Source: an optimization exercise on an open RTL-to-GDS flow (aim: small area, a short achievable clock period and few clock cycles per item). Production flows keep margins and buffers that such runs may drop. At most, simulation tests tie the RTL to the original design; equivalence was not proved. The series may have gaps, and a smaller design here may also do less where the tests do not look. No functional check of the RTL was part of run 3.

Fig. 1: run 1, a small window of the routed layout
Region (195, 195) to (245, 245) µm. Cells in grey, sequential cells in the stronger grey; small squares are vias.
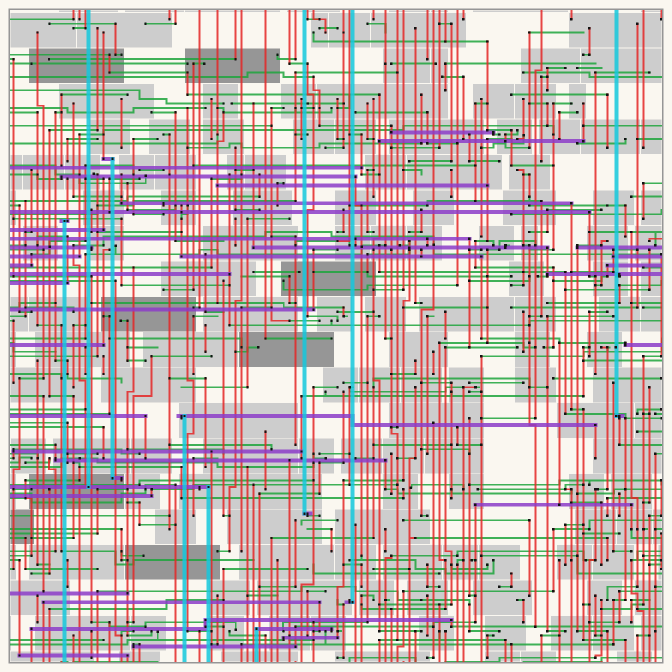
Fig. 2: run 1, final layout
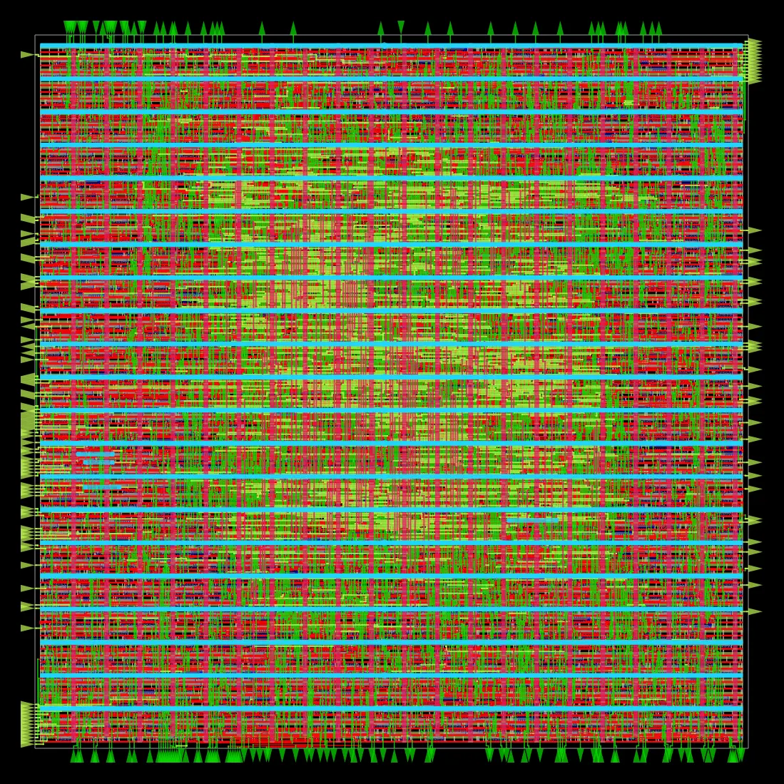
Fig. 3: run 1, the metal 3 layer
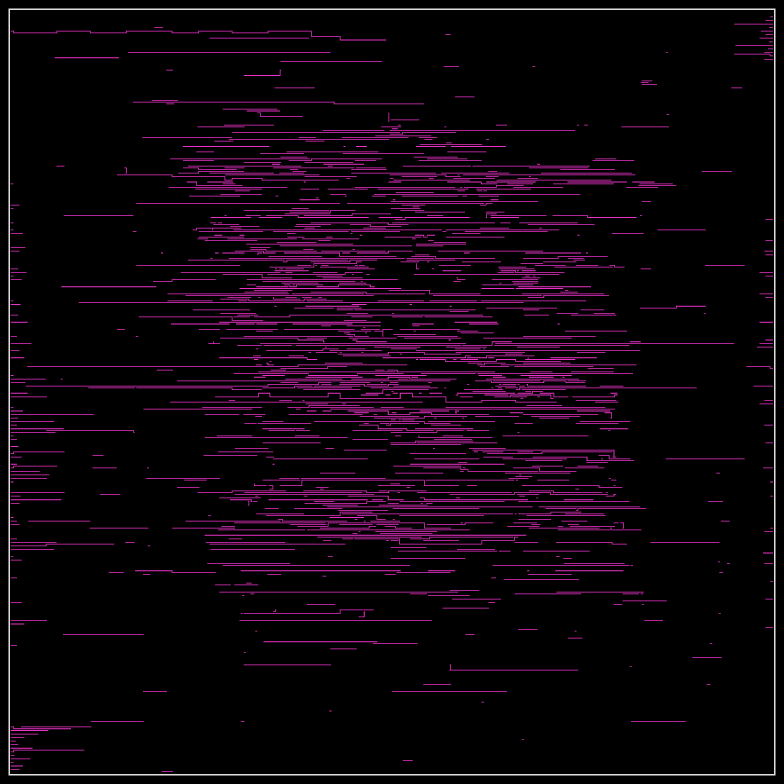
Fig. 4: run 1, logic cells by family
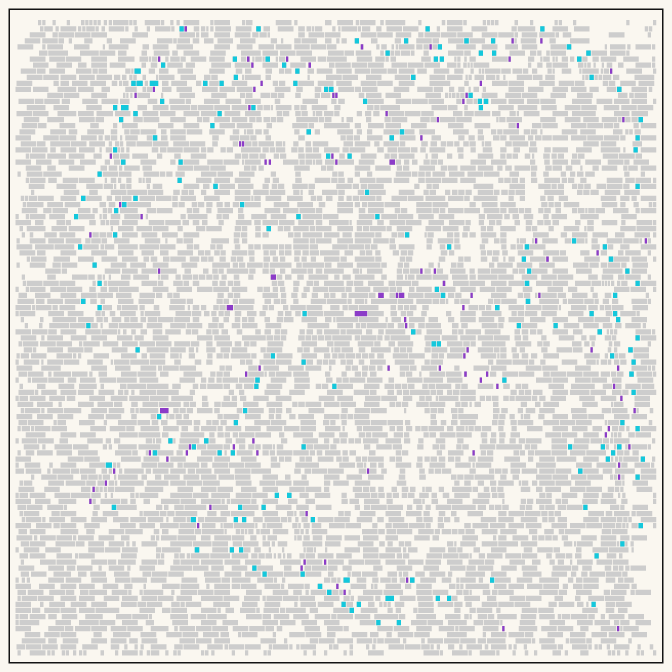
## flow/design.v in outline (module list and top-level ports)
// module systolic_array: 2351 lines
module systolic_array #(
    parameter DATAWIDTH = 16,
    parameter N_SIZE = 4
) (
    input clk, rst_n,
    input valid_in,
    input [N_SIZE*DATAWIDTH-1:0] matrix_a_in,  
    input [N_SIZE*DATAWIDTH-1:0] matrix_b_in,  
    output reg valid_out,
    output [N_SIZE*DATAWIDTH*2-1:0] matrix_out  
);
  // ...
==> flow/flow/run.sh <==
#!/bin/bash
# Layout flow: the standard ORFS flow (standard.sh) with three changes:
#  - after the standard synthesis, flow/fixpol.py removes most of the inverters that
#    Yosys' full-adder extraction leaves between full adders (each full adder may be used
#    in its inverted form, since FA(~a,~b,~c) = ~FA(a,b,c)); registers are not touched;
#  - the repair steps aim for a larger setup slack margin, so that the paths end well
#    below the 10 ns clock period; the SDC and the period are the standard flow's own;
#  - port buffers are buf_2, and the clock tree uses larger sink clusters.
set -euo pipefail
R=orfs/results/sky130hd/systolic_array/base
ARGS="SETUP_SLACK_MARGIN=6.7 CORE_UTILIZATION=60 CTS_CLUSTER_SIZE=30 CTS_CLUSTER_DIAMETER=60"
bash standard.sh synth > standard_synth.log 2>&1
cp $R/1_2_yosys.v $R/1_2_yosys.standard.v
python3 flow/fixpol.py $R/1_2_yosys.standard.v $R/1_2_yosys.v > fixpol.log 2>&1
bash standard.sh $ARGS BUFFER_PORTS_ARGS='-buffer_cell sky130_fd_sc_hd__buf_2' finish > standard_flow.log 2>&1
==> flow/flow/fixpol.py <==
#!/usr/bin/env python3
"""Remove inverters around full adders in a sky130hd gate netlist.

A full adder is self-dual: FA(~a, ~b, ~c) = (~sum, ~carry).  Yosys' extract_fa leaves many
inverters between full adders; this script picks, for each full adder, whether to use it
as is or in its inverted form (all inputs and both outputs inverted) so that as few
inverters as possible are needed, and rewrites the netlist.  Only inverters and full
adders change (and xor2/xnor2 cells may swap with each other); registers are untouched.

usage: fixpol.py in.v out.v
"""
import random
import re
import sys
from collections import defaultdict

OUTPINS = {'X', 'Y', 'Q', 'Q_N', 'SUM', 'COUT', 'HI', 'LO'}
P = 'sky130_fd_sc_hd__'
# cells that can be replaced by their complement: new type, output pin renames
SWAP = {
    'xnor2_1': ('xor2_1', {'Y': 'X'}), 'xor2_1': ('xnor2_1', {'X': 'Y'}),
    'nand2_1': ('and2_1', {'Y': 'X'}), 'and2_1': ('nand2_1', {'X': 'Y'}),
    'nor2_1': ('or2_1', {'Y': 'X'}), 'or2_1': ('nor2_1', {'X': 'Y'}),
}


def parse(txt):
    cells = []
    for m in re.finditer(r'^(\s*)(sky130_fd_sc_hd__\w+)\s+(\S+)\s*\((.*?)\);\n', txt, re.S | re.M):
        typ, name, body = m.group(2), m.group(3), m.group(4)
        pins = [(p, n.strip()) for p, n in re.findall(r'\.(\w+)\(([^()]*)\)', body)]
        cells.append({'typ': typ, 'name': name, 'pins': pins, 'span': m.span()})
    return cells


def esc(n):
    return n + ' ' if n.startswith('\\') else n


def norm(n):
    # escaped identifiers keep their trailing space in the text; compare stripped
    return n.strip()


def main():
    src, dst = sys.argv[1], sys.argv[2]
    txt = open(src).read()
    cells = parse(txt)
    drv = {}
    loads = defaultdict(list)
    for ci, c in enumerate(cells):
        for p, n in c['pins']:
            if p in OUTPINS:
                drv[n] = (ci, p)
            else:
                loads[n].append((ci, p))
    ports = set()
    for m in re.finditer(r'^\s*(?:input|output)\s+(?:\[[^\]]*\]\s*)?(\S+);', txt, re.M):
        ports.add(m.group(1))

    assigned = set()
    for m in re.finditer(r'^\s*assign\s+(.*?);', txt, re.M | re.S):
        for t in re.findall(r'(\\\S+|[A-Za-z_][\w$]*(?:\s*\[\d+\])?)', m.group(1)):
            assigned.add(t.strip())
            assigned.add(t.strip().split('[')[0].strip())

    def frozen_net(n):
        return n in assigned or n.split('[')[0].strip() in assigned

    def is_fa(ci):
        return cells[ci]['typ'] in (P + 'fa_1', P + 'fa_2', P + 'fa_4')

    def is_inv(ci):
        return cells[ci]['typ'] in (P + 'inv_1', P + 'inv_2')

    def port_net(n):
        base = n.lstrip('\\').split('[')[0].strip()
        return base in ports

    # inverters we may remove: input not driven by an inverter, output not a port and
    # not driving an inverter
    removable = set()
    for ci, c in enumerate(cells):
        if not is_inv(ci):
            continue
        pins = dict(c['pins'])
        a, y = pins['A'], pins['Y']
        if a in drv and is_inv(drv[a][0]):
            continue
        if port_net(y) or port_net(a) or not loads[y] or frozen_net(y) or frozen_net(a):
            continue
        if any(is_inv(l[0]) for l in loads[y]):
            continue
        removable.add(ci)

    # sources: nets that feed removable inverters or full adders
    # each load pin: (cell, pin) wants value V(src) ^ w
    want = defaultdict(list)      # src net -> list of [cell, pin, w]
    for ci, c in enumerate(cells):
        if ci in removable:
            continue
        for p, n in c['pins']:
            if p in OUTPINS:
                continue
            if n in drv and drv[n][0] in removable:
                a = dict(cells[drv[n][0]]['pins'])['A']
                want[a].append([ci, p, 1])
            elif n in drv and is_fa(drv[n][0]):
                want[n].append([ci, p, 0])
            elif is_fa(ci):
                want[n].append([ci, p, 0])
    fas = [ci for ci in range(len(cells)) if is_fa(ci)
           and not any(p in OUTPINS and (port_net(n) or frozen_net(n)) for p, n in cells[ci]['pins'])]
    flip = {ci: 0 for ci in fas}

    def phi(n):
        d = drv.get(n)
        if d and d[0] in flip:
            return flip[d[0]]
        return 0

    def swappable(n):
        d = drv.get(n)
        if not d:
            return False
        t = cells[d[0]]['typ']
        if len(loads[n]) != len(want[n]) or port_net(n) or frozen_net(n):
            return False
        return t[len(P):] in SWAP

    def net_cost(n):
        ph = phi(n)
        need = [(w ^ flip.get(ci, 0) ^ ph) for ci, p, w in want[n]]
        if not any(need):
            return 0
        if all(need) and swappable(n):
            return 0
        return 1

    touch = defaultdict(set)
    for n, lst in want.items():
        d = drv.get(n)
        if d and d[0] in flip:
            touch[d[0]].add(n)
        for ci, p, w in lst:
            if ci in flip:
                touch[ci].add(n)

    base = sum(net_cost(n) for n in want)
    cur = base
    rng = random.Random(1)
    best = dict(flip)
    bestc = cur
    for rnd in range(60):
        improved = True
        while improved:
            improved = False
            order = list(fas)
            rng.shuffle(order)
            for v in order:
                nets = touch[v]
                before = sum(net_cost(n) for n in nets)
                flip[v] ^= 1
                after = sum(net_cost(n) for n in nets)
                if after < before:
                    cur += after - before
                    improved = True
                else:
                    flip[v] ^= 1
        if cur < bestc:
            bestc = cur
            best = dict(flip)
        # perturb
        flip = dict(best)
        cur = bestc
        for v in rng.sample(fas, max(1, len(fas) // 20)):
            nets = touch[v]
            before = sum(net_cost(n) for n in nets)
            flip[v] ^= 1
            cur += sum(net_cost(n) for n in nets) - before
    flip = best
    sys.stderr.write("fixpol: inverters on adder nets %d -> %d (%d full adders flipped)\n"
                     % (base, bestc, sum(flip.values())))

    # rewrite
    newpins = {ci: list(c['pins']) for ci, c in enumerate(cells)}
    newtyp = {ci: c['typ'] for ci, c in enumerate(cells)}
    added = []
    k = 0
    for n, lst in want.items():
        ph = phi(n)
        need = [(w ^ flip.get(ci, 0) ^ ph) for ci, p, w in lst]
        target = {}
        if any(need) and all(need) and swappable(n):
            d = drv[n][0]
            t = newtyp[d]
            nt, ren = SWAP[t[len(P):]]
            newtyp[d] = P + nt
            newpins[d] = [(ren.get(pp, pp), nn_) for pp, nn_ in newpins[d]]
            for (ci, p, w) in lst:
                target[(ci, p)] = n
        elif any(need):
            nn = 'fixpol_n%d' % k
            added.append((k, n, nn))
            k += 1
            for (ci, p, w), q in zip(lst, need):
                target[(ci, p)] = nn if q else n
        else:
            for (ci, p, w) in lst:
                target[(ci, p)] = n
        for (ci, p), t in target.items():
            newpins[ci] = [(pp, t if pp == p else nn_) for pp, nn_ in newpins[ci]]
    # flipped full adders keep their pins (inputs were rewired above); their outputs now
    # carry the inverted values, which the loads above account for
    out = []
    pos = 0
    for ci, c in enumerate(cells):
        s, e = c['span']
        out.append(txt[pos:s])
        pos = e
        if ci in removable:
            continue
        indent = re.match(r'\s*', txt[s:e]).group(0)
        body = ",\n".join("%s  .%s(%s)" % (indent.strip('\n'), p, esc(n)) for p, n in newpins[ci])
        out.append("%s%s %s (\n%s\n%s);\n" % (indent, newtyp[ci], c['name'], body, indent.strip('\n')))
    rest = txt[pos:]
    decl = "".join("  wire %s;\n" % nn for _, _, nn in added)
    insts = "".join("  %sinv_1 fixpol_inv%d (\n    .A(%s),\n    .Y(%s)\n  );\n" % (P, i, esc(n), nn)
                    for i, n, nn in added)
    rest = rest.replace("endmodule", insts + "endmodule", 1)
    res = "".join(out) + rest
    # declare the new wires after the module's port list
    m = re.search(r'\);\n', res)
    res = res[:m.end()] + decl + res[m.end():]
    open(dst, 'w').write(res)


if __name__ == '__main__':
    main()
==> flow/standard.sh <==
#!/bin/bash
# synth_recipe.tcl (not shown) runs the flow's synth.tcl, then flattens the netlist and writes it again
# the make line also repeats each setting of config.mk as NAME=value (left out here)
make -C /OpenROAD-flow-scripts/flow DESIGN_CONFIG=/design/flow/config.mk WORK_HOME=/design/flow/orfs CLKGATE_MAP_FILE= SYNTH_SCRIPT=/design/flow/synth_recipe.tcl "${@:-finish}"
==> flow/config.mk <==
export PLATFORM = sky130hd
export DESIGN_NAME = systolic_array
export DESIGN_NICKNAME = systolic_array
export VERILOG_FILES = /design/flow/design.v
export SDC_FILE = /design/flow/constraint.sdc
export NUM_CORES = 8
export LEC_CHECK = 0
export CAP_MARGIN = 20
export CORE_MARGIN = 2
export CORE_UTILIZATION = 40
export SLEW_MARGIN = 20
==> flow/constraint.sdc <==
create_clock -name core_clock -period 10.0 [get_ports {clk}]
set_input_delay 2.0000 -clock core_clock [delete_from_list [all_inputs] [get_ports {clk}]]
set_output_delay 2.0000 -clock core_clock [all_outputs]
set_load 0.01 [all_outputs]
==> impl_metrics.ini, run 1 <==
[clocking]
cts_root_buf = clkbuf_16
cts_tree = yes
cts.sinks = 982
clockBufferDepth = 3
cts_buffers = 74
htree_levels = 3
clk_latency_ns = 0.69

[timing]
rsz0062_at_grt = yes
maxSlewViolCount = 0
period_share_pct = 33.4
slew-limit-headroom_pct = 36.1
finalWorstPathRequiredPeriod_ns = 3.34
timing_worst_slew_pin_value_ns = 0.959
setup_viol = 0
fin_tns_setup_ns = 0
fin_worst_skew_ns = 0.0367
hold_viol = 0
fmax_mhz = 300

[global_route]
grtUsageTotal_pct = 31.1
grt_pass1_vias = 33400
grt_max_degree = 65
antenna_found_initial = 5
overflow = 0
grt_pass1_wl_um = 202000

[drt]
dr_wl_met3_um = 16700
wl_per_cell_um = 26.2
drt_iter0_drc = 3590
first_pass_iters = 7
vias = 32500
wl_um = 142000
wl_met1_um = 56900

[cells_and_area]
fin_nets = 5169
drive_gt1_share_pct = 19.8
areaGrowthSynthToFinish_pct = 14.7

[synthesis]
synthesis.nets = 5012
synth_area_per_cell_um2 = 12.1

[die]
dieHeight_um = 293
die_area_um2 = 85700
ios = 260
fp.coreArea_um2 = 82200
start_util_pct = 60.8

[critical_path]
end_kind = flop
arrival_ns = 3.88
required_ns = 10.54
worstPathMaxFanout = 4
crit_type = reg2reg
slowest_stage = dfxtp_2
r2r_setup_slack_ns = 6.66
path_cells = fa_1 > ha_1 > a21o_1 > a21o_4 > a41o_1 > nand4_1 > a21oi_2 > o211ai_1 > nand3_1 > o31a_1 > xnor2_1

[place]
place_congestion = 0.885
dp_cells = 5172
io_buffers = 259
dp_hpwl_um = 80400

[min_path]
hold_path_depth = 0
hold_class = reg2reg

[run_status]
status = timing/DRC/antenna clean
Testbench counts for the RTL of run 1, summed over its fixed seeds: cycles 14,592, matrices 768.
About Fig. 1:
metal 2: marked red. metal 1: marked green. metal 4: marked cyan. metal 3: marked purple.
Most frequent: a22oi_1 (38), xnor2_1 (32), fa_1 (27). 133 logic cells have their middle in the window. Sequential cells in the window: 7.

About Fig. 2:
Final Cell Area: 57,400 µm²
final core occ: 69.7%

About Fig. 3:
408 nets have wire on it. The longest straight run is 170 µm. The layer carries 16,700 µm of wire. The wires run mostly horizontal. The layer holds 12% of the routed length.

About Fig. 4:
inv cells: marked purple, cells 102, most used inv_1, where spread over the die. and/or cells: marked cyan, cells 174, most used and2_1, where spread over the die.
multi-input combinational area share: 50.8%
Post-Layout Cell Count: 5,410
commonest non-fill, non-tap cell in the layout: dfxtp_1

[run 1: layout make-up]
| type | count | area (µm²) |
|---|---|---|
| diodes | 2 | 5.00 |
| clock buffers | 80 | 1870 |
| inverters | 102 | 423 |
| well taps | 1070 | 1340 |
| multi-input cells | 2701 | 29200 |
| repair buffers | 417 | 3590 |
| flip-flops and latches | 982 | 19900 |
| fillers | 5905 | 24900 |
| clock inverters | 56 | 1080 |
[run 1: critical path, delay by kind of cell, from the launching register on]
family	cells	cell delay [ns]
AO/OA/AOI/OAI	6	1.48
adder cells (fa/ha/maj)	2	0.75
flip-flops	1	0.49
AND/OR/NAND/NOR	2	0.33
XOR/XNOR	1	0.14
[run 1: routing by layer]
metal,global-route usage [%],vias to the layer above
met5,0,-
met4,12.6,8
met3,8.73,431
met2,47.3,1789
met1,42.2,16100
li1,-,14100
[run 1: through the flow]
step                      setup WS [ns]  hold WS [ns]  utilization [%]
after floorplan                    6.72         0.310                -
after global placement             5.82         0.309             63.1
after detailed placement           5.75         0.312             63.1
after CTS                          6.62         0.297             68.0
after global routing               6.52         0.292             69.7
final                              6.66         0.298             69.7
[run 1: what timing repair did]
item,CTS,global route
cloned,5,23
resized for setup,162,118
hold endpoints to repair,0,0
hold buffers,0,0
buffers inserted,40,32
endpoints found under the setup margin,323,149
pin swaps,34,44
Fig. 5: run 1, port wiring
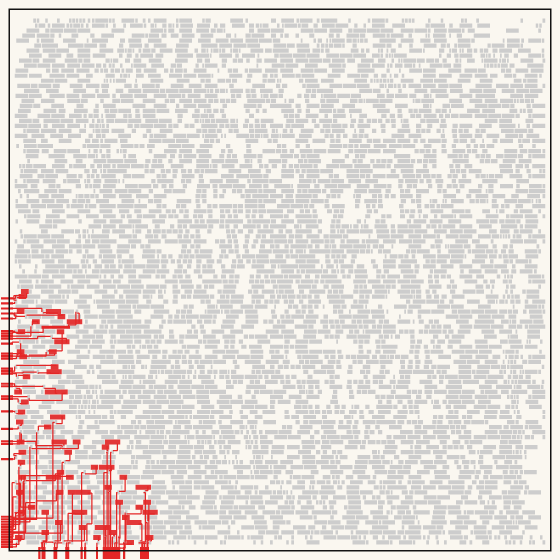

==> run 1 -> run 2 <==
--- a/flow/flow/run.sh
+++ b/flow/flow/run.sh
@@ -8,7 +8,7 @@
 #  - port buffers are buf_2, and the clock tree uses larger sink clusters.
 set -euo pipefail
 R=orfs/results/sky130hd/systolic_array/base
-ARGS="SETUP_SLACK_MARGIN=6.7 CORE_UTILIZATION=60 CTS_CLUSTER_SIZE=30 CTS_CLUSTER_DIAMETER=60"
+ARGS="SETUP_SLACK_MARGIN=6.7 CORE_UTILIZATION=65 CTS_CLUSTER_SIZE=30 CTS_CLUSTER_DIAMETER=60"
 bash standard.sh synth > standard_synth.log 2>&1
 cp $R/1_2_yosys.v $R/1_2_yosys.standard.v
 python3 flow/fixpol.py $R/1_2_yosys.standard.v $R/1_2_yosys.v > fixpol.log 2>&1
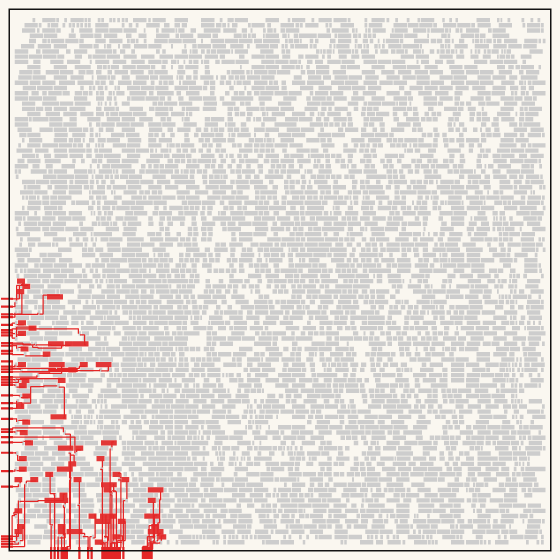
Fig. 6. Port wiring (run 2).
`matrix_a_in`: marked red, bits 64, direction input, edge 36 left, 28 bottom, end cells 64, buffers 64, wire 1,570 µm.
Ports: 260
PortBufs: 259

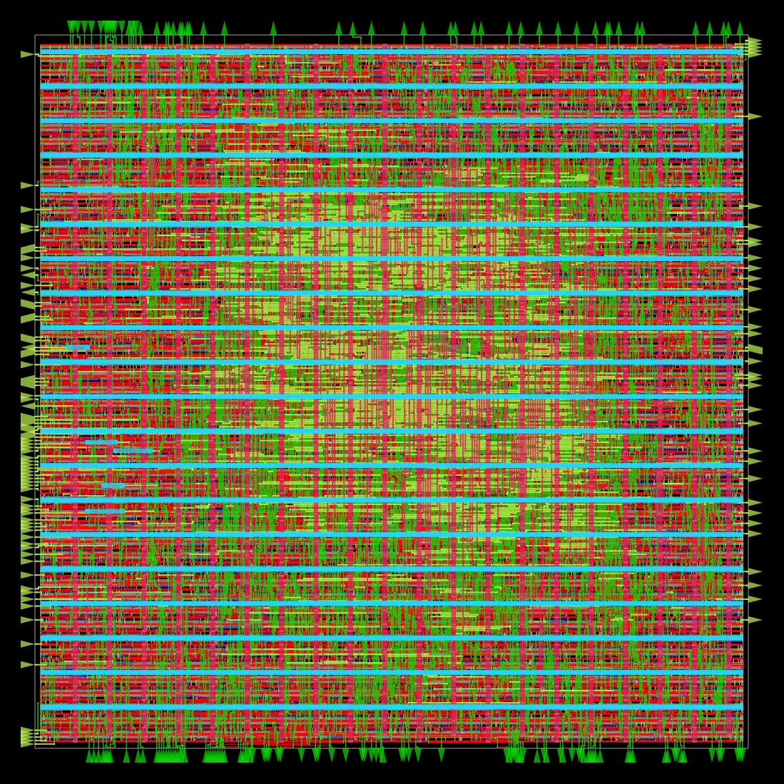
Fig. 7. Final layout (run 2).
Final Cell Area: 57,100 µm²
final core occ: 75.1%
die area: 79,200 µm²
DIE WIDTH: 281 µm

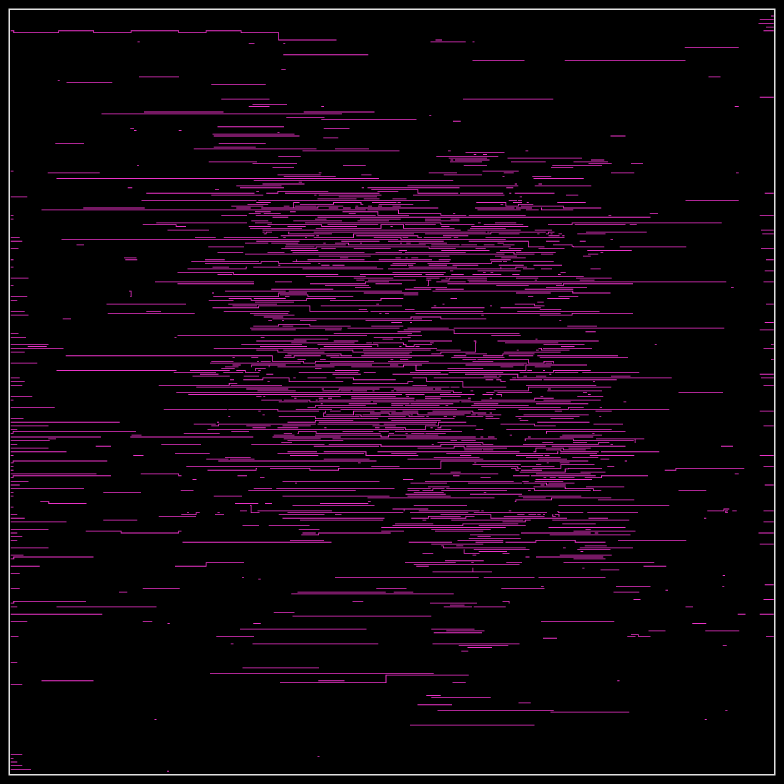
Fig. 8. The metal 3 layer (run 2).
424 nets have wire on it. The layer holds 12% of the routed length. The layer carries 16,900 µm of wire. The wires run mostly horizontal.
vias: 32,700
met3 Use GR: 8.12%
routed wire length: 137,000 µm

==> impl_metrics.ini, run 2 <==
[cells_and_area]
areaGrowthSynthToFinish_pct = 14.2
fin_nets = 5175
drive_gt1_share_pct = 19.4

[timing]
timing_worst_slew_pin_value_ns = 1.09
fin_tns_setup_ns = 0
setup_viol = 0
maxSlewViolCount = 0
period_share_pct = 33.0
slew-limit-headroom_pct = 27.5
fmax_mhz = 303
hold_viol = 0
finalWorstPathRequiredPeriod_ns = 3.30
rsz0062_at_grt = yes

[global_route]
grt_pass1_vias = 33400
antenna_found_initial = 11
grt_pass1_wl_um = 196000
grtUsageTotal_pct = 32.8
grt_max_degree = 92
overflow = 0

[synthesis]
netlist_area_um2 = 50000
synthesis.nets = 5012

[critical_path]
r2r_setup_slack_ns = 6.70
worstPathMaxFanout = 4
arrival_ns = 3.87
cpPeakStageDelay_ns = 0.50
r2r_cells = 13
path_cells = fa_1 > ha_1 > a21o_1 > nand4_1 > a31oi_2 > o21ai_2 > a21boi_2 > o31ai_4 > a21oi_2 > a21oi_2 > fa_2 > xnor2_2 > and2_1
required_ns = 10.57
cpMostUsedCell = a21oi_2
end_kind = flop

[clocking]
clk_latency_ns = 0.68
cts_root_buf = clkbuf_16
htree_levels = 3
cts.sinks = 982
cts_tree = yes
cts_buffers = 69
clockBufferDepth = 3

[die]
start_util_pct = 65.7
fp.coreArea_um2 = 76100

[place]
placed_area_um2 = 51800
place_congestion = 0.894
dp_hpwl_um = 78100

[min_path]
hold_path_depth = 0

[run_status]
status = timing/DRC/antenna clean

[drt]
drt_iter0_drc = 3779
first_pass_iters = 7
wl_per_cell_um = 25.6
-- run 2: layout make-up --
| class | count | area, µm² | area share [%] |
|---|---|---|---|
| antenna | 1 | 2.50 | 0.00438 |
| clock buffer | 75 | 1780 | 3.12 |
| clock inverter | 51 | 888 | 1.56 |
| inverter | 102 | 418 | 0.732 |
| multi-input combinational | 2701 | 29000 | 50.8 |
| sequential | 982 | 19900 | 34.8 |
| tap | 1030 | 1290 | 2.26 |
| timing repair buffer | 428 | 3800 | 6.65 |
-- run 2: critical path: cells and delay by family (launching register included) --
family | cells | cell delay (ns)
adders and majority gates | 3 | 1.20
xor gates and xnor gates | 1 | 0.15
DFF | 1 | 0.50
and+or+nand+nor | 2 | 0.31
AOI/OAI and AO/OA | 7 | 1.09
-- run 2: repair_timing --
| item | 4_1_cts | 5_1_grt |
|---|---|---|
| hold buffers | 0 | 0 |
| setup buffers | 28 | 55 |
| cloned | 6 | 24 |
| pin swaps | 22 | 32 |
| gates resized for setup | 144 | 106 |
| setup endpoints to repair | 301 | 125 |
-- run 2: metal layers --
metal  vias to the layer above  GRT usage, %  part of all wire [%]
met4                        10          12.6                   5.8
met5                         -             0                 0.039
met2                      1918          51.7                    44
li1                      14100             -                     -
met1                     16000          43.9                    38
met3                       544          8.12                    12
-- run 2: through the flow --
step / setup slack, ns / instances / hold WS, ns
CTS: 6.67 / 5290 / 0.309
global placement: 5.55 / 5130 / 0.309
detailed placement: 5.52 / 5130 / 0.312
finish: 6.70 / 5370 / 0.315
global route: 6.58 / 5370 / 0.318
floorplan: 6.72 / 4121 / 0.310
==> run 2 -> run 3 <==
--- a/flow/design.v
+++ b/flow/design.v
@@ -35,7 +35,7 @@
     reg [15:0] ra3_0, ra3_1, ra3_2, ra3_3;
     reg [63:0] rb0, rb1, rb2, rb3;
     always @(posedge clk) begin
-        ra1_0 <= ld ? matrix_a_in[16 +: 16] : ra1_3;
+        ra1_0 <= matrix_a_in[16 +: 16];
         ra2_0 <= ld ? matrix_a_in[32 +: 16] : ra2_3;
         ra3_0 <= ld ? matrix_a_in[48 +: 16] : ra3_3;
         rb0 <= ld ? matrix_b_in : rb3;
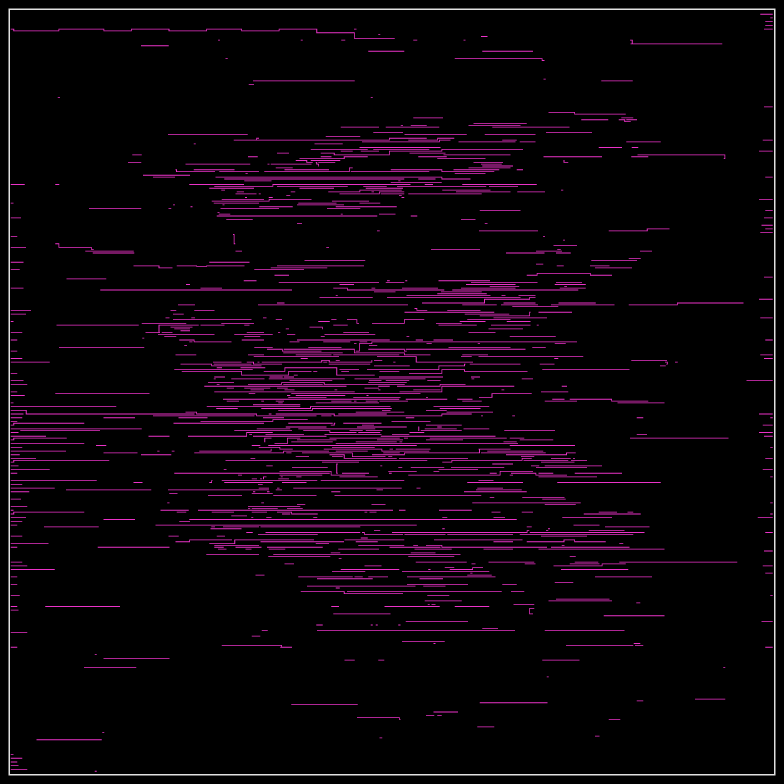
Fig. 9. The metal 3 layer (run 3).
The layer holds 9.6% of the routed length. The layer carries 12,000 µm of wire. 364 nets have wire on it. The longest straight run is 120 µm. The wires run mostly horizontal.
met3 Use GR: 6.66%
routed wire length: 125,000 µm
vias: 31,800

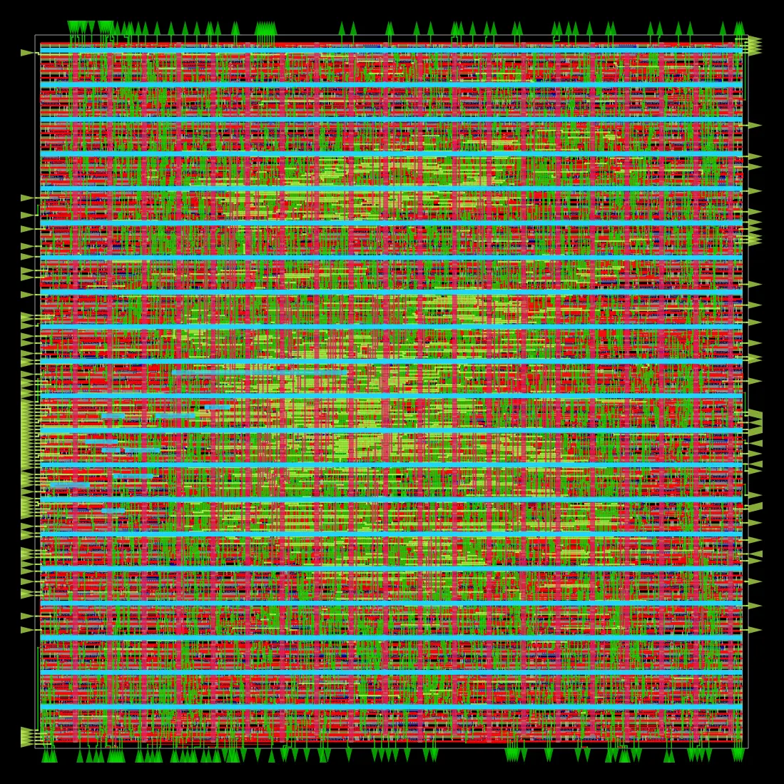
Fig. 10. Final layout (run 3).
DIE WIDTH: 281 µm
Die Y: 281 µm
Post-Layout Cell Count: 5,277
final core occ: 74.2%

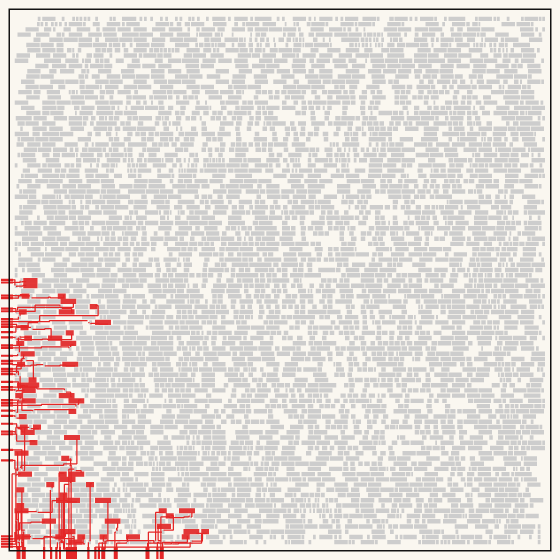
Fig. 11. Port wiring (run 3).
`matrix_a_in`: marked red, bits 64, direction input, edge 38 left, 26 bottom, end cells 64, buffers 64, wire 1,710 µm.

==> impl_metrics.ini, run 3 <==
[critical_path]
end_kind = flop
required_ns = 10.54
crit_type = reg2reg
arrival_ns = 3.90
critPathLaunchType = flop
cpLargestDelayFamily = compound AO/OA/AOI/OAI gates
path_cells = fa_1 > ha_4 > a21o_1 > a221o_1 > a221o_1 > a41oi_4 > o21bai_4 > a21o_1 > a21o_1 > a21oi_2 > mux2_4
cpMostUsedCell = a21o_1
crit_cells = 11
r2r_cells = 11
r2r_setup_slack_ns = 6.65
worstPathMaxFanout = 4
slowest_stage = fa_1
cpPeakStageDelay_ns = 0.58
worst-path-buf-inv = 0

[timing]
worst_slack_ns = 6.65
rsz0062_at_grt = yes
fmax_mhz = 298
setup_viol = 0
hold_viol = 0
fin_worst_skew_ns = 0.0487
maxSlewViolCount = 0
fin_tns_setup_ns = 0
timing_worst_slew_pin_value_ns = 0.976
whs_ns = 0.317
finalWorstPathRequiredPeriod_ns = 3.35
slew-limit-headroom_pct = 35.0
period_share_pct = 33.5

[place]
pre_cts_ws_ns = 5.70
dp_hpwl_um = 74700
place_congestion = 0.851
io_buffers = 259

[cells_and_area]
areaGrowthSynthToFinish_pct = 13.1
n_fill_cell = 5230
final_cell_mix = 890 x dfxtp_1, 548 x fa_1, 483 x xnor2_1, 481 x a22oi_1, 259 x buf_2
multi_input_area_um2 = 29000
register_area_um2 = 19900
fin_nets = 5136
drive_gt1_share_pct = 19.5
layout_commonest_cell = dfxtp_1

[min_path]
hold_class = reg2reg
hold_path_depth = 0

[die]
start_util_pct = 65.6
fp.coreArea_um2 = 75800
ios = 260
die_area_um2 = 78800
num_rows = 101

[drt]
wl_per_cell_um = 23.7
drc = 0
first_pass_iters = 6
drt_iter0_drc = 2897
vias_per_cell = 6.02
drt.antenna.violating_nets = 0

[clocking]
cts_root_buf = clkbuf_16
clk_latency_ns = 0.67
hold_buffers = 0
path_clk_slew_ns = 0.09
clockBufferDepth = 3
htree_levels = 3
cts_tree = yes
cts.sinks = 982
cts_buffers = 66

[global_route]
grtUsageTotal_pct = 30.9
grt_pass1_vias = 32900
grt_max_degree = 68
grt_pass1_wl_um = 187000
overflow = 0
antenna_found_initial = 14

[synthesis]
synthesis.nets = 4994
yosysWarnings = 1
synth_area_per_cell_um2 = 12.1
synthCells = 4103
netlist_area_um2 = 49800

[run]
max-cap-violations = 0

[run_status]
status = timing/DRC/antenna clean
run 3: layer usage:
layer,vias to the layer above,GRT usage [%],wire length (µm)
met5,-,0.125,160
met4,20,11.1,5750
met3,371,6.66,12000
met2,1542,49.1,56200
met1,15800,42.1,50900
li1,14000,-,-
run 3: cell type report:
class                           count  share of cell area (%)
Multi-Input combinational cell   2678                    51.5
Sequential cell                   982                    35.3
Inverter                          108                   0.774
Clock buffer                       71                    3.02
Clock inverter                     48                    1.29
Antenna cell                        3                  0.0133
Tap cell                          978                    2.17
Timing Repair Buffer              409                    5.90
run 3: timing repair:
action | CTS | global route
setup buffers | 46 | 51
gates resized for setup | 160 | 126
endpoints found under the hold margin | 0 | 0
pin swaps | 37 | 49
cloned | 5 | 9
setup endpoints to repair | 260 | 161
run 3: stage by stage:
stage               utilization (%)  area, µm²  std cells
CTS                            72.5      55000       5214
floorplan                         -      49800       4103
finish                         74.2      56300       5277
detailed placement             67.8      51400       5044
global placement               67.8      51400       5044
global route                   74.2      56300       5276
==> run 3 -> run 4 <==
--- a/flow/design.v
+++ b/flow/design.v
@@ -35,7 +35,7 @@
     reg [15:0] ra3_0, ra3_1, ra3_2, ra3_3;
     reg [63:0] rb0, rb1, rb2, rb3;
     always @(posedge clk) begin
-        ra1_0 <= matrix_a_in[16 +: 16];
+        ra1_0 <= ld ? matrix_a_in[16 +: 16] : ra1_3;
         ra2_0 <= ld ? matrix_a_in[32 +: 16] : ra2_3;
         ra3_0 <= ld ? matrix_a_in[48 +: 16] : ra3_3;
         rb0 <= ld ? matrix_b_in : rb3;
--- a/flow/flow/run.sh
+++ b/flow/flow/run.sh
@@ -12,4 +12,4 @@
 bash standard.sh synth > standard_synth.log 2>&1
 cp $R/1_2_yosys.v $R/1_2_yosys.standard.v
 python3 flow/fixpol.py $R/1_2_yosys.standard.v $R/1_2_yosys.v > fixpol.log 2>&1
-bash standard.sh $ARGS BUFFER_PORTS_ARGS='-buffer_cell sky130_fd_sc_hd__buf_2' finish > standard_flow.log 2>&1
+bash standard.sh $ARGS BUFFER_PORTS_ARGS='-buffer_cell sky130_fd_sc_hd__buf_1' finish > standard_flow.log 2>&1
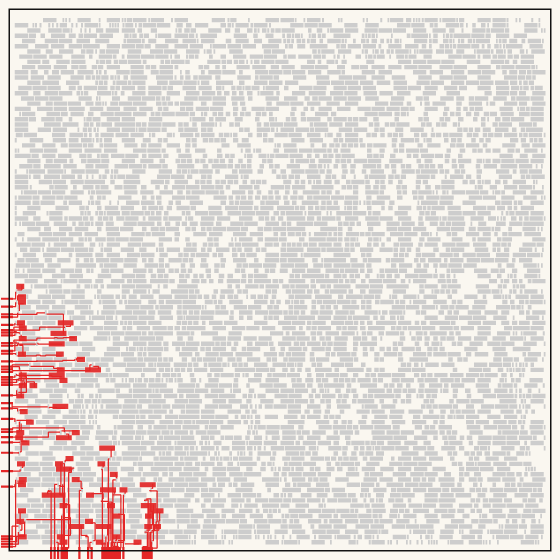
Fig. 12. Port wiring (run 4).
`matrix_a_in`: marked red, bits 64, direction input, edge 36 left, 28 bottom, end cells 64, buffers 64, wire 1,630 µm.

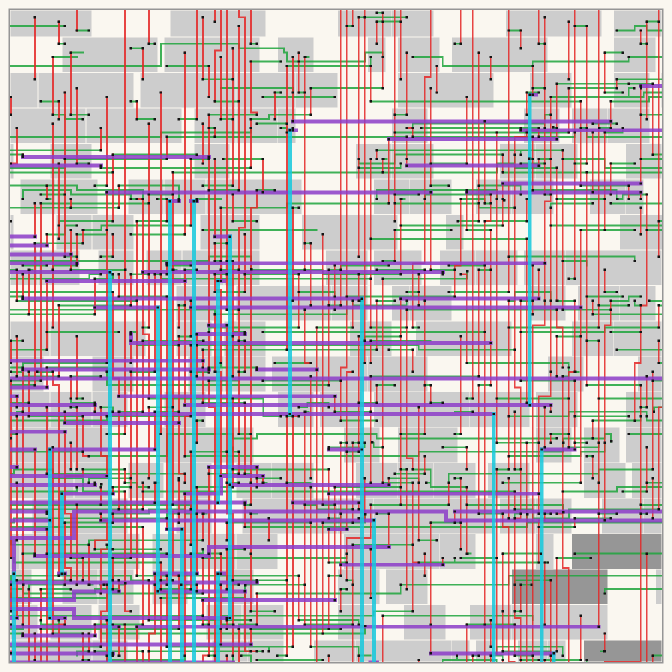
Fig. 13. A small window of the routed layout (run 4).
Region (186, 186) to (236, 236) µm. Cells in grey, sequential cells in the stronger grey; small squares are vias.
metal 1: marked green. metal 4: marked cyan. metal 2: marked red. metal 3: marked purple.
Sequential cells in the window: 3. Most frequent: a22oi_1 (52), xnor2_1 (43), fa_1 (27). 162 logic cells have their middle in the window.

==> impl_metrics.ini, run 4 <==
[run_status]
status = timing/DRC/antenna clean

[place]
dp_hpwl_um = 78200
io_buffers = 259
place_congestion = 0.892
placed_area_um2 = 51500

[timing]
slew-limit-headroom_pct = 39.8
fmax_mhz = 290
rsz0062_at_grt = yes
fin_worst_skew_ns = 0.0444
setup_viol = 0
timing_worst_slew_pin_value_ns = 0.903
fin_tns_setup_ns = 0
period_share_pct = 34.4
maxSlewViolCount = 0
hold_viol = 0
finalWorstPathRequiredPeriod_ns = 3.44

[cells_and_area]
drive_gt1_share_pct = 13.6
final_cell_mix = 910 x dfxtp_1, 549 x fa_1, 478 x a22oi_1, 472 x xnor2_1, 259 x buf_1
layout_commonest_cell = dfxtp_1
fin_nets = 5180
areaGrowthSynthToFinish_pct = 13.8
design_area_um2 = 56900

[synthesis]
synth_area_per_cell_um2 = 12.1
synthesis.nets = 5012
netlist_area_um2 = 50000
synthCells = 4121
yosysWarnings = 1

[die]
start_util_pct = 65.7
die_x_um = 281
fp.coreArea_um2 = 76100
dieHeight_um = 281
num_rows = 101
die_area_um2 = 79200

[critical_path]
crit_type = reg2reg
r2r_setup_slack_ns = 6.56
end_kind = flop
arrival_ns = 3.99
critPathLaunchType = flop
r2r_cells = 13
worstPathMaxFanout = 4

[drt]
wl_um = 138000
wl_per_cell_um = 25.7
vias = 32700
drt_iter0_drc = 3524
drc = 0
drt.antenna.violating_nets = 0
vias_per_cell = 6.09

[global_route]
grtUsageTotal_pct = 33.2
grt_max_degree = 92
antenna_found_initial = 8
grt_pass1_vias = 33700
grt_pass1_wl_um = 198000
met3_usage_pct = 9.20
grt_use_met1_pct = 44.6
busiest_layer = met2
overflow = 0
use_met2_pct = 50.9

[clocking]
path_clk_slew_ns = 0.10
cts_root_buf = clkbuf_16
cts_tree = yes
cts.sinks = 982
hold_buffers = 0
clockBufferDepth = 3
cts_buffers = 69
clk_latency_ns = 0.67
htree_levels = 3

[run]
max-cap-violations = 0

[min_path]
hold_path_depth = 0
hold_class = reg2reg
Testbench counts for the RTL of run 4, summed over its fixed seeds: cycles 14,592, matrices 768.
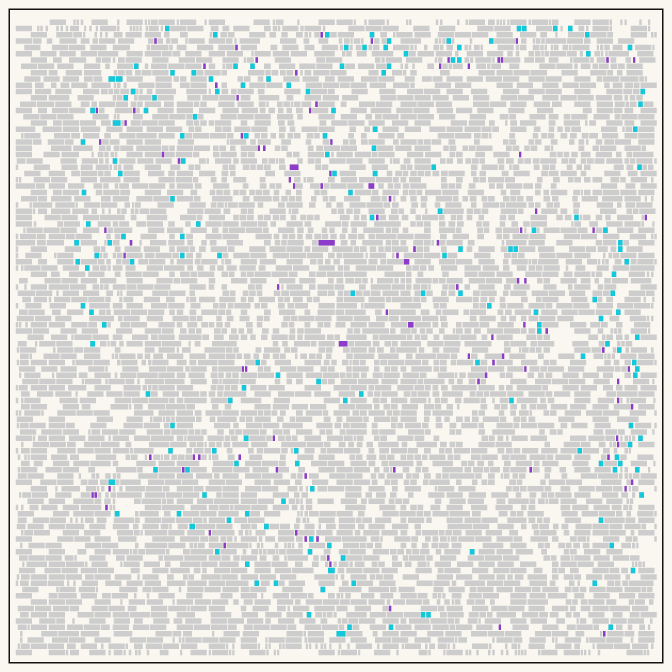
Fig. 14. Logic cells by family (run 4).
inv cells: marked purple, cells 102, most used inv_1, where spread over the die. and/or cells: marked cyan, cells 174, most used and2_1, where spread over the die.
Post-Layout Cell Count: 5,371
multi-input combinational area share: 51.2%

==> run 4: cell type report <==
class	count	area, µm²
multi-input combinational	2701	29100
timing repair buffer	433	3510
fill	5207	19200
clock inverter	47	876
antenna	2	5.00
inverter	102	425
tap	1030	1290
sequential	982	19900
clock buffer	74	1790
==> run 4: layer usage <==
metal / part of all wire, % / up-vias / wire length [µm]
met4: 5.8 / 16 / 8040
met3: 12 / 557 / 17100
li1: - / 14100 / -
met5: 0.14 / - / 188
met2: 43 / 1929 / 59700
met1: 38 / 16000 / 52900
==> run 4: worst max-delay path, stage by stage, from the launching register on <==
cell     delay, ns
dfxtp_4       0.46
buf_6         0.13
fa_1          0.44
ha_1          0.31
a21o_1        0.13
a21o_4        0.18
a41o_4        0.25
nand4_1       0.19
buf_4         0.20
a21o_1        0.19
a211o_1       0.33
and3b_2       0.24
xnor2_2       0.15
and2_1        0.16
==> run 4: metrics by stage <==
| step | worst slack (ns) | instances | hold slack (ns) | utilization [%] |
|---|---|---|---|---|
| after floorplan | 6.72 | 4121 | 0.310 | - |
| after CTS | 6.56 | 5311 | 0.314 | 72.8 |
| final | 6.56 | 5371 | 0.319 | 74.8 |
| after detailed placement | 5.51 | 5134 | 0.312 | 67.7 |
| after global placement | 5.54 | 5134 | 0.310 | 67.7 |
| after global routing | 6.53 | 5369 | 0.320 | 74.8 |
==> run 4: timing repair <==
item	4_1_cts	5_1_grt
setup buffers	51	33
resized for setup	158	122
endpoints found under the setup margin	311	141
gates cloned	5	24
pin swaps	35	58
==> run 4 -> run 5 <==
--- a/flow/flow/run.sh
+++ b/flow/flow/run.sh
@@ -8,8 +8,8 @@
 #  - port buffers are buf_2, and the clock tree uses larger sink clusters.
 set -euo pipefail
 R=orfs/results/sky130hd/systolic_array/base
-ARGS="SETUP_SLACK_MARGIN=6.7 CORE_UTILIZATION=65 CTS_CLUSTER_SIZE=30 CTS_CLUSTER_DIAMETER=60"
+ARGS="PLACE_DENSITY_LB_ADDON=0.1 SETUP_SLACK_MARGIN=6.7 CORE_UTILIZATION=65 CTS_CLUSTER_SIZE=30 CTS_CLUSTER_DIAMETER=60"
 bash standard.sh synth > standard_synth.log 2>&1
 cp $R/1_2_yosys.v $R/1_2_yosys.standard.v
 python3 flow/fixpol.py $R/1_2_yosys.standard.v $R/1_2_yosys.v > fixpol.log 2>&1
-bash standard.sh $ARGS BUFFER_PORTS_ARGS='-buffer_cell sky130_fd_sc_hd__buf_1' finish > standard_flow.log 2>&1
+bash standard.sh $ARGS BUFFER_PORTS_ARGS='-buffer_cell sky130_fd_sc_hd__buf_2' finish > standard_flow.log 2>&1
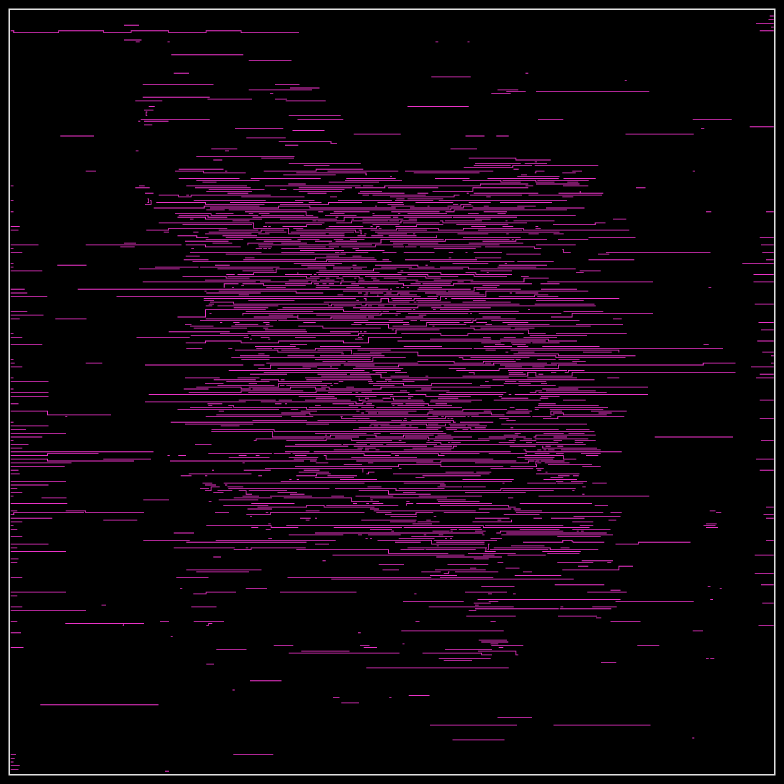
Fig. 15. The metal 3 layer (run 5).
The layer carries 19,300 µm of wire. The wires run mostly horizontal. The layer holds 14% of the routed length.

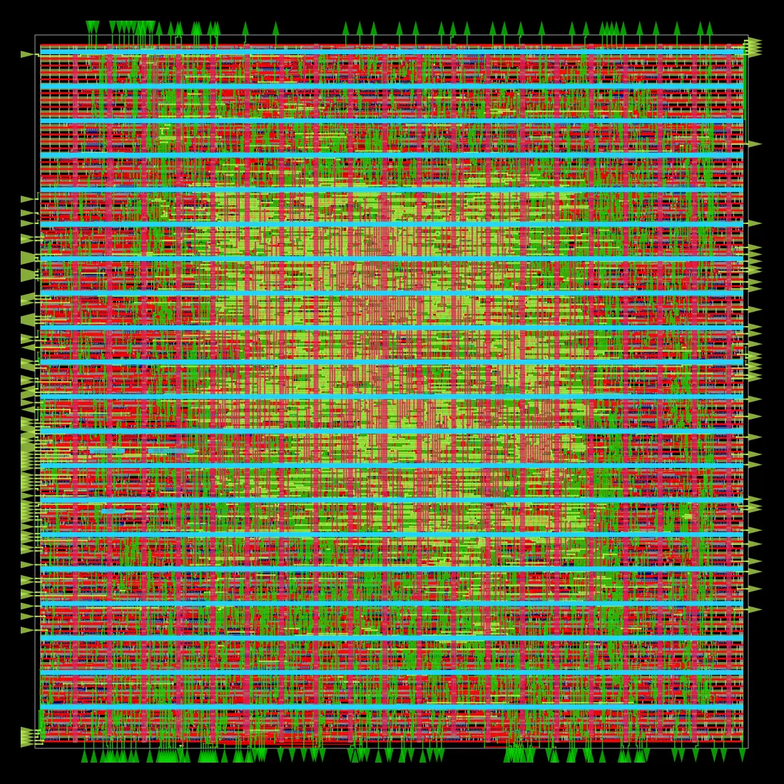
Fig. 16. Final layout (run 5).
routed wire length: 140,000 µm
Final Cell Area: 56,800 µm²

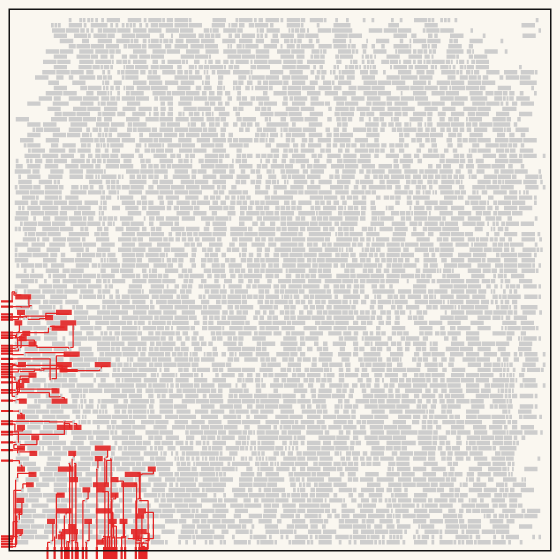
Fig. 17. Port wiring (run 5).
`matrix_a_in`: marked red, bits 64, direction input, edge 36 left, 28 bottom, end cells 64, buffers 64, wire 1,680 µm.

==> impl_metrics.ini, run 5 <==
[run_status]
status = timing/DRC/antenna clean

[place]
place_congestion = 0.873
io_buffers = 259
placed_area_um2 = 51700
dp_cells = 5123
dp_hpwl_um = 77800

[critical_path]
crit_type = reg2reg
r2r_cells = 11
arrival_ns = 3.92
r2r_setup_slack_ns = 6.66
critPathLaunchType = flop
worstPathMaxFanout = 4
required_ns = 10.58
end_kind = flop

[timing]
finalWorstPathRequiredPeriod_ns = 3.34
maxSlewViolCount = 0
period_share_pct = 33.4
slew-limit-headroom_pct = 27.3
rsz0062_at_grt = yes
timing_worst_slew_pin_value_ns = 1.09
fin_worst_skew_ns = 0.0464
setup_viol = 0
fmax_mhz = 299
hold_viol = 0
fin_tns_setup_ns = 0

[drt]
vias_per_cell = 6.24
drt_iter0_drc = 3937
drc = 0
drt.antenna.violating_nets = 0
first_pass_iters = 10
wl_per_cell_um = 26.2
vias = 33400

[global_route]
grt_use_met1_pct = 44.4
use_met2_pct = 51.9
grt_pass1_vias = 34200
antenna_found_initial = 5
met3_usage_pct = 9.23
grt_max_degree = 92
busiest_layer = met2
grtUsageTotal_pct = 33.5
overflow = 0
grt_pass1_wl_um = 201000

[clocking]
cts_root_buf = clkbuf_16
clockBufferDepth = 3
path_clk_slew_ns = 0.11
cts_buffers = 68
htree_levels = 3
clk_latency_ns = 0.68
cts.sinks = 982
cts_tree = yes
hold_buffers = 0

[synthesis]
synth_area_per_cell_um2 = 12.1
synthCells = 4121
netlist_area_um2 = 50000
yosysWarnings = 1
synthesis.nets = 5012

[cells_and_area]
areaGrowthSynthToFinish_pct = 13.7
final_cell_mix = 901 x dfxtp_1, 550 x fa_1, 478 x a22oi_1, 476 x xnor2_1, 259 x buf_2
n_fill_cell = 5126
layoutNonFillerInstCount = 5351
fin_nets = 5155
layout_commonest_cell = dfxtp_1
drive_gt1_share_pct = 19.1

[die]
num_rows = 101
start_util_pct = 65.7
ios = 260
dieHeight_um = 281
die_area_um2 = 79200
fp.coreArea_um2 = 76100
die_x_um = 281

[min_path]
hold_path_depth = 0
hold_class = reg2reg

[run]
max-cap-violations = 0
run 5: cell type report:
type | count | area [µm²] | area share [%]
multi-input cells | 2701 | 29100 | 51.1
inverters | 102 | 418 | 0.735
clock buffers | 77 | 1800 | 3.16
flip-flops and latches | 982 | 19900 | 35.0
clock inverters | 47 | 798 | 1.40
diodes | 3 | 7.51 | 0.0132
repair buffers | 409 | 3590 | 6.32
well taps | 1030 | 1290 | 2.27
run 5: timing repair:
action | CTS | global route
pin swaps | 30 | 45
buffers inserted | 36 | 38
resized for setup | 155 | 90
endpoints found under the setup margin | 315 | 142
cloned | 6 | 21
run 5: routing by layer:
| metal | vias to the layer above | share of wire, % |
|---|---|---|
| met3 | 698 | 14 |
| met2 | 2264 | 43 |
| li1 | 14100 | - |
| met4 | 6 | 6.5 |
| met5 | - | 0.025 |
| met1 | 16300 | 37 |
run 5: through the flow:
stage                     setup WS [ns]  hold slack [ns]  utilization, %
after CTS                          6.67            0.319            72.9
after detailed placement           5.65            0.312            68.0
after global routing               6.55            0.327            74.7
after global placement             5.67            0.310            68.0
final                              6.66            0.316            74.7
after floorplan                    6.72            0.310               -
run 5: critical path: stages (launching register included):
cell and delay [ns]:
dfxtp_4 0.50, fa_1 0.48, ha_1 0.29, a21o_1 0.12
nand4_1 0.15, a211o_1 0.37, a211oi_2 0.29, o2111ai_2 0.16
a311oi_2 0.36, a21oi_2 0.12, o21bai_2 0.17, mux2i_1 0.22
Fig. 18: run 5, a small window of the routed layout
Region (186, 186) to (236, 236) µm. Cells in grey, sequential cells in the stronger grey; small squares are vias.
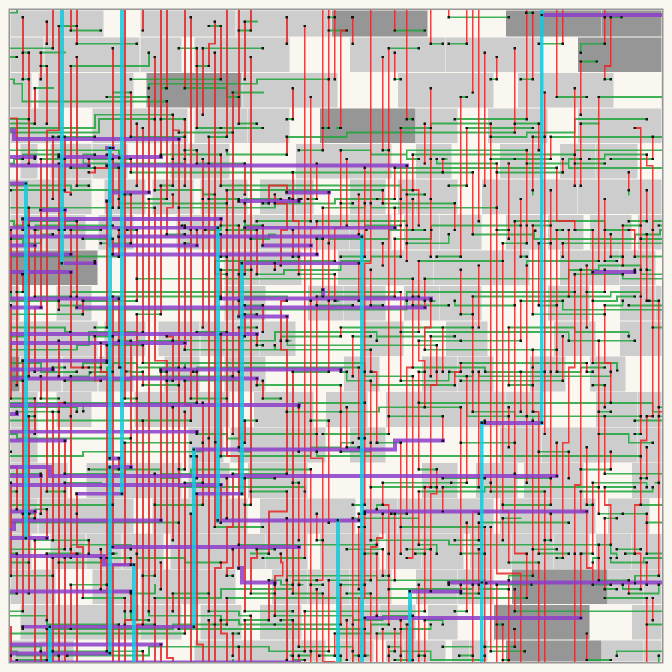

==> run 5 -> run 6 <==
--- a/flow/flow/run.sh
+++ b/flow/flow/run.sh
@@ -8,7 +8,7 @@
 #  - port buffers are buf_2, and the clock tree uses larger sink clusters.
 set -euo pipefail
 R=orfs/results/sky130hd/systolic_array/base
-ARGS="PLACE_DENSITY_LB_ADDON=0.1 SETUP_SLACK_MARGIN=6.7 CORE_UTILIZATION=65 CTS_CLUSTER_SIZE=30 CTS_CLUSTER_DIAMETER=60"
+ARGS="GPL_TIMING_DRIVEN=0 SETUP_SLACK_MARGIN=6.7 CORE_UTILIZATION=65 CTS_CLUSTER_SIZE=30 CTS_CLUSTER_DIAMETER=60"
 bash standard.sh synth > standard_synth.log 2>&1
 cp $R/1_2_yosys.v $R/1_2_yosys.standard.v
 python3 flow/fixpol.py $R/1_2_yosys.standard.v $R/1_2_yosys.v > fixpol.log 2>&1
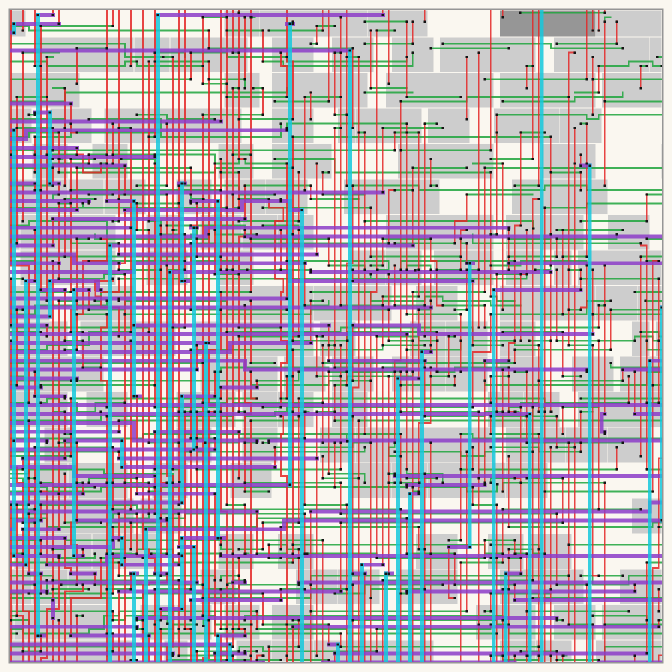
Fig. 19. A small window of the routed layout (run 6).
Region (186, 186) to (236, 236) µm. Cells in grey, sequential cells in the stronger grey; small squares are vias.
metal 2: marked red. metal 3: marked purple. metal 1: marked green. metal 4: marked cyan.
Sequential cells in the window: 1. Most frequent: xnor2_1 (39), a22oi_1 (38), fa_1 (24). 150 logic cells have their middle in the window.

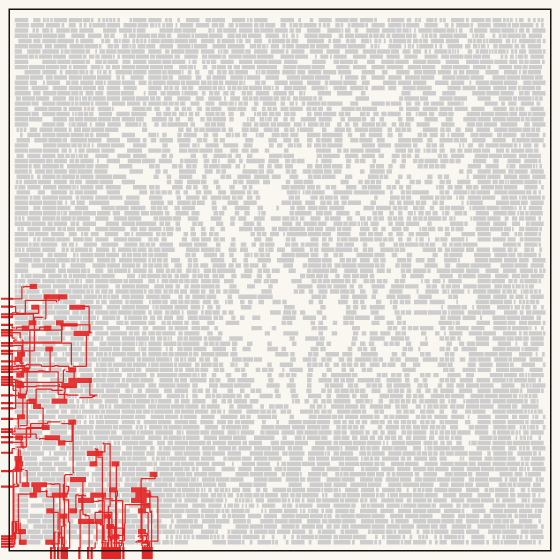
Fig. 20. Port wiring (run 6).
`matrix_a_in`: marked red, bits 64, direction input, edge 36 left, 28 bottom, end cells 64, buffers 64, wire 2,190 µm.

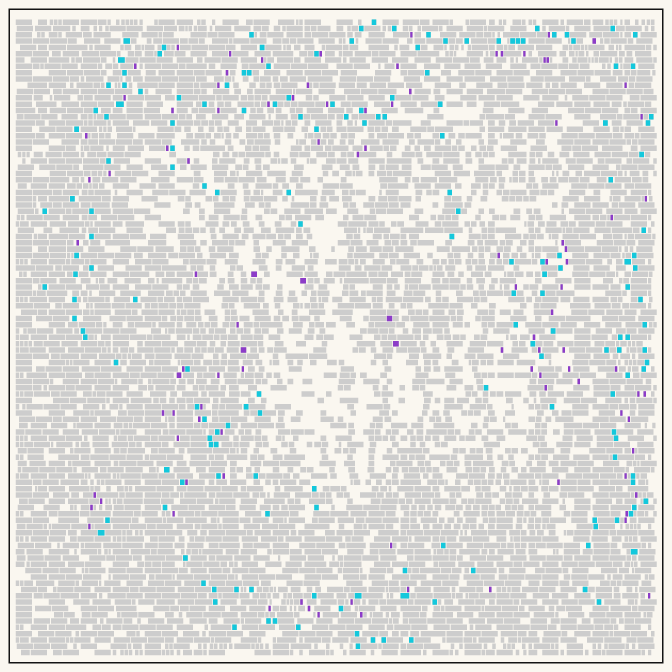
Fig. 21. Logic cells by family (run 6).
inv cells: marked purple, cells 102, most used inv_1, where spread over the die. and/or cells: marked cyan, cells 174, most used and2_1, where spread over the die.

==> impl_metrics.ini, run 6 <==
[global_route]
grt_pass1_vias = 37500
overflow = 0
grtUsageTotal_pct = 45.0
antenna_found_initial = 10
grt_pass1_wl_um = 253000
grt_max_degree = 32

[cells_and_area]
areaGrowthSynthToFinish_pct = 20.5
fin_nets = 5452
layout_commonest_cell = dfxtp_1
n_fill_cell = 4460
final_cell_mix = 916 x dfxtp_1, 495 x fa_1, 438 x xnor2_1, 415 x a22oi_1, 265 x buf_2
layoutNonFillerInstCount = 5642
drive_gt1_share_pct = 27.8
final_core_util_pct = 79.2

[timing]
fmax_mhz = 274
hold_viol = 0
maxSlewViolCount = 0
slew-limit-headroom_pct = 26.0
rsz0062_at_grt = yes
setup_viol = 0
worst_slack_ns = 6.34
period_share_pct = 36.6
fin_worst_skew_ns = 0.0658
finalWorstPathRequiredPeriod_ns = 3.66
fin_tns_setup_ns = 0
timing_worst_slew_pin_value_ns = 1.11

[drt]
wl_per_cell_um = 32.6
vias = 36900
first_pass_iters = 8
drc = 0
drt.antenna.violating_nets = 0
drt_iter0_drc = 4838
wl_um = 184000
vias_per_cell = 6.55

[clocking]
cts_root_buf = clkbuf_16
htree_levels = 2
cts_buffers = 53
clockBufferDepth = 3
path_clk_slew_ns = 0.10
cts_tree = yes
clk_latency_ns = 0.70
cts.sinks = 982

[critical_path]
crit_cells = 15
worstPathMaxFanout = 3
required_ns = 10.59
arrival_ns = 4.24
cpLargestDelayFamily = compound AO/OA/AOI/OAI gates
critPathLaunchType = flop
crit_type = reg2reg
r2r_setup_slack_ns = 6.34
slowest_stage = fa_1
cpPeakStageDelay_ns = 0.47
end_kind = flop
r2r_cells = 15
worst-path-buf-inv = 4
path_cells = buf_12 > buf_6 > fa_1 > ha_1 > a21o_1 > a21o_1 > a41o_1 > nand4_1 > buf_4 > a21oi_4 > o211ai_1 > buf_4 > nand3_2 > o31a_1 > xnor2_1

[place]
place_congestion = 1.08
dp_hpwl_um = 124000
pre_cts_ws_ns = 5.17
io_buffers = 259
dp_cells = 5412

[min_path]
hold_path_depth = 0
hold_class = reg2reg

[run_status]
status = timing/DRC/antenna clean

[die]
num_rows = 101
die_area_um2 = 79200
fp.coreArea_um2 = 76100
dieHeight_um = 281
start_util_pct = 65.7
ios = 260
die_x_um = 281

[run]
max-cap-violations = 0

[synthesis]
synthCells = 4121
synthesis.nets = 5012
netlist_area_um2 = 50000
yosysWarnings = 1
synth_area_per_cell_um2 = 12.1
[run 6: repair_timing]
action                                 4_1_cts  5_1_grt
endpoints found under the hold margin        0        0
resized for setup                          921      519
cloned                                       0        2
hold buffers                                 0        0
setup endpoints to repair                  348      183
pin swaps                                   82      214
buffers inserted                            46       76
[run 6: cell type report]
class | instances | area, µm² | share of cell area, %
Clock inverter | 37 | 642 | 1.07
Timing Repair Buffer | 385 | 2410 | 4.01
Tap cell | 1030 | 1290 | 2.14
Inverter | 102 | 405 | 0.673
Buffer | 336 | 4070 | 6.76
Multi-Input combinational cell | 2701 | 30200 | 50.2
Antenna cell | 12 | 30.0 | 0.0498
Sequential cell | 982 | 19800 | 32.9
Clock buffer | 57 | 1360 | 2.26
[run 6: worst register-to-register path, stage by stage, from the launching register on]
cell	delay, ns
dfxtp_4	0.37
buf_12	0.14
buf_6	0.11
fa_1	0.47
ha_1	0.29
a21o_1	0.25
a21o_1	0.24
a41o_1	0.28
nand4_1	0.17
buf_4	0.17
a21oi_4	0.08
o211ai_1	0.23
buf_4	0.17
nand3_2	0.08
o31a_1	0.38
xnor2_1	0.14
[run 6: per-stage QoR]
stage | area (µm²) | hold slack [ns]
6_report | 60200 | 0.326
5_1_grt | 60200 | 0.323
4_1_cts | 57900 | 0.323
3_5_place_dp | 52700 | 0.312
3_3_place_gp | 52600 | 0.310
2_1_floorplan | 50000 | 0.310
[run 6: routing by layer]
metal	up-vias	share of wire [%]	track usage, %
li1	14700	-	-
met5	-	0.17	0.733
met1	18300	35	55.0
met4	18	8.2	27.4
met3	1015	14	20.5
met2	2909	42	65.3
==> run 6 -> run 7 <==
--- a/flow/flow/run.sh
+++ b/flow/flow/run.sh
@@ -8,7 +8,7 @@
 #  - port buffers are buf_2, and the clock tree uses larger sink clusters.
 set -euo pipefail
 R=orfs/results/sky130hd/systolic_array/base
-ARGS="GPL_TIMING_DRIVEN=0 SETUP_SLACK_MARGIN=6.7 CORE_UTILIZATION=65 CTS_CLUSTER_SIZE=30 CTS_CLUSTER_DIAMETER=60"
+ARGS="TNS_END_PERCENT=40 SETUP_SLACK_MARGIN=6.7 CORE_UTILIZATION=65 CTS_CLUSTER_SIZE=30 CTS_CLUSTER_DIAMETER=60"
 bash standard.sh synth > standard_synth.log 2>&1
 cp $R/1_2_yosys.v $R/1_2_yosys.standard.v
 python3 flow/fixpol.py $R/1_2_yosys.standard.v $R/1_2_yosys.v > fixpol.log 2>&1
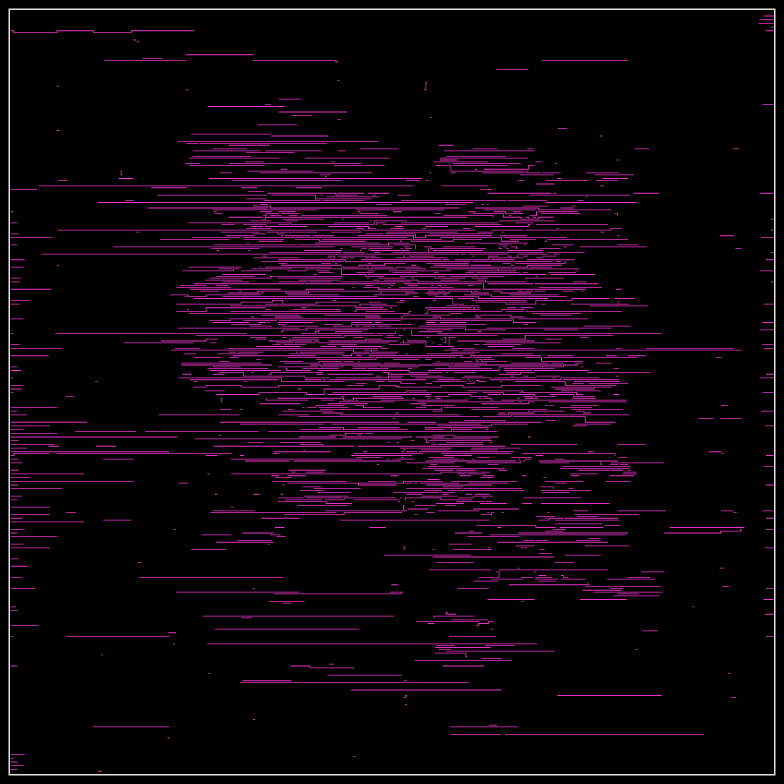
Fig. 22. The metal 3 layer (run 7).
The layer holds 12% of the routed length. 448 nets have wire on it. The wires run mostly horizontal. The layer carries 17,500 µm of wire. The longest straight run is 154 µm.
routed wire length: 140,000 µm
vias: 33,000
met3 Use GR: 8.13%

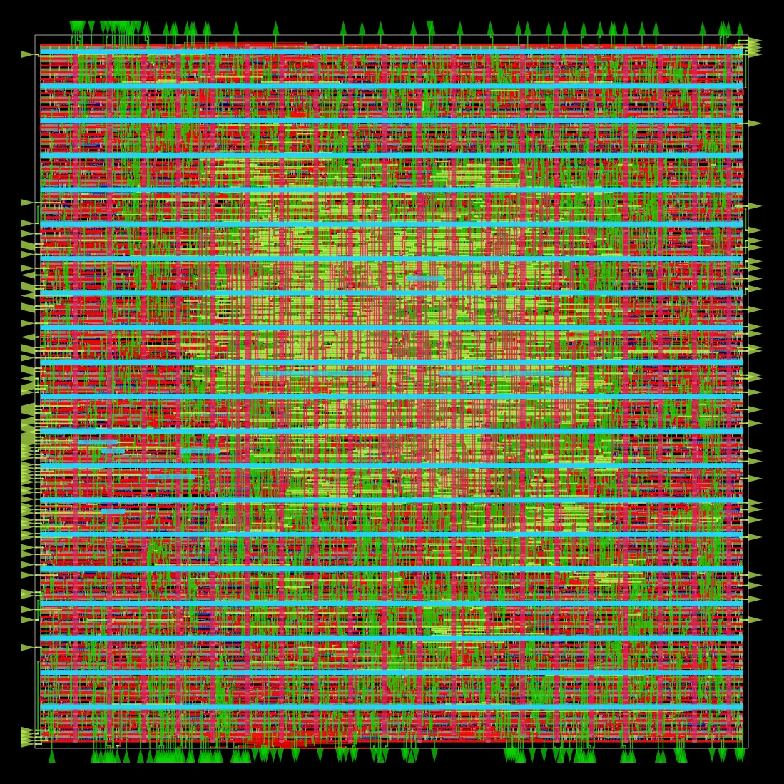
Fig. 23. Final layout (run 7).
Die Y: 281 µm
FP Rows: 101
Final Cell Area: 56,900 µm²
DIE WIDTH: 281 µm

==> impl_metrics.ini, run 7 <==
[die]
ios = 260
die_area_um2 = 79200
fp.coreArea_um2 = 76100
start_util_pct = 65.7

[clocking]
path_clk_slew_ns = 0.11
cts_root_buf = clkbuf_16
htree_levels = 2
cts_tree = yes
cts.sinks = 982
clk_latency_ns = 0.71

[global_route]
grt_pass1_wl_um = 196000
overflow = 0
grt_max_degree = 92
grtUsageTotal_pct = 32.6
antenna_found_initial = 9
grt_pass1_vias = 33400

[cells_and_area]
layout_commonest_cell = dfxtp_1
areaGrowthSynthToFinish_pct = 13.9
fin_nets = 5160
final_cell_mix = 909 x dfxtp_1, 545 x fa_1, 476 x xnor2_1, 474 x a22oi_1, 259 x buf_2
drive_gt1_share_pct = 19.3

[timing]
finalWorstPathRequiredPeriod_ns = 3.48
fin_worst_skew_ns = 0.0470
whs_ns = 0.315
period_share_pct = 34.8
rsz0062_at_grt = yes
hold_viol = 0
fmax_mhz = 288
worst_slack_ns = 6.52
setup_viol = 0
timing_worst_slew_pin_value_ns = 1.05
maxSlewViolCount = 0
slew-limit-headroom_pct = 29.8

[synthesis]
synthesis.nets = 5012
netlist_area_um2 = 50000
synthCells = 4121
yosysWarnings = 1
synth_area_per_cell_um2 = 12.1

[place]
io_buffers = 259
dp_hpwl_um = 78200
pre_cts_ws_ns = 5.41
place_congestion = 0.881

[run_status]
status = timing/DRC/antenna clean

[critical_path]
r2r_setup_slack_ns = 6.52
end_kind = flop
required_ns = 10.57
worst-path-buf-inv = 0
crit_cells = 6
slowest_stage = dfxtp_2
cpPeakStageDelay_ns = 0.73
critPathLaunchType = flop
r2r_cells = 6
path_cells = a22oi_1 > xnor2_1 > fa_1 > fa_1 > fa_1 > fa_1
crit_type = reg2reg
cpLargestDelayFamily = adder cells

[drt]
drt.antenna.violating_nets = 0
drc = 0
first_pass_iters = 10
wl_per_cell_um = 26.2
vias_per_cell = 6.16

[min_path]
hold_class = reg2reg
hold_path_depth = 0

[run]
max-cap-violations = 0
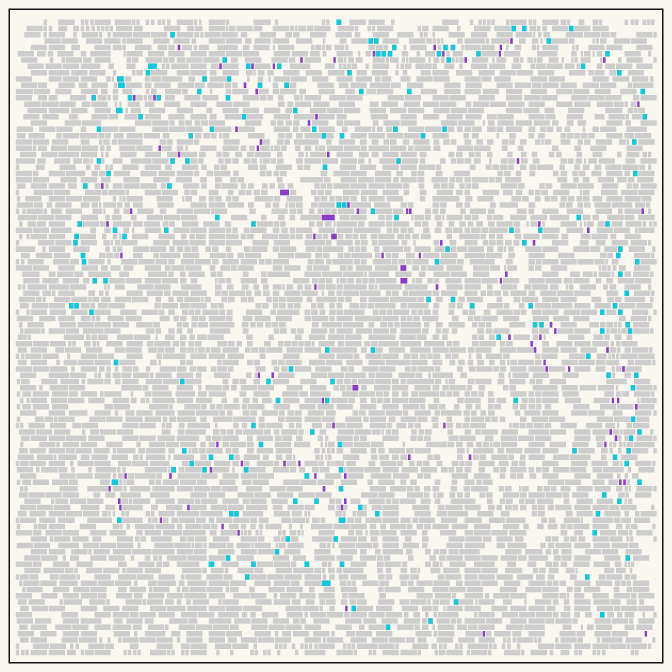
Fig. 24. Logic cells by family (run 7).
and/or cells: marked cyan, cells 174, most used and2_1, where spread over the die. inv cells: marked purple, cells 102, most used inv_1, where spread over the die.
Post-Layout Cell Count: 5,353
multi-input combinational area share: 51.1%

[run 7: stage by stage]
step,instances,cell area (µm²)
CTS,5287,55400
finish,5353,56900
global placement,5135,51800
floorplan,4121,50000
detailed placement,5135,51800
global route,5351,56900
[run 7: final cells by class]
| cell class | instances | area [µm²] |
|---|---|---|
| inverters | 102 | 419 |
| clock inverters | 48 | 786 |
| well taps | 1030 | 1290 |
| flip-flops and latches | 982 | 19900 |
| multi-input cells | 2701 | 29100 |
| fillers | 5084 | 19100 |
| diodes | 3 | 7.51 |
| repair buffers | 421 | 3880 |
| clock buffers | 66 | 1570 |
[run 7: layer usage]
layer	track usage (%)	wire length (µm)	vias to the layer above	share of wire [%]
met3	8.13	17500	628	12
met1	43.6	53200	16200	38
li1	-	-	14100	-
met4	11.7	8520	16	6.1
met2	51.8	60800	2047	43
met5	0.427	163	-	0.12
[run 7: what timing repair did]
action / 4_1_cts / 5_1_grt
pin swaps: 31 / 64
hold buffers: 0 / 0
setup buffers: 31 / 31
endpoints found under the setup margin: 340 / 132
gates cloned: 7 / 32
resized for setup: 172 / 108
[run 7: worst reg2reg max path: cells and delay by family (launching register included)]
family,cells,cell delay [ns]
flops,1,0.73
compound gates,1,0.23
fa+ha+maj,4,2.16
xor+xnor,1,0.21
Fig. 25: run 7, port wiring
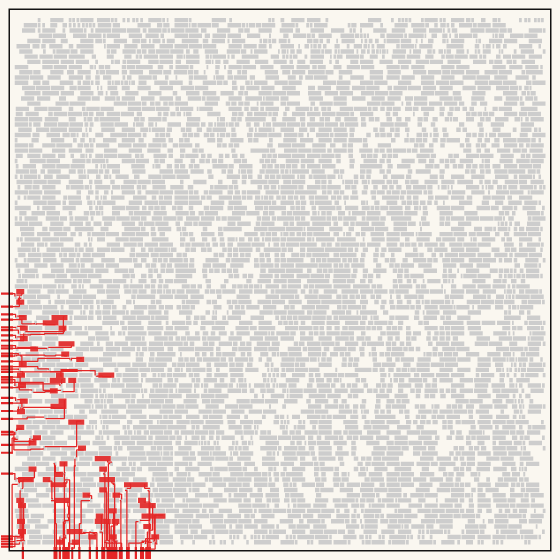

==> run 7 -> run 8 <==
--- a/flow/flow/run.sh
+++ b/flow/flow/run.sh
@@ -8,7 +8,7 @@
 #  - port buffers are buf_2, and the clock tree uses larger sink clusters.
 set -euo pipefail
 R=orfs/results/sky130hd/systolic_array/base
-ARGS="TNS_END_PERCENT=40 SETUP_SLACK_MARGIN=6.7 CORE_UTILIZATION=65 CTS_CLUSTER_SIZE=30 CTS_CLUSTER_DIAMETER=60"
+ARGS="TNS_END_PERCENT=10 SETUP_SLACK_MARGIN=6.7 CORE_UTILIZATION=65 CTS_CLUSTER_SIZE=30 CTS_CLUSTER_DIAMETER=60"
 bash standard.sh synth > standard_synth.log 2>&1
 cp $R/1_2_yosys.v $R/1_2_yosys.standard.v
 python3 flow/fixpol.py $R/1_2_yosys.standard.v $R/1_2_yosys.v > fixpol.log 2>&1
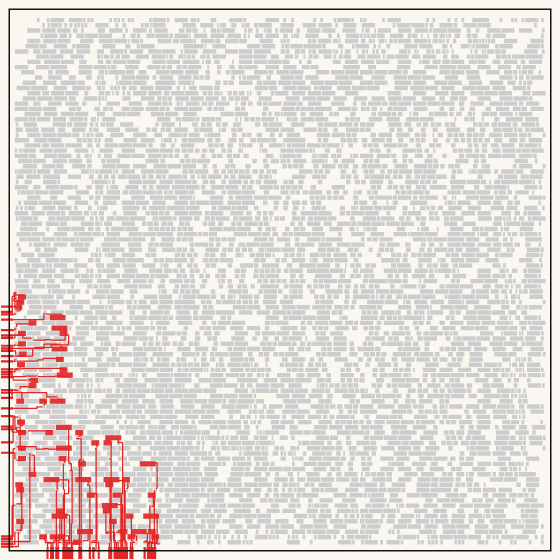
Fig. 26. Port wiring (run 8).
`matrix_a_in`: marked red, bits 64, direction input, edge 34 bottom, 30 left, end cells 64, buffers 64, wire 1,780 µm.

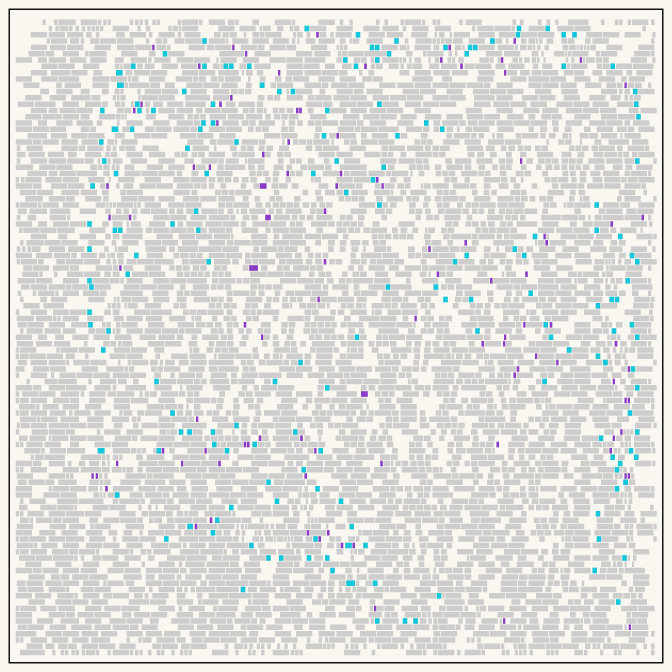
Fig. 27. Logic cells by family (run 8).
inv cells: marked purple, cells 102, most used inv_1, where spread over the die. and/or cells: marked cyan, cells 174, most used and2_1, where spread over the die.
multi-input combinational area share: 51.6%
Post-Layout Cell Count: 5,320

==> impl_metrics.ini, run 8 <==
[run_status]
status = timing/DRC/antenna clean

[timing]
finalWorstPathRequiredPeriod_ns = 3.40
rsz0062_at_grt = yes
fmax_mhz = 294
maxSlewViolCount = 0
timing_worst_slew_pin_value_ns = 0.924
slew-limit-headroom_pct = 38.4
period_share_pct = 34.0

[global_route]
grt_pass1_vias = 33200
overflow = 0
grt_max_degree = 66
grtUsageTotal_pct = 32.0

[die]
fp.coreArea_um2 = 76100
start_util_pct = 65.7
dieHeight_um = 281
ios = 260
num_rows = 101
die_area_um2 = 79200
die_x_um = 281

[critical_path]
path_cells = fa_1 > ha_1 > a21o_1 > a21o_4 > a41o_1 > nand4_1 > a21oi_2 > or2_1 > fa_1 > inv_1 > xnor2_1 > and2_1
r2r_setup_slack_ns = 6.60
worst-path-buf-inv = 1
end_kind = flop
cpLargestDelayFamily = adder cells
slowest_stage = dfxtp_4
cpPeakStageDelay_ns = 0.50
critPathLaunchType = flop
crit_type = reg2reg
crit_cells = 12

[synthesis]
synth_area_per_cell_um2 = 12.1
synthCells = 4121
netlist_area_um2 = 50000

[cells_and_area]
areaGrowthSynthToFinish_pct = 11.7
final_cell_mix = 906 x dfxtp_1, 552 x fa_1, 480 x a22oi_1, 478 x xnor2_1, 259 x buf_2
drive_gt1_share_pct = 17.7
layout_commonest_cell = dfxtp_1
fin_nets = 5125

[clocking]
path_clk_slew_ns = 0.09
cts.sinks = 982
cts_tree = yes
htree_levels = 3

[min_path]
hold_path_depth = 0
hold_class = reg2reg

[drt]
drc = 0
vias = 32000
first_pass_iters = 7
drt.antenna.violating_nets = 0
vias_per_cell = 6.01

[place]
io_buffers = 259
place_congestion = 0.883

[run]
max-cap-violations = 0
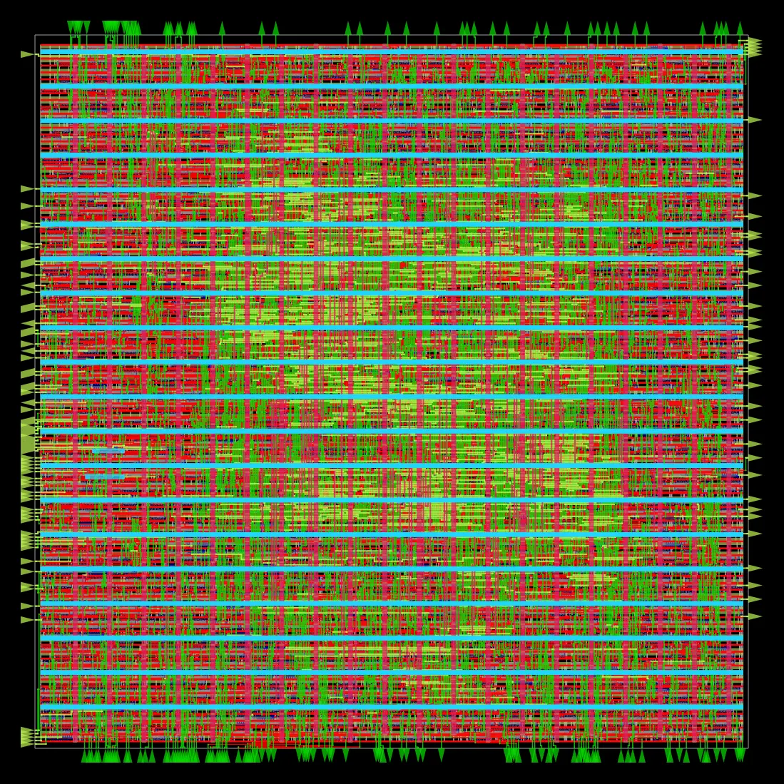
Fig. 28. Final layout (run 8).
final core occ: 73.4%
Final Cell Area: 55,900 µm²
routed wire length: 128,000 µm

-- run 8: through the flow --
stage          setup WS [ns]  utilization [%]  std cells  area, µm²
2_1_floorplan           6.53                -       4121      50000
3_3_place_gp            5.82             68.1       5128      51800
3_5_place_dp            5.75             68.1       5128      51800
4_1_cts                 6.59             72.5       5283      55100
5_1_grt                 6.47             73.4       5319      55900
6_report                6.60             73.4       5320      55900
-- run 8: layout make-up --
type	instances	area [µm²]
Antenna cell	3	7.51
Multi-Input combinational cell	2701	28800
Timing Repair Buffer	379	2900
Clock buffer	73	1750
Clock inverter	50	850
Sequential cell	982	19800
Inverter	102	404
Tap cell	1030	1290
Fill cell	5281	20200
-- run 8: per-layer routing --
metal | global-route usage, % | up-vias | share of wire, %
met5 | 0 | - | 0.019
li1 | - | 14000 | -
met2 | 49.6 | 1635 | 45
met4 | 12.8 | 4 | 4.5
met1 | 43.0 | 16000 | 40
met3 | 8.53 | 362 | 11
-- run 8: what timing repair did --
action,CTS,global route
gates cloned,2,10
hold buffers,0,0
buffers inserted,30,24
endpoints found under the setup margin,299,155
gates resized for setup,128,56
pin swaps,10,14
==> run 8 -> run 9 <==
--- a/flow/flow/run.sh
+++ b/flow/flow/run.sh
@@ -8,7 +8,7 @@
 #  - port buffers are buf_2, and the clock tree uses larger sink clusters.
 set -euo pipefail
 R=orfs/results/sky130hd/systolic_array/base
-ARGS="TNS_END_PERCENT=10 SETUP_SLACK_MARGIN=6.7 CORE_UTILIZATION=65 CTS_CLUSTER_SIZE=30 CTS_CLUSTER_DIAMETER=60"
+ARGS="TNS_END_PERCENT=10 SETUP_SLACK_MARGIN=6.9 CORE_UTILIZATION=65 CTS_CLUSTER_SIZE=30 CTS_CLUSTER_DIAMETER=60"
 bash standard.sh synth > standard_synth.log 2>&1
 cp $R/1_2_yosys.v $R/1_2_yosys.standard.v
 python3 flow/fixpol.py $R/1_2_yosys.standard.v $R/1_2_yosys.v > fixpol.log 2>&1
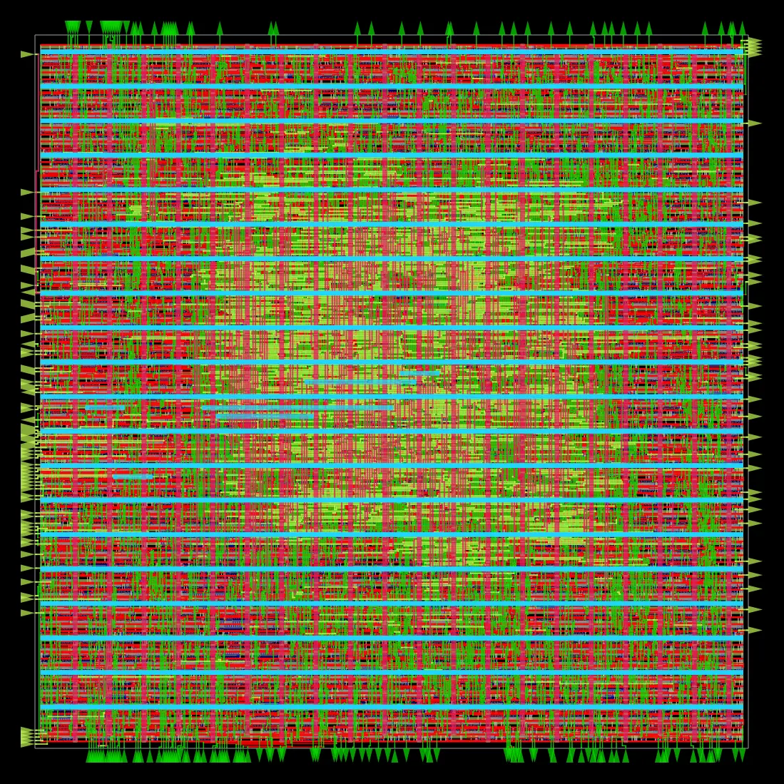
Fig. 29. Final layout (run 9).
final core occ: 76.0%
Final Cell Area: 57,800 µm²

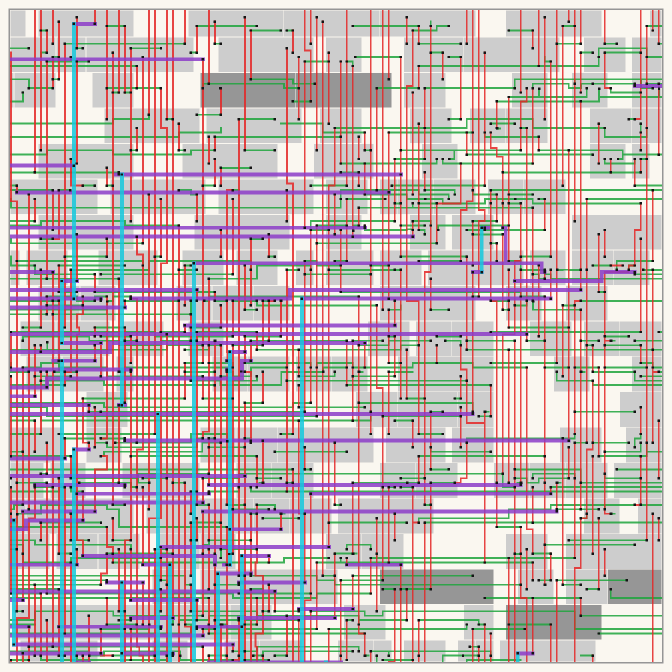
Fig. 30. A small window of the routed layout (run 9).
Region (186, 186) to (236, 236) µm. Cells in grey, sequential cells in the stronger grey; small squares are vias.
metal 1: marked green. metal 3: marked purple. metal 2: marked red. metal 4: marked cyan.
Sequential cells in the window: 5. 156 logic cells have their middle in the window. Most frequent: a22oi_1 (49), xnor2_1 (42), fa_1 (26).

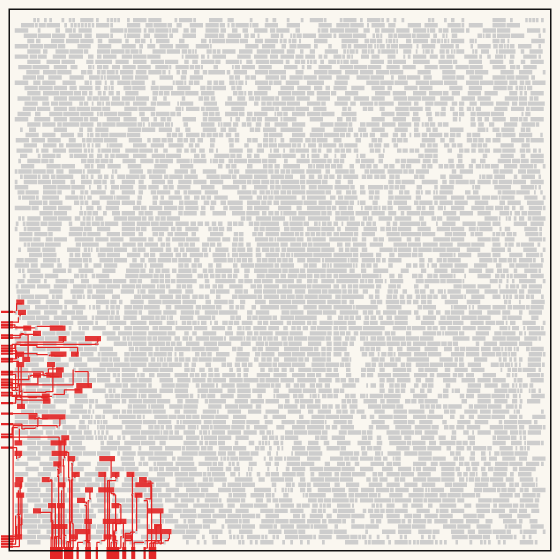
Fig. 31. Port wiring (run 9).
`matrix_a_in`: marked red, bits 64, direction input, edge 33 bottom, 31 left, end cells 64, buffers 64, wire 1,910 µm.

==> impl_metrics.ini, run 9 <==
[clocking]
cts_root_buf = clkbuf_16
cts_tree = yes
clk_latency_ns = 0.70
hold_buffers = 0
clockBufferDepth = 3
htree_levels = 2
path_clk_slew_ns = 0.11
cts.sinks = 982

[global_route]
grtUsageTotal_pct = 36.5
antenna_found_initial = 18
grt_max_degree = 92
overflow = 0
grt_pass1_vias = 34700

[run_status]
status = timing/DRC/antenna clean

[drt]
drc = 0
wl_per_cell_um = 26.7
vias_per_cell = 6.22
first_pass_iters = 7
drt.antenna.violating_nets = 0
vias = 33600
wl_um = 144000

[critical_path]
r2r_setup_slack_ns = 6.48
crit_type = reg2reg
path_cells = buf_16 > a22oi_2 > xor2_1 > fa_1 > fa_2 > fa_1 > fa_2
r2r_cells = 7
slowest_stage = xor2_1
critPathLaunchType = flop
end_kind = flop
arrival_ns = 4.07
cpPeakStageDelay_ns = 0.64

[run]
max-cap-violations = 0

[cells_and_area]
drive_gt1_share_pct = 21.5
layoutNonFillerInstCount = 5392
register_area_um2 = 19900
multi_input_area_um2 = 29400
fin_nets = 5196
layout_commonest_cell = dfxtp_1
areaGrowthSynthToFinish_pct = 15.6
final_cell_mix = 906 x dfxtp_1, 514 x fa_1, 470 x xnor2_1, 464 x a22oi_1, 259 x buf_2
n_fill_cell = 5013

[min_path]
hold_path_depth = 0
hold_class = reg2reg

[timing]
timing_worst_slew_pin_value_ns = 1.07
maxSlewViolCount = 0
slew-limit-headroom_pct = 28.8
fmax_mhz = 284
setup_viol = 0
finalWorstPathRequiredPeriod_ns = 3.52
period_share_pct = 35.2
rsz0062_at_grt = yes

[die]
ios = 260
dieHeight_um = 281
die_area_um2 = 79200
die_x_um = 281
start_util_pct = 65.7
num_rows = 101
fp.coreArea_um2 = 76100

[synthesis]
netlist_area_um2 = 50000
synth_area_per_cell_um2 = 12.1
synthCells = 4121

[place]
placed_area_um2 = 51800
place_congestion = 0.869
io_buffers = 259
dp_cells = 5132
## run 9: changes by cell type in the layout (fill, tap and decap cells not counted), sizes merged
cell	before	now
clkbuf	83	65
clkinv	21	15
bufinv	3	0
inv	126	127
buf	367	437
bufbuf	2	20
clkinvlp	2	5
diode	3	10
## run 9: worst max-delay path, delay by kind of cell, from the launching register on
family	cells	cell delay (ns)
compound gates	1	0.17
xor+xnor	1	0.64
fa+ha+maj	4	1.92
buf+inv	1	0.20
flops	1	0.45
## run 9: area by class of cell
class,instances,area share (%)
inverters,102,0.723
diodes,10,0.0433
well taps,1030,2.23
flip-flops and latches,982,34.4
clock inverters,45,1.24
clock buffers,64,2.68
multi-input cells,2701,51.0
repair buffers,458,7.68
## run 9: metal layers
layer	GRT usage [%]	wire length (µm)	vias up
met1	47.0	53900	16400
li1	-	-	14200
met3	12.7	18200	734
met4	19.3	9840	12
met2	54.4	61600	2171
met5	1.83	194	-
## run 9: through the flow
step	worst slack (ns)	util, %
floorplan	6.87	-
finish	6.48	76.0
global placement	6.03	68.1
global route	6.47	75.9
CTS	6.61	74.6
detailed placement	5.95	68.1
## run 9: timing repair
item                                    in CTS  in global routing
gates resized for setup                    256                122
buffers inserted                            56                 43
endpoints found under the setup margin     415                369
gates cloned                                41                  1
pin swaps                                   74                 89
==> run 9 -> run 10 <==
--- a/flow/flow/run.sh
+++ b/flow/flow/run.sh
@@ -8,8 +8,8 @@
 #  - port buffers are buf_2, and the clock tree uses larger sink clusters.
 set -euo pipefail
 R=orfs/results/sky130hd/systolic_array/base
-ARGS="TNS_END_PERCENT=10 SETUP_SLACK_MARGIN=6.9 CORE_UTILIZATION=65 CTS_CLUSTER_SIZE=30 CTS_CLUSTER_DIAMETER=60"
+ARGS="SETUP_SLACK_MARGIN=6.7 CORE_UTILIZATION=65 CTS_CLUSTER_SIZE=30 CTS_CLUSTER_DIAMETER=60"
 bash standard.sh synth > standard_synth.log 2>&1
 cp $R/1_2_yosys.v $R/1_2_yosys.standard.v
 python3 flow/fixpol.py $R/1_2_yosys.standard.v $R/1_2_yosys.v > fixpol.log 2>&1
-bash standard.sh $ARGS BUFFER_PORTS_ARGS='-buffer_cell sky130_fd_sc_hd__buf_2' finish > standard_flow.log 2>&1
+bash standard.sh $ARGS BUFFER_PORTS_ARGS='-buffer_cell sky130_fd_sc_hd__buf_2' CTS_ARGS='-sink_clustering_enable -repair_clock_nets -sink_clustering_size 15 -sink_clustering_max_diameter 60 -sink_clustering_buffer sky130_fd_sc_hd__clkbuf_8' finish > standard_flow.log 2>&1
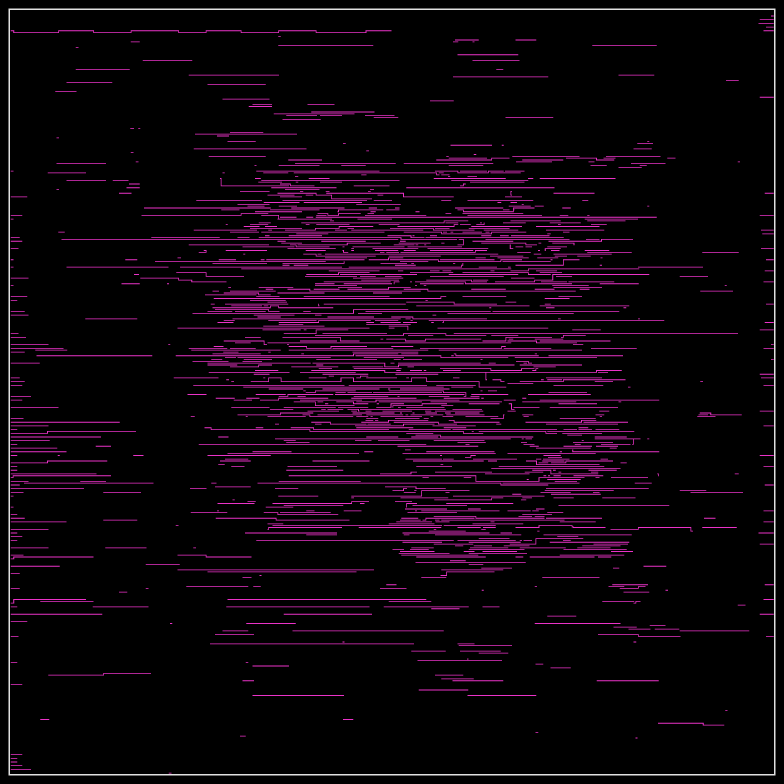
Fig. 32. The metal 3 layer (run 10).
The longest straight run is 125 µm. 426 nets have wire on it. The wires run mostly horizontal. The layer carries 16,300 µm of wire. The layer holds 12% of the routed length.

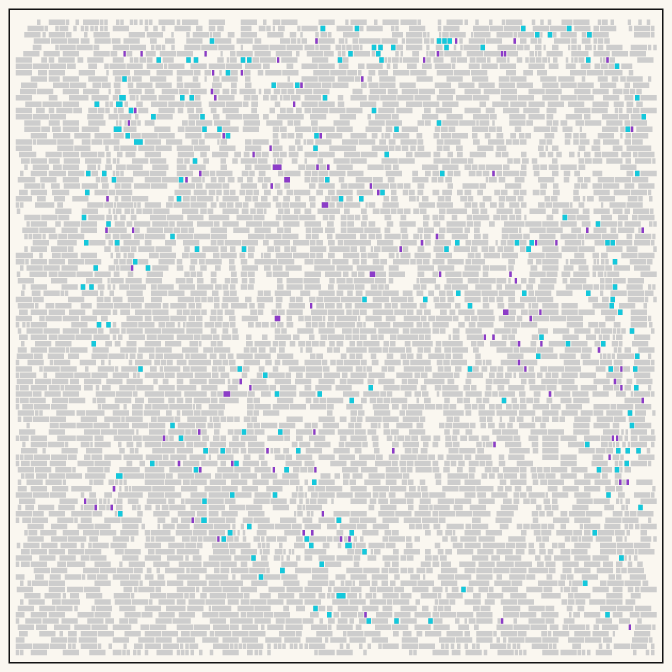
Fig. 33. Logic cells by family (run 10).
and/or cells: marked cyan, cells 174, most used and2_1, where spread over the die. inv cells: marked purple, cells 102, most used inv_1, where spread over the die.

==> impl_metrics.ini, run 10 <==
[run_status]
status = timing/DRC/antenna clean

[global_route]
grt_pass1_vias = 33700
antenna_found_initial = 11
grt_max_degree = 92
overflow = 0
grtUsageTotal_pct = 32.7

[min_path]
hold_class = reg2reg
hold_path_depth = 0

[critical_path]
end_kind = flop
cpPeakStageDelay_ns = 0.50
critPathLaunchType = flop
worst-path-buf-inv = 6
arrival_ns = 3.89
crit_cells = 16
crit_type = reg2reg
r2r_setup_slack_ns = 6.65
slowest_stage = dfxtp_4
r2r_cells = 16
path_cells = fa_1 > ha_1 > a21o_1 > nand4_1 > a31oi_2 > o21ai_2 > a21boi_2 > buf_4 > buf_4 > buf_4 > buf_4 > buf_4 > buf_4 > o21ai_0 > a21boi_1 > and2_1
cpLargestDelayFamily = compound AO/OA/AOI/OAI gates

[drt]
drc = 0
vias_per_cell = 6.08
drt.antenna.violating_nets = 0
vias = 32800
wl_um = 136000
first_pass_iters = 8
wl_per_cell_um = 25.2

[cells_and_area]
multi_input_area_um2 = 29100
areaGrowthSynthToFinish_pct = 12.3
drive_gt1_share_pct = 19.9
n_fill_cell = 5315
layout_commonest_cell = dfxtp_1
register_area_um2 = 19900
final_cell_mix = 907 x dfxtp_1, 548 x fa_1, 477 x a22oi_1, 472 x xnor2_1, 259 x buf_2
fin_nets = 5207

[place]
pre_cts_ws_ns = 5.52
io_buffers = 259

[synthesis]
netlist_area_um2 = 50000
synth_area_per_cell_um2 = 12.1
synthCells = 4121

[run]
max-cap-violations = 0

[die]
die_x_um = 281
fp.coreArea_um2 = 76100
dieHeight_um = 281
start_util_pct = 65.7
ios = 260
die_area_um2 = 79200
num_rows = 101

[clocking]
cts_tree = yes
clockBufferDepth = 3
cts.sinks = 982
path_clk_slew_ns = 0.09
htree_levels = 3
cts_root_buf = clkbuf_16
hold_buffers = 0
clk_latency_ns = 0.65

[timing]
setup_viol = 0
timing_worst_slew_pin_value_ns = 1.05
maxSlewViolCount = 0
slew-limit-headroom_pct = 30.1
fin_tns_setup_ns = 0
finalWorstPathRequiredPeriod_ns = 3.35
rsz0062_at_grt = yes
period_share_pct = 33.5
hold_viol = 0
fmax_mhz = 299
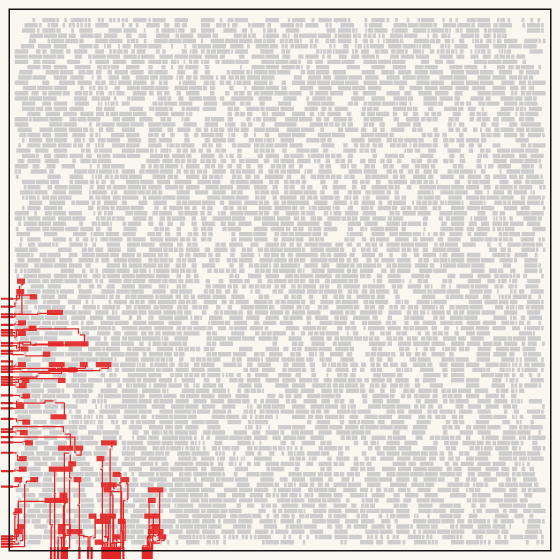
Fig. 34. Port wiring (run 10).
`matrix_a_in`: marked red, bits 64, direction input, edge 36 left, 28 bottom, end cells 64, buffers 64, wire 1,550 µm.

[run 10: cell type report]
class	instances	area share (%)
Antenna cell	2	0.00892
Clock buffer	94	2.34
Clock inverter	31	0.606
Inverter	102	0.740
Multi-Input combinational cell	2701	51.8
Sequential cell	982	35.4
Tap cell	1030	2.30
Timing Repair Buffer	444	6.84
[run 10: worst register-to-register path, cell delays in order, from the launching register on]
cell      delay, ns
dfxtp_4        0.50
fa_1           0.49
ha_1           0.29
a21o_1         0.19
nand4_1        0.15
a31oi_2        0.14
o21ai_2        0.18
a21boi_2       0.10
buf_4          0.14
buf_4          0.12
buf_4          0.12
buf_4          0.12
buf_4          0.12
buf_4          0.14
o21ai_0        0.17
a21boi_1       0.11
and2_1         0.17
[run 10: stage by stage]
stage	hold WS [ns]	instances	area, µm²	util [%]
6_report	0.312	5386	56100	73.8
5_1_grt	0.320	5385	56100	73.8
4_1_cts	0.306	5301	54600	71.8
3_5_place_dp	0.312	5130	51800	68.1
3_3_place_gp	0.309	5130	51800	68.1
2_1_floorplan	0.310	4121	50000	-
[run 10: repair_timing]
item,CTS,global route
buffers inserted,41,62
gates cloned,5,21
setup endpoints to repair,307,129
pin swaps,28,48
gates resized for setup,155,99
endpoints found under the hold margin,0,0
[run 10: routing by layer]
layer,vias to the layer above,global-route usage (%),share of wire (%)
li1,14200,-,-
met1,16200,44.1,39
met2,1934,51.2,44
met3,492,8.60,12
met4,12,12.3,5.6
met5,-,0,0.054
==> run 10 -> run 11 <==
--- a/flow/flow/run.sh
+++ b/flow/flow/run.sh
@@ -12,4 +12,4 @@
 bash standard.sh synth > standard_synth.log 2>&1
 cp $R/1_2_yosys.v $R/1_2_yosys.standard.v
 python3 flow/fixpol.py $R/1_2_yosys.standard.v $R/1_2_yosys.v > fixpol.log 2>&1
-bash standard.sh $ARGS BUFFER_PORTS_ARGS='-buffer_cell sky130_fd_sc_hd__buf_2' CTS_ARGS='-sink_clustering_enable -repair_clock_nets -sink_clustering_size 15 -sink_clustering_max_diameter 60 -sink_clustering_buffer sky130_fd_sc_hd__clkbuf_8' finish > standard_flow.log 2>&1
+bash standard.sh $ARGS BUFFER_PORTS_ARGS='-buffer_cell sky130_fd_sc_hd__buf_2' CTS_ARGS='-sink_clustering_enable -repair_clock_nets -sink_clustering_size 20 -sink_clustering_max_diameter 50 -sink_clustering_buffer sky130_fd_sc_hd__clkbuf_8' finish > standard_flow.log 2>&1
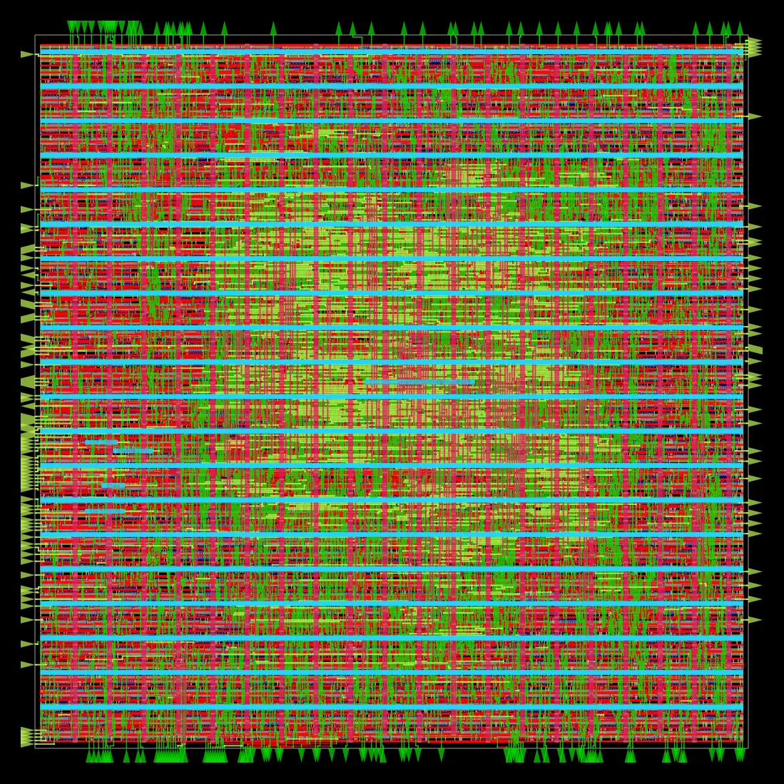
Fig. 35. Final layout (run 11).
final core occ: 74.8%
Final Cell Area: 56,900 µm²
Post-Layout Cell Count: 5,424

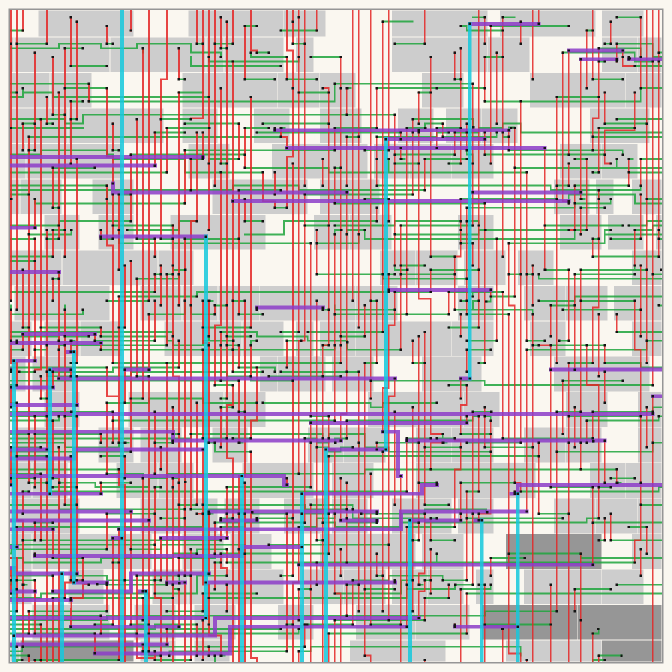
Fig. 36. A small window of the routed layout (run 11).
Region (186, 186) to (236, 236) µm. Cells in grey, sequential cells in the stronger grey; small squares are vias.
metal 1: marked green. metal 4: marked cyan. metal 3: marked purple. metal 2: marked red.
Most frequent: a22oi_1 (49), xnor2_1 (45), fa_1 (27). 161 logic cells have their middle in the window. Sequential cells in the window: 5.

==> impl_metrics.ini, run 11 <==
[global_route]
grt_pass1_vias = 33700
antenna_found_initial = 10
grtUsageTotal_pct = 32.9
grt_max_degree = 92
grt_pass1_wl_um = 197000
overflow = 0

[critical_path]
end_kind = flop
worstPathMaxFanout = 4
crit_type = reg2reg
critPathLaunchType = flop
r2r_setup_slack_ns = 6.68
arrival_ns = 3.84
required_ns = 10.53
r2r_cells = 11

[cells_and_area]
drive_gt1_share_pct = 20.6
layout_commonest_cell = dfxtp_1
areaGrowthSynthToFinish_pct = 13.7
final_cell_mix = 905 x dfxtp_1, 548 x fa_1, 479 x a22oi_1, 473 x xnor2_1, 260 x buf_2
fin_nets = 5202

[drt]
wl_per_cell_um = 25.1
drt.antenna.violating_nets = 0
vias_per_cell = 6.04
drc = 0
first_pass_iters = 7
drt_iter0_drc = 3499
vias = 32800
wl_um = 136000

[timing]
finalWorstPathRequiredPeriod_ns = 3.32
worst_slack_ns = 6.68
rsz0062_at_grt = yes
whs_ns = 0.312
fmax_mhz = 302
setup_viol = 0
slew-limit-headroom_pct = 29.4
maxSlewViolCount = 0
timing_worst_slew_pin_value_ns = 1.06
period_share_pct = 33.2
fin_tns_setup_ns = 0
fin_worst_skew_ns = 0.0389
hold_viol = 0

[synthesis]
netlist_area_um2 = 50000
synthesis.nets = 5012
synth_area_per_cell_um2 = 12.1
yosysWarnings = 1
synthCells = 4121

[clocking]
cts_root_buf = clkbuf_16
clk_latency_ns = 0.67
cts_tree = yes
cts.sinks = 982
clockBufferDepth = 3
path_clk_slew_ns = 0.11
hold_buffers = 0
cts_buffers = 98
htree_levels = 3

[die]
num_rows = 101
dieHeight_um = 281
die_area_um2 = 79200
die_x_um = 281
fp.coreArea_um2 = 76100
ios = 260
start_util_pct = 65.7

[place]
place_congestion = 0.894
io_buffers = 259
pre_cts_ws_ns = 5.52
dp_hpwl_um = 78100

[run_status]
status = timing/DRC/antenna clean

[min_path]
hold_class = reg2reg
hold_path_depth = 0

[run]
max-cap-violations = 0
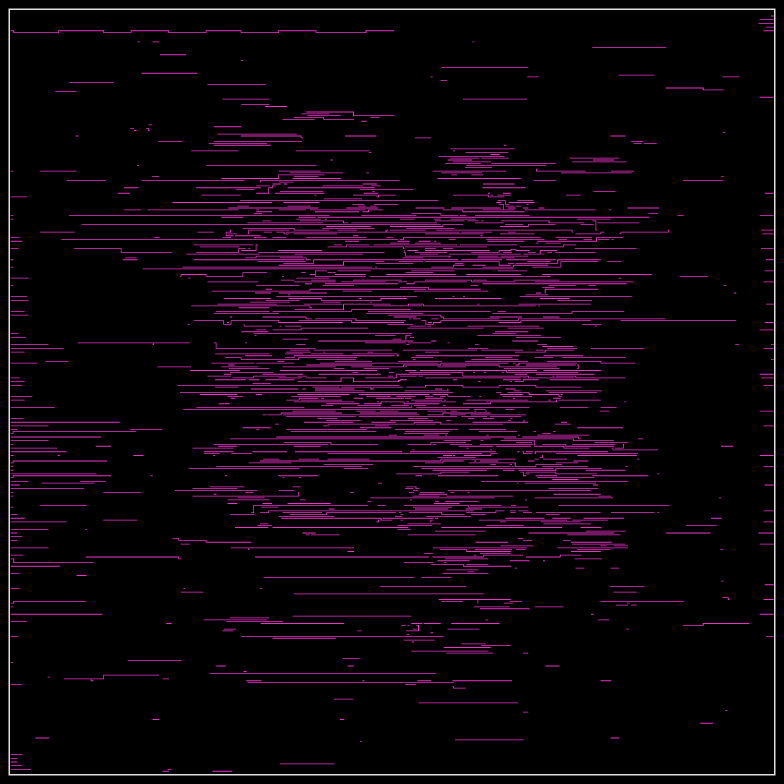
Fig. 37. The metal 3 layer (run 11).
The wires run mostly horizontal. The layer holds 12% of the routed length. The layer carries 15,800 µm of wire. The longest straight run is 136 µm. 415 nets have wire on it.

## run 11: what timing repair did
| item | 4_1_cts | 5_1_grt |
|---|---|---|
| resized for setup | 150 | 109 |
| setup buffers | 46 | 40 |
| gates cloned | 5 | 20 |
| setup endpoints to repair | 306 | 135 |
| pin swaps | 23 | 50 |
## run 11: per-stage QoR
| step | cells | area, µm² | utilization (%) |
|---|---|---|---|
| 5_1_grt | 5424 | 56900 | 74.8 |
| 4_1_cts | 5363 | 55500 | 73.0 |
| 6_report | 5424 | 56900 | 74.8 |
| 2_1_floorplan | 4121 | 50000 | - |
| 3_3_place_gp | 5130 | 51800 | 68.1 |
| 3_5_place_dp | 5130 | 51800 | 68.1 |
## run 11: critical path, cell delays in order, from the launching register on
cell      delay (ns)
dfxtp_4         0.51
fa_1            0.48
ha_1            0.32
a21o_1          0.17
a21o_4          0.24
a41o_1          0.27
nand4_1         0.18
a21oi_2         0.13
o211ai_1        0.29
nand3_1         0.15
o31a_1          0.32
xnor2_1         0.14
## run 11: final cells by class
type	instances	area (µm²)
inverter	102	415
clock buffer	111	1550
clock inverter	71	993
fill	5182	19200
antenna	1	2.50
timing repair buffer	426	3680
sequential	982	19900
tap	1030	1290
multi-input combinational	2701	29100
## run 11: per-layer routing
layer  track usage, %  vias up  wire length (µm)
met5                0        -                87
li1                 -    14200                 -
met3             8.26      517             15800
met4             13.9       10              7950
met1             44.1    16200             52700
met2             51.1     1883             59500
==> run 11 -> run 12 <==
==> flow/flow/run.sh (replaced) <==
#!/bin/bash
# Layout flow: the standard ORFS flow (standard.sh) with three changes:
#  - after the standard synthesis, flow/fixpol.py removes most of the inverters that
#    Yosys' full-adder extraction leaves between full adders (each full adder may be used
#    in its inverted form, since FA(~a,~b,~c) = ~FA(a,b,c)); registers are not touched;
#  - the repair steps aim for a larger setup slack margin (larger still after global
#    routing), so that the paths end well below the 10 ns clock period; the SDC and the
#    period are the standard flow's own;
#  - port buffers are buf_2, and the clock tree uses larger sink clusters.
set -euo pipefail
R=orfs/results/sky130hd/systolic_array/base
ARGS="CORE_UTILIZATION=65 CTS_CLUSTER_SIZE=30 CTS_CLUSTER_DIAMETER=60"
bash standard.sh synth > standard_synth.log 2>&1
cp $R/1_2_yosys.v $R/1_2_yosys.standard.v
python3 flow/fixpol.py $R/1_2_yosys.standard.v $R/1_2_yosys.v > fixpol.log 2>&1
bash standard.sh $ARGS SETUP_SLACK_MARGIN=6.7 BUFFER_PORTS_ARGS='-buffer_cell sky130_fd_sc_hd__buf_2' cts > standard_flow_cts.log 2>&1
bash standard.sh $ARGS SETUP_SLACK_MARGIN=6.9 BUFFER_PORTS_ARGS='-buffer_cell sky130_fd_sc_hd__buf_2' finish > standard_flow.log 2>&1
==> impl_metrics.ini, run 12 <==
[timing]
fin_tns_setup_ns = 0
timing_worst_slew_pin_value_ns = 1.08
slew-limit-headroom_pct = 27.8
period_share_pct = 34.8
hold_viol = 0
rsz0062_at_grt = yes
fin_worst_skew_ns = 0.0484

[synthesis]
netlist_area_um2 = 50000
synth_area_per_cell_um2 = 12.1
synthesis.nets = 5012
synthCells = 4121

[critical_path]
path_cells = fa_1 > ha_1 > a21o_1 > a21o_4 > a41o_4 > nand4_1 > a21o_1 > a211o_4 > a311oi_2 > or3_4 > a21oi_1
required_ns = 10.56
cpMostUsedCell = a21o_1
critPathLaunchType = flop
worstPathMaxFanout = 3
worst-path-buf-inv = 0

[min_path]
hold_path_depth = 0

[clocking]
cts.sinks = 982
hold_buffers = 0
cts_tree = yes
clk_latency_ns = 0.70
clockBufferDepth = 3
cts_resized = 144

[die]
fp.coreArea_um2 = 76100
die_x_um = 281
num_rows = 101
dieHeight_um = 281

[run_status]
status = timing/DRC/antenna clean

[cells_and_area]
design_area_um2 = 61400
final_cell_mix = 844 x dfxtp_1, 439 x xnor2_1, 376 x fa_1, 350 x a22oi_1, 203 x buf_2

[run]
max-cap-violations = 0

[drt]
first_pass_iters = 14
vias = 35800
drt.antenna.violating_nets = 0

[place]
io_buffers = 259
## run 12: cell types whose count changed in the layout (fill, tap and decap cells not counted), sizes merged, moves of 6 or more
cell,change
buf,+152
clkbuf,-17
inv,-14
diode,+8
clkinv,-6
## run 12: worst reg2reg max path: cells and delay by family, from the launching register on
kind	cells	cell delay [ns]
compound gates	7	1.59
fa+ha+maj	2	0.79
flops	1	0.58
simple gates	2	0.39
## run 12: through the flow
stage	cells	hold WS, ns	setup WS [ns]
3_3_place_gp	5130	0.309	5.55
4_1_cts	5290	0.309	6.67
5_1_grt	5539	0.316	6.53
2_1_floorplan	4121	0.310	6.72
6_report	5548	0.313	6.52
3_5_place_dp	5130	0.312	5.52
## run 12: layout make-up
cell class | count | area, µm²
multi-input cells | 2701 | 30800
clock buffers | 75 | 1780
repair buffers | 598 | 6210
inverters | 102 | 434
well taps | 1030 | 1290
clock inverters | 51 | 888
fillers | 4330 | 14700
diodes | 9 | 22.5
flip-flops and latches | 982 | 20000
## run 12: layer usage
layer  GRT usage (%)  up-vias  share of wire, %
li1                -    14500                 -
met1            43.9    17400                35
met2            51.7     2642                41
met3            8.12     1134                15
met4            12.6       43               8.7
met5               0        -              0.64
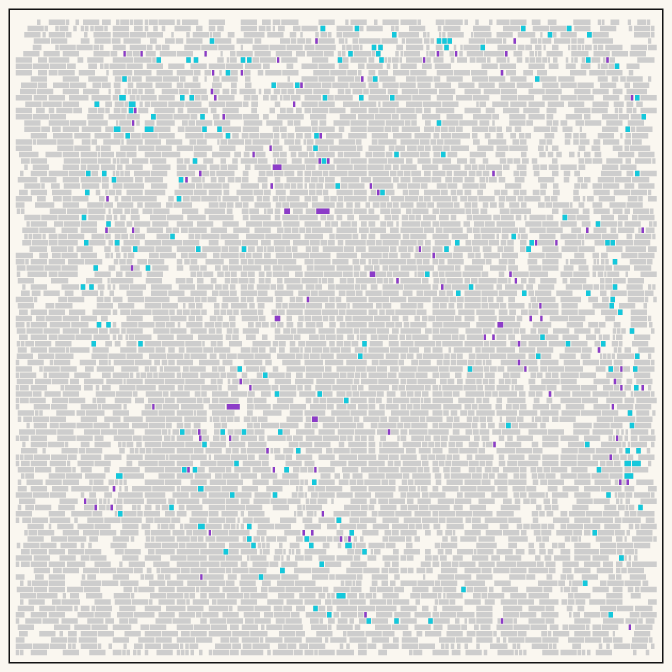
Fig. 38. Logic cells by family (run 12).
inv cells: marked purple, cells 102, most used inv_1, where spread over the die. and/or cells: marked cyan, cells 174, most used and2_1, where spread over the die.
Post-Layout Cell Count: 5,548
multi-input combinational area share: 50.1%

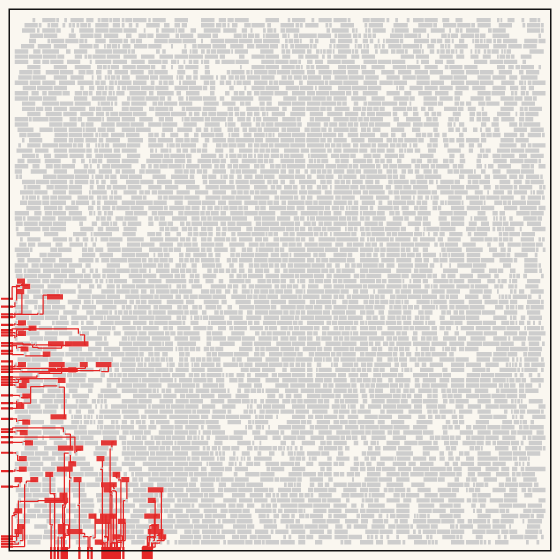
Fig. 39. Port wiring (run 12).
`matrix_a_in`: marked red, bits 64, direction input, edge 36 left, 28 bottom, end cells 64, buffers 64, wire 1,570 µm.

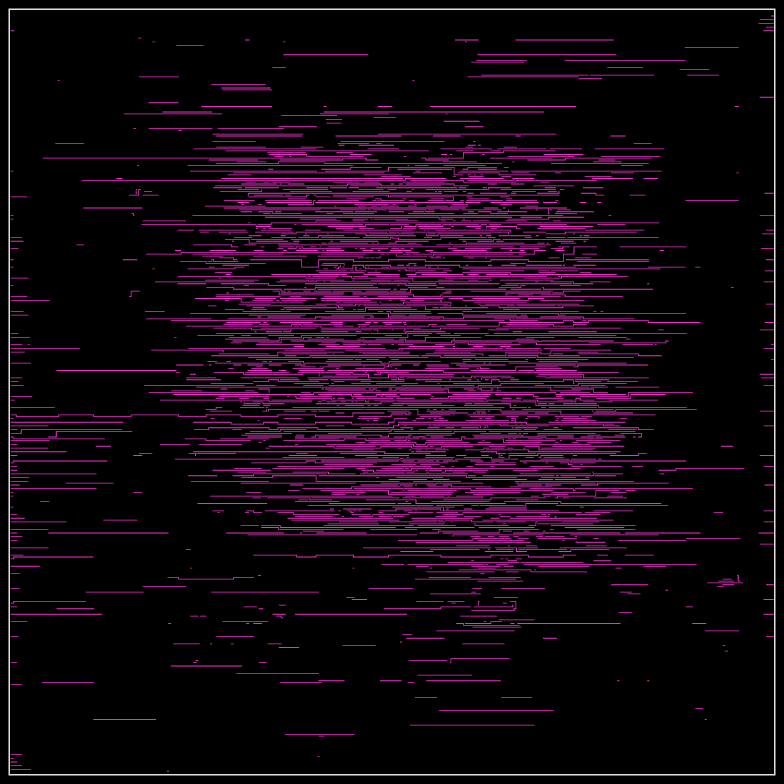
Fig. 40. The metal 3 layer (run 12).
The layer holds 15% of the routed length. The longest straight run is 136 µm. 627 nets have wire on it. The wires run mostly horizontal.

[what the ideal ports hide]
In the flow no input, the clock included, has a driving cell. The finished layouts below were timed again as built, in two steps. Step 1 (the two cells are an assumption about what drives the block):
set clk [get_ports {clk}]
set_driving_cell -lib_cell sky130_fd_sc_hd__clkbuf_16 $clk
set_driving_cell -lib_cell sky130_fd_sc_hd__buf_2 [delete_from_list [all_inputs] $clk]
Step 2 also shifts input and output timing later by t, the mid clock arrival at the registers, as if the neighbouring blocks saw the same clock. a / b / c = no drivers / after step 1 / after step 2; a / b = the first two.
| run | shift t [ns] | slack for setup (ns) | worst slew at a driven data input, ns | cell pins on the clock port's net |
|---|---|---|---|---|
| run 1 | 0.739 | 6.663 / 6.663 / 6.663 | 0.08 | 1 |
| run 2 | 0.722 | 6.696 / 6.696 / 6.696 | 0.07 | 1 |
| run 3 | 0.720 | 6.647 / 6.647 / 6.647 | 0.12 | 1 |
| run 4 | 0.718 | 6.557 / 6.557 / 6.557 | 0.08 | 1 |
| run 5 | 0.722 | 6.659 / 6.659 / 6.659 | 0.09 | 1 |
| run 6 | 0.744 | 6.344 / 6.344 / 6.344 | 0.07 | 1 |
| run 7 | 0.756 | 6.522 / 6.522 / 6.522 | 0.10 | 1 |
| run 8 | 0.715 | 6.601 / 6.601 / 6.601 | 0.07 | 1 |
| run 9 | 0.742 | 6.481 / 6.481 / 6.481 | 0.07 | 1 |
| run 10 | 0.707 | 6.655 / 6.655 / 6.655 | 0.07 | 1 |
| run 11 | 0.720 | 6.684 / 6.684 / 6.684 | 0.07 | 1 |
| run 12 | 0.743 | 6.515 / 6.515 / 6.515 | 0.06 | 1 |
After both steps setup and hold are still met in every run listed.
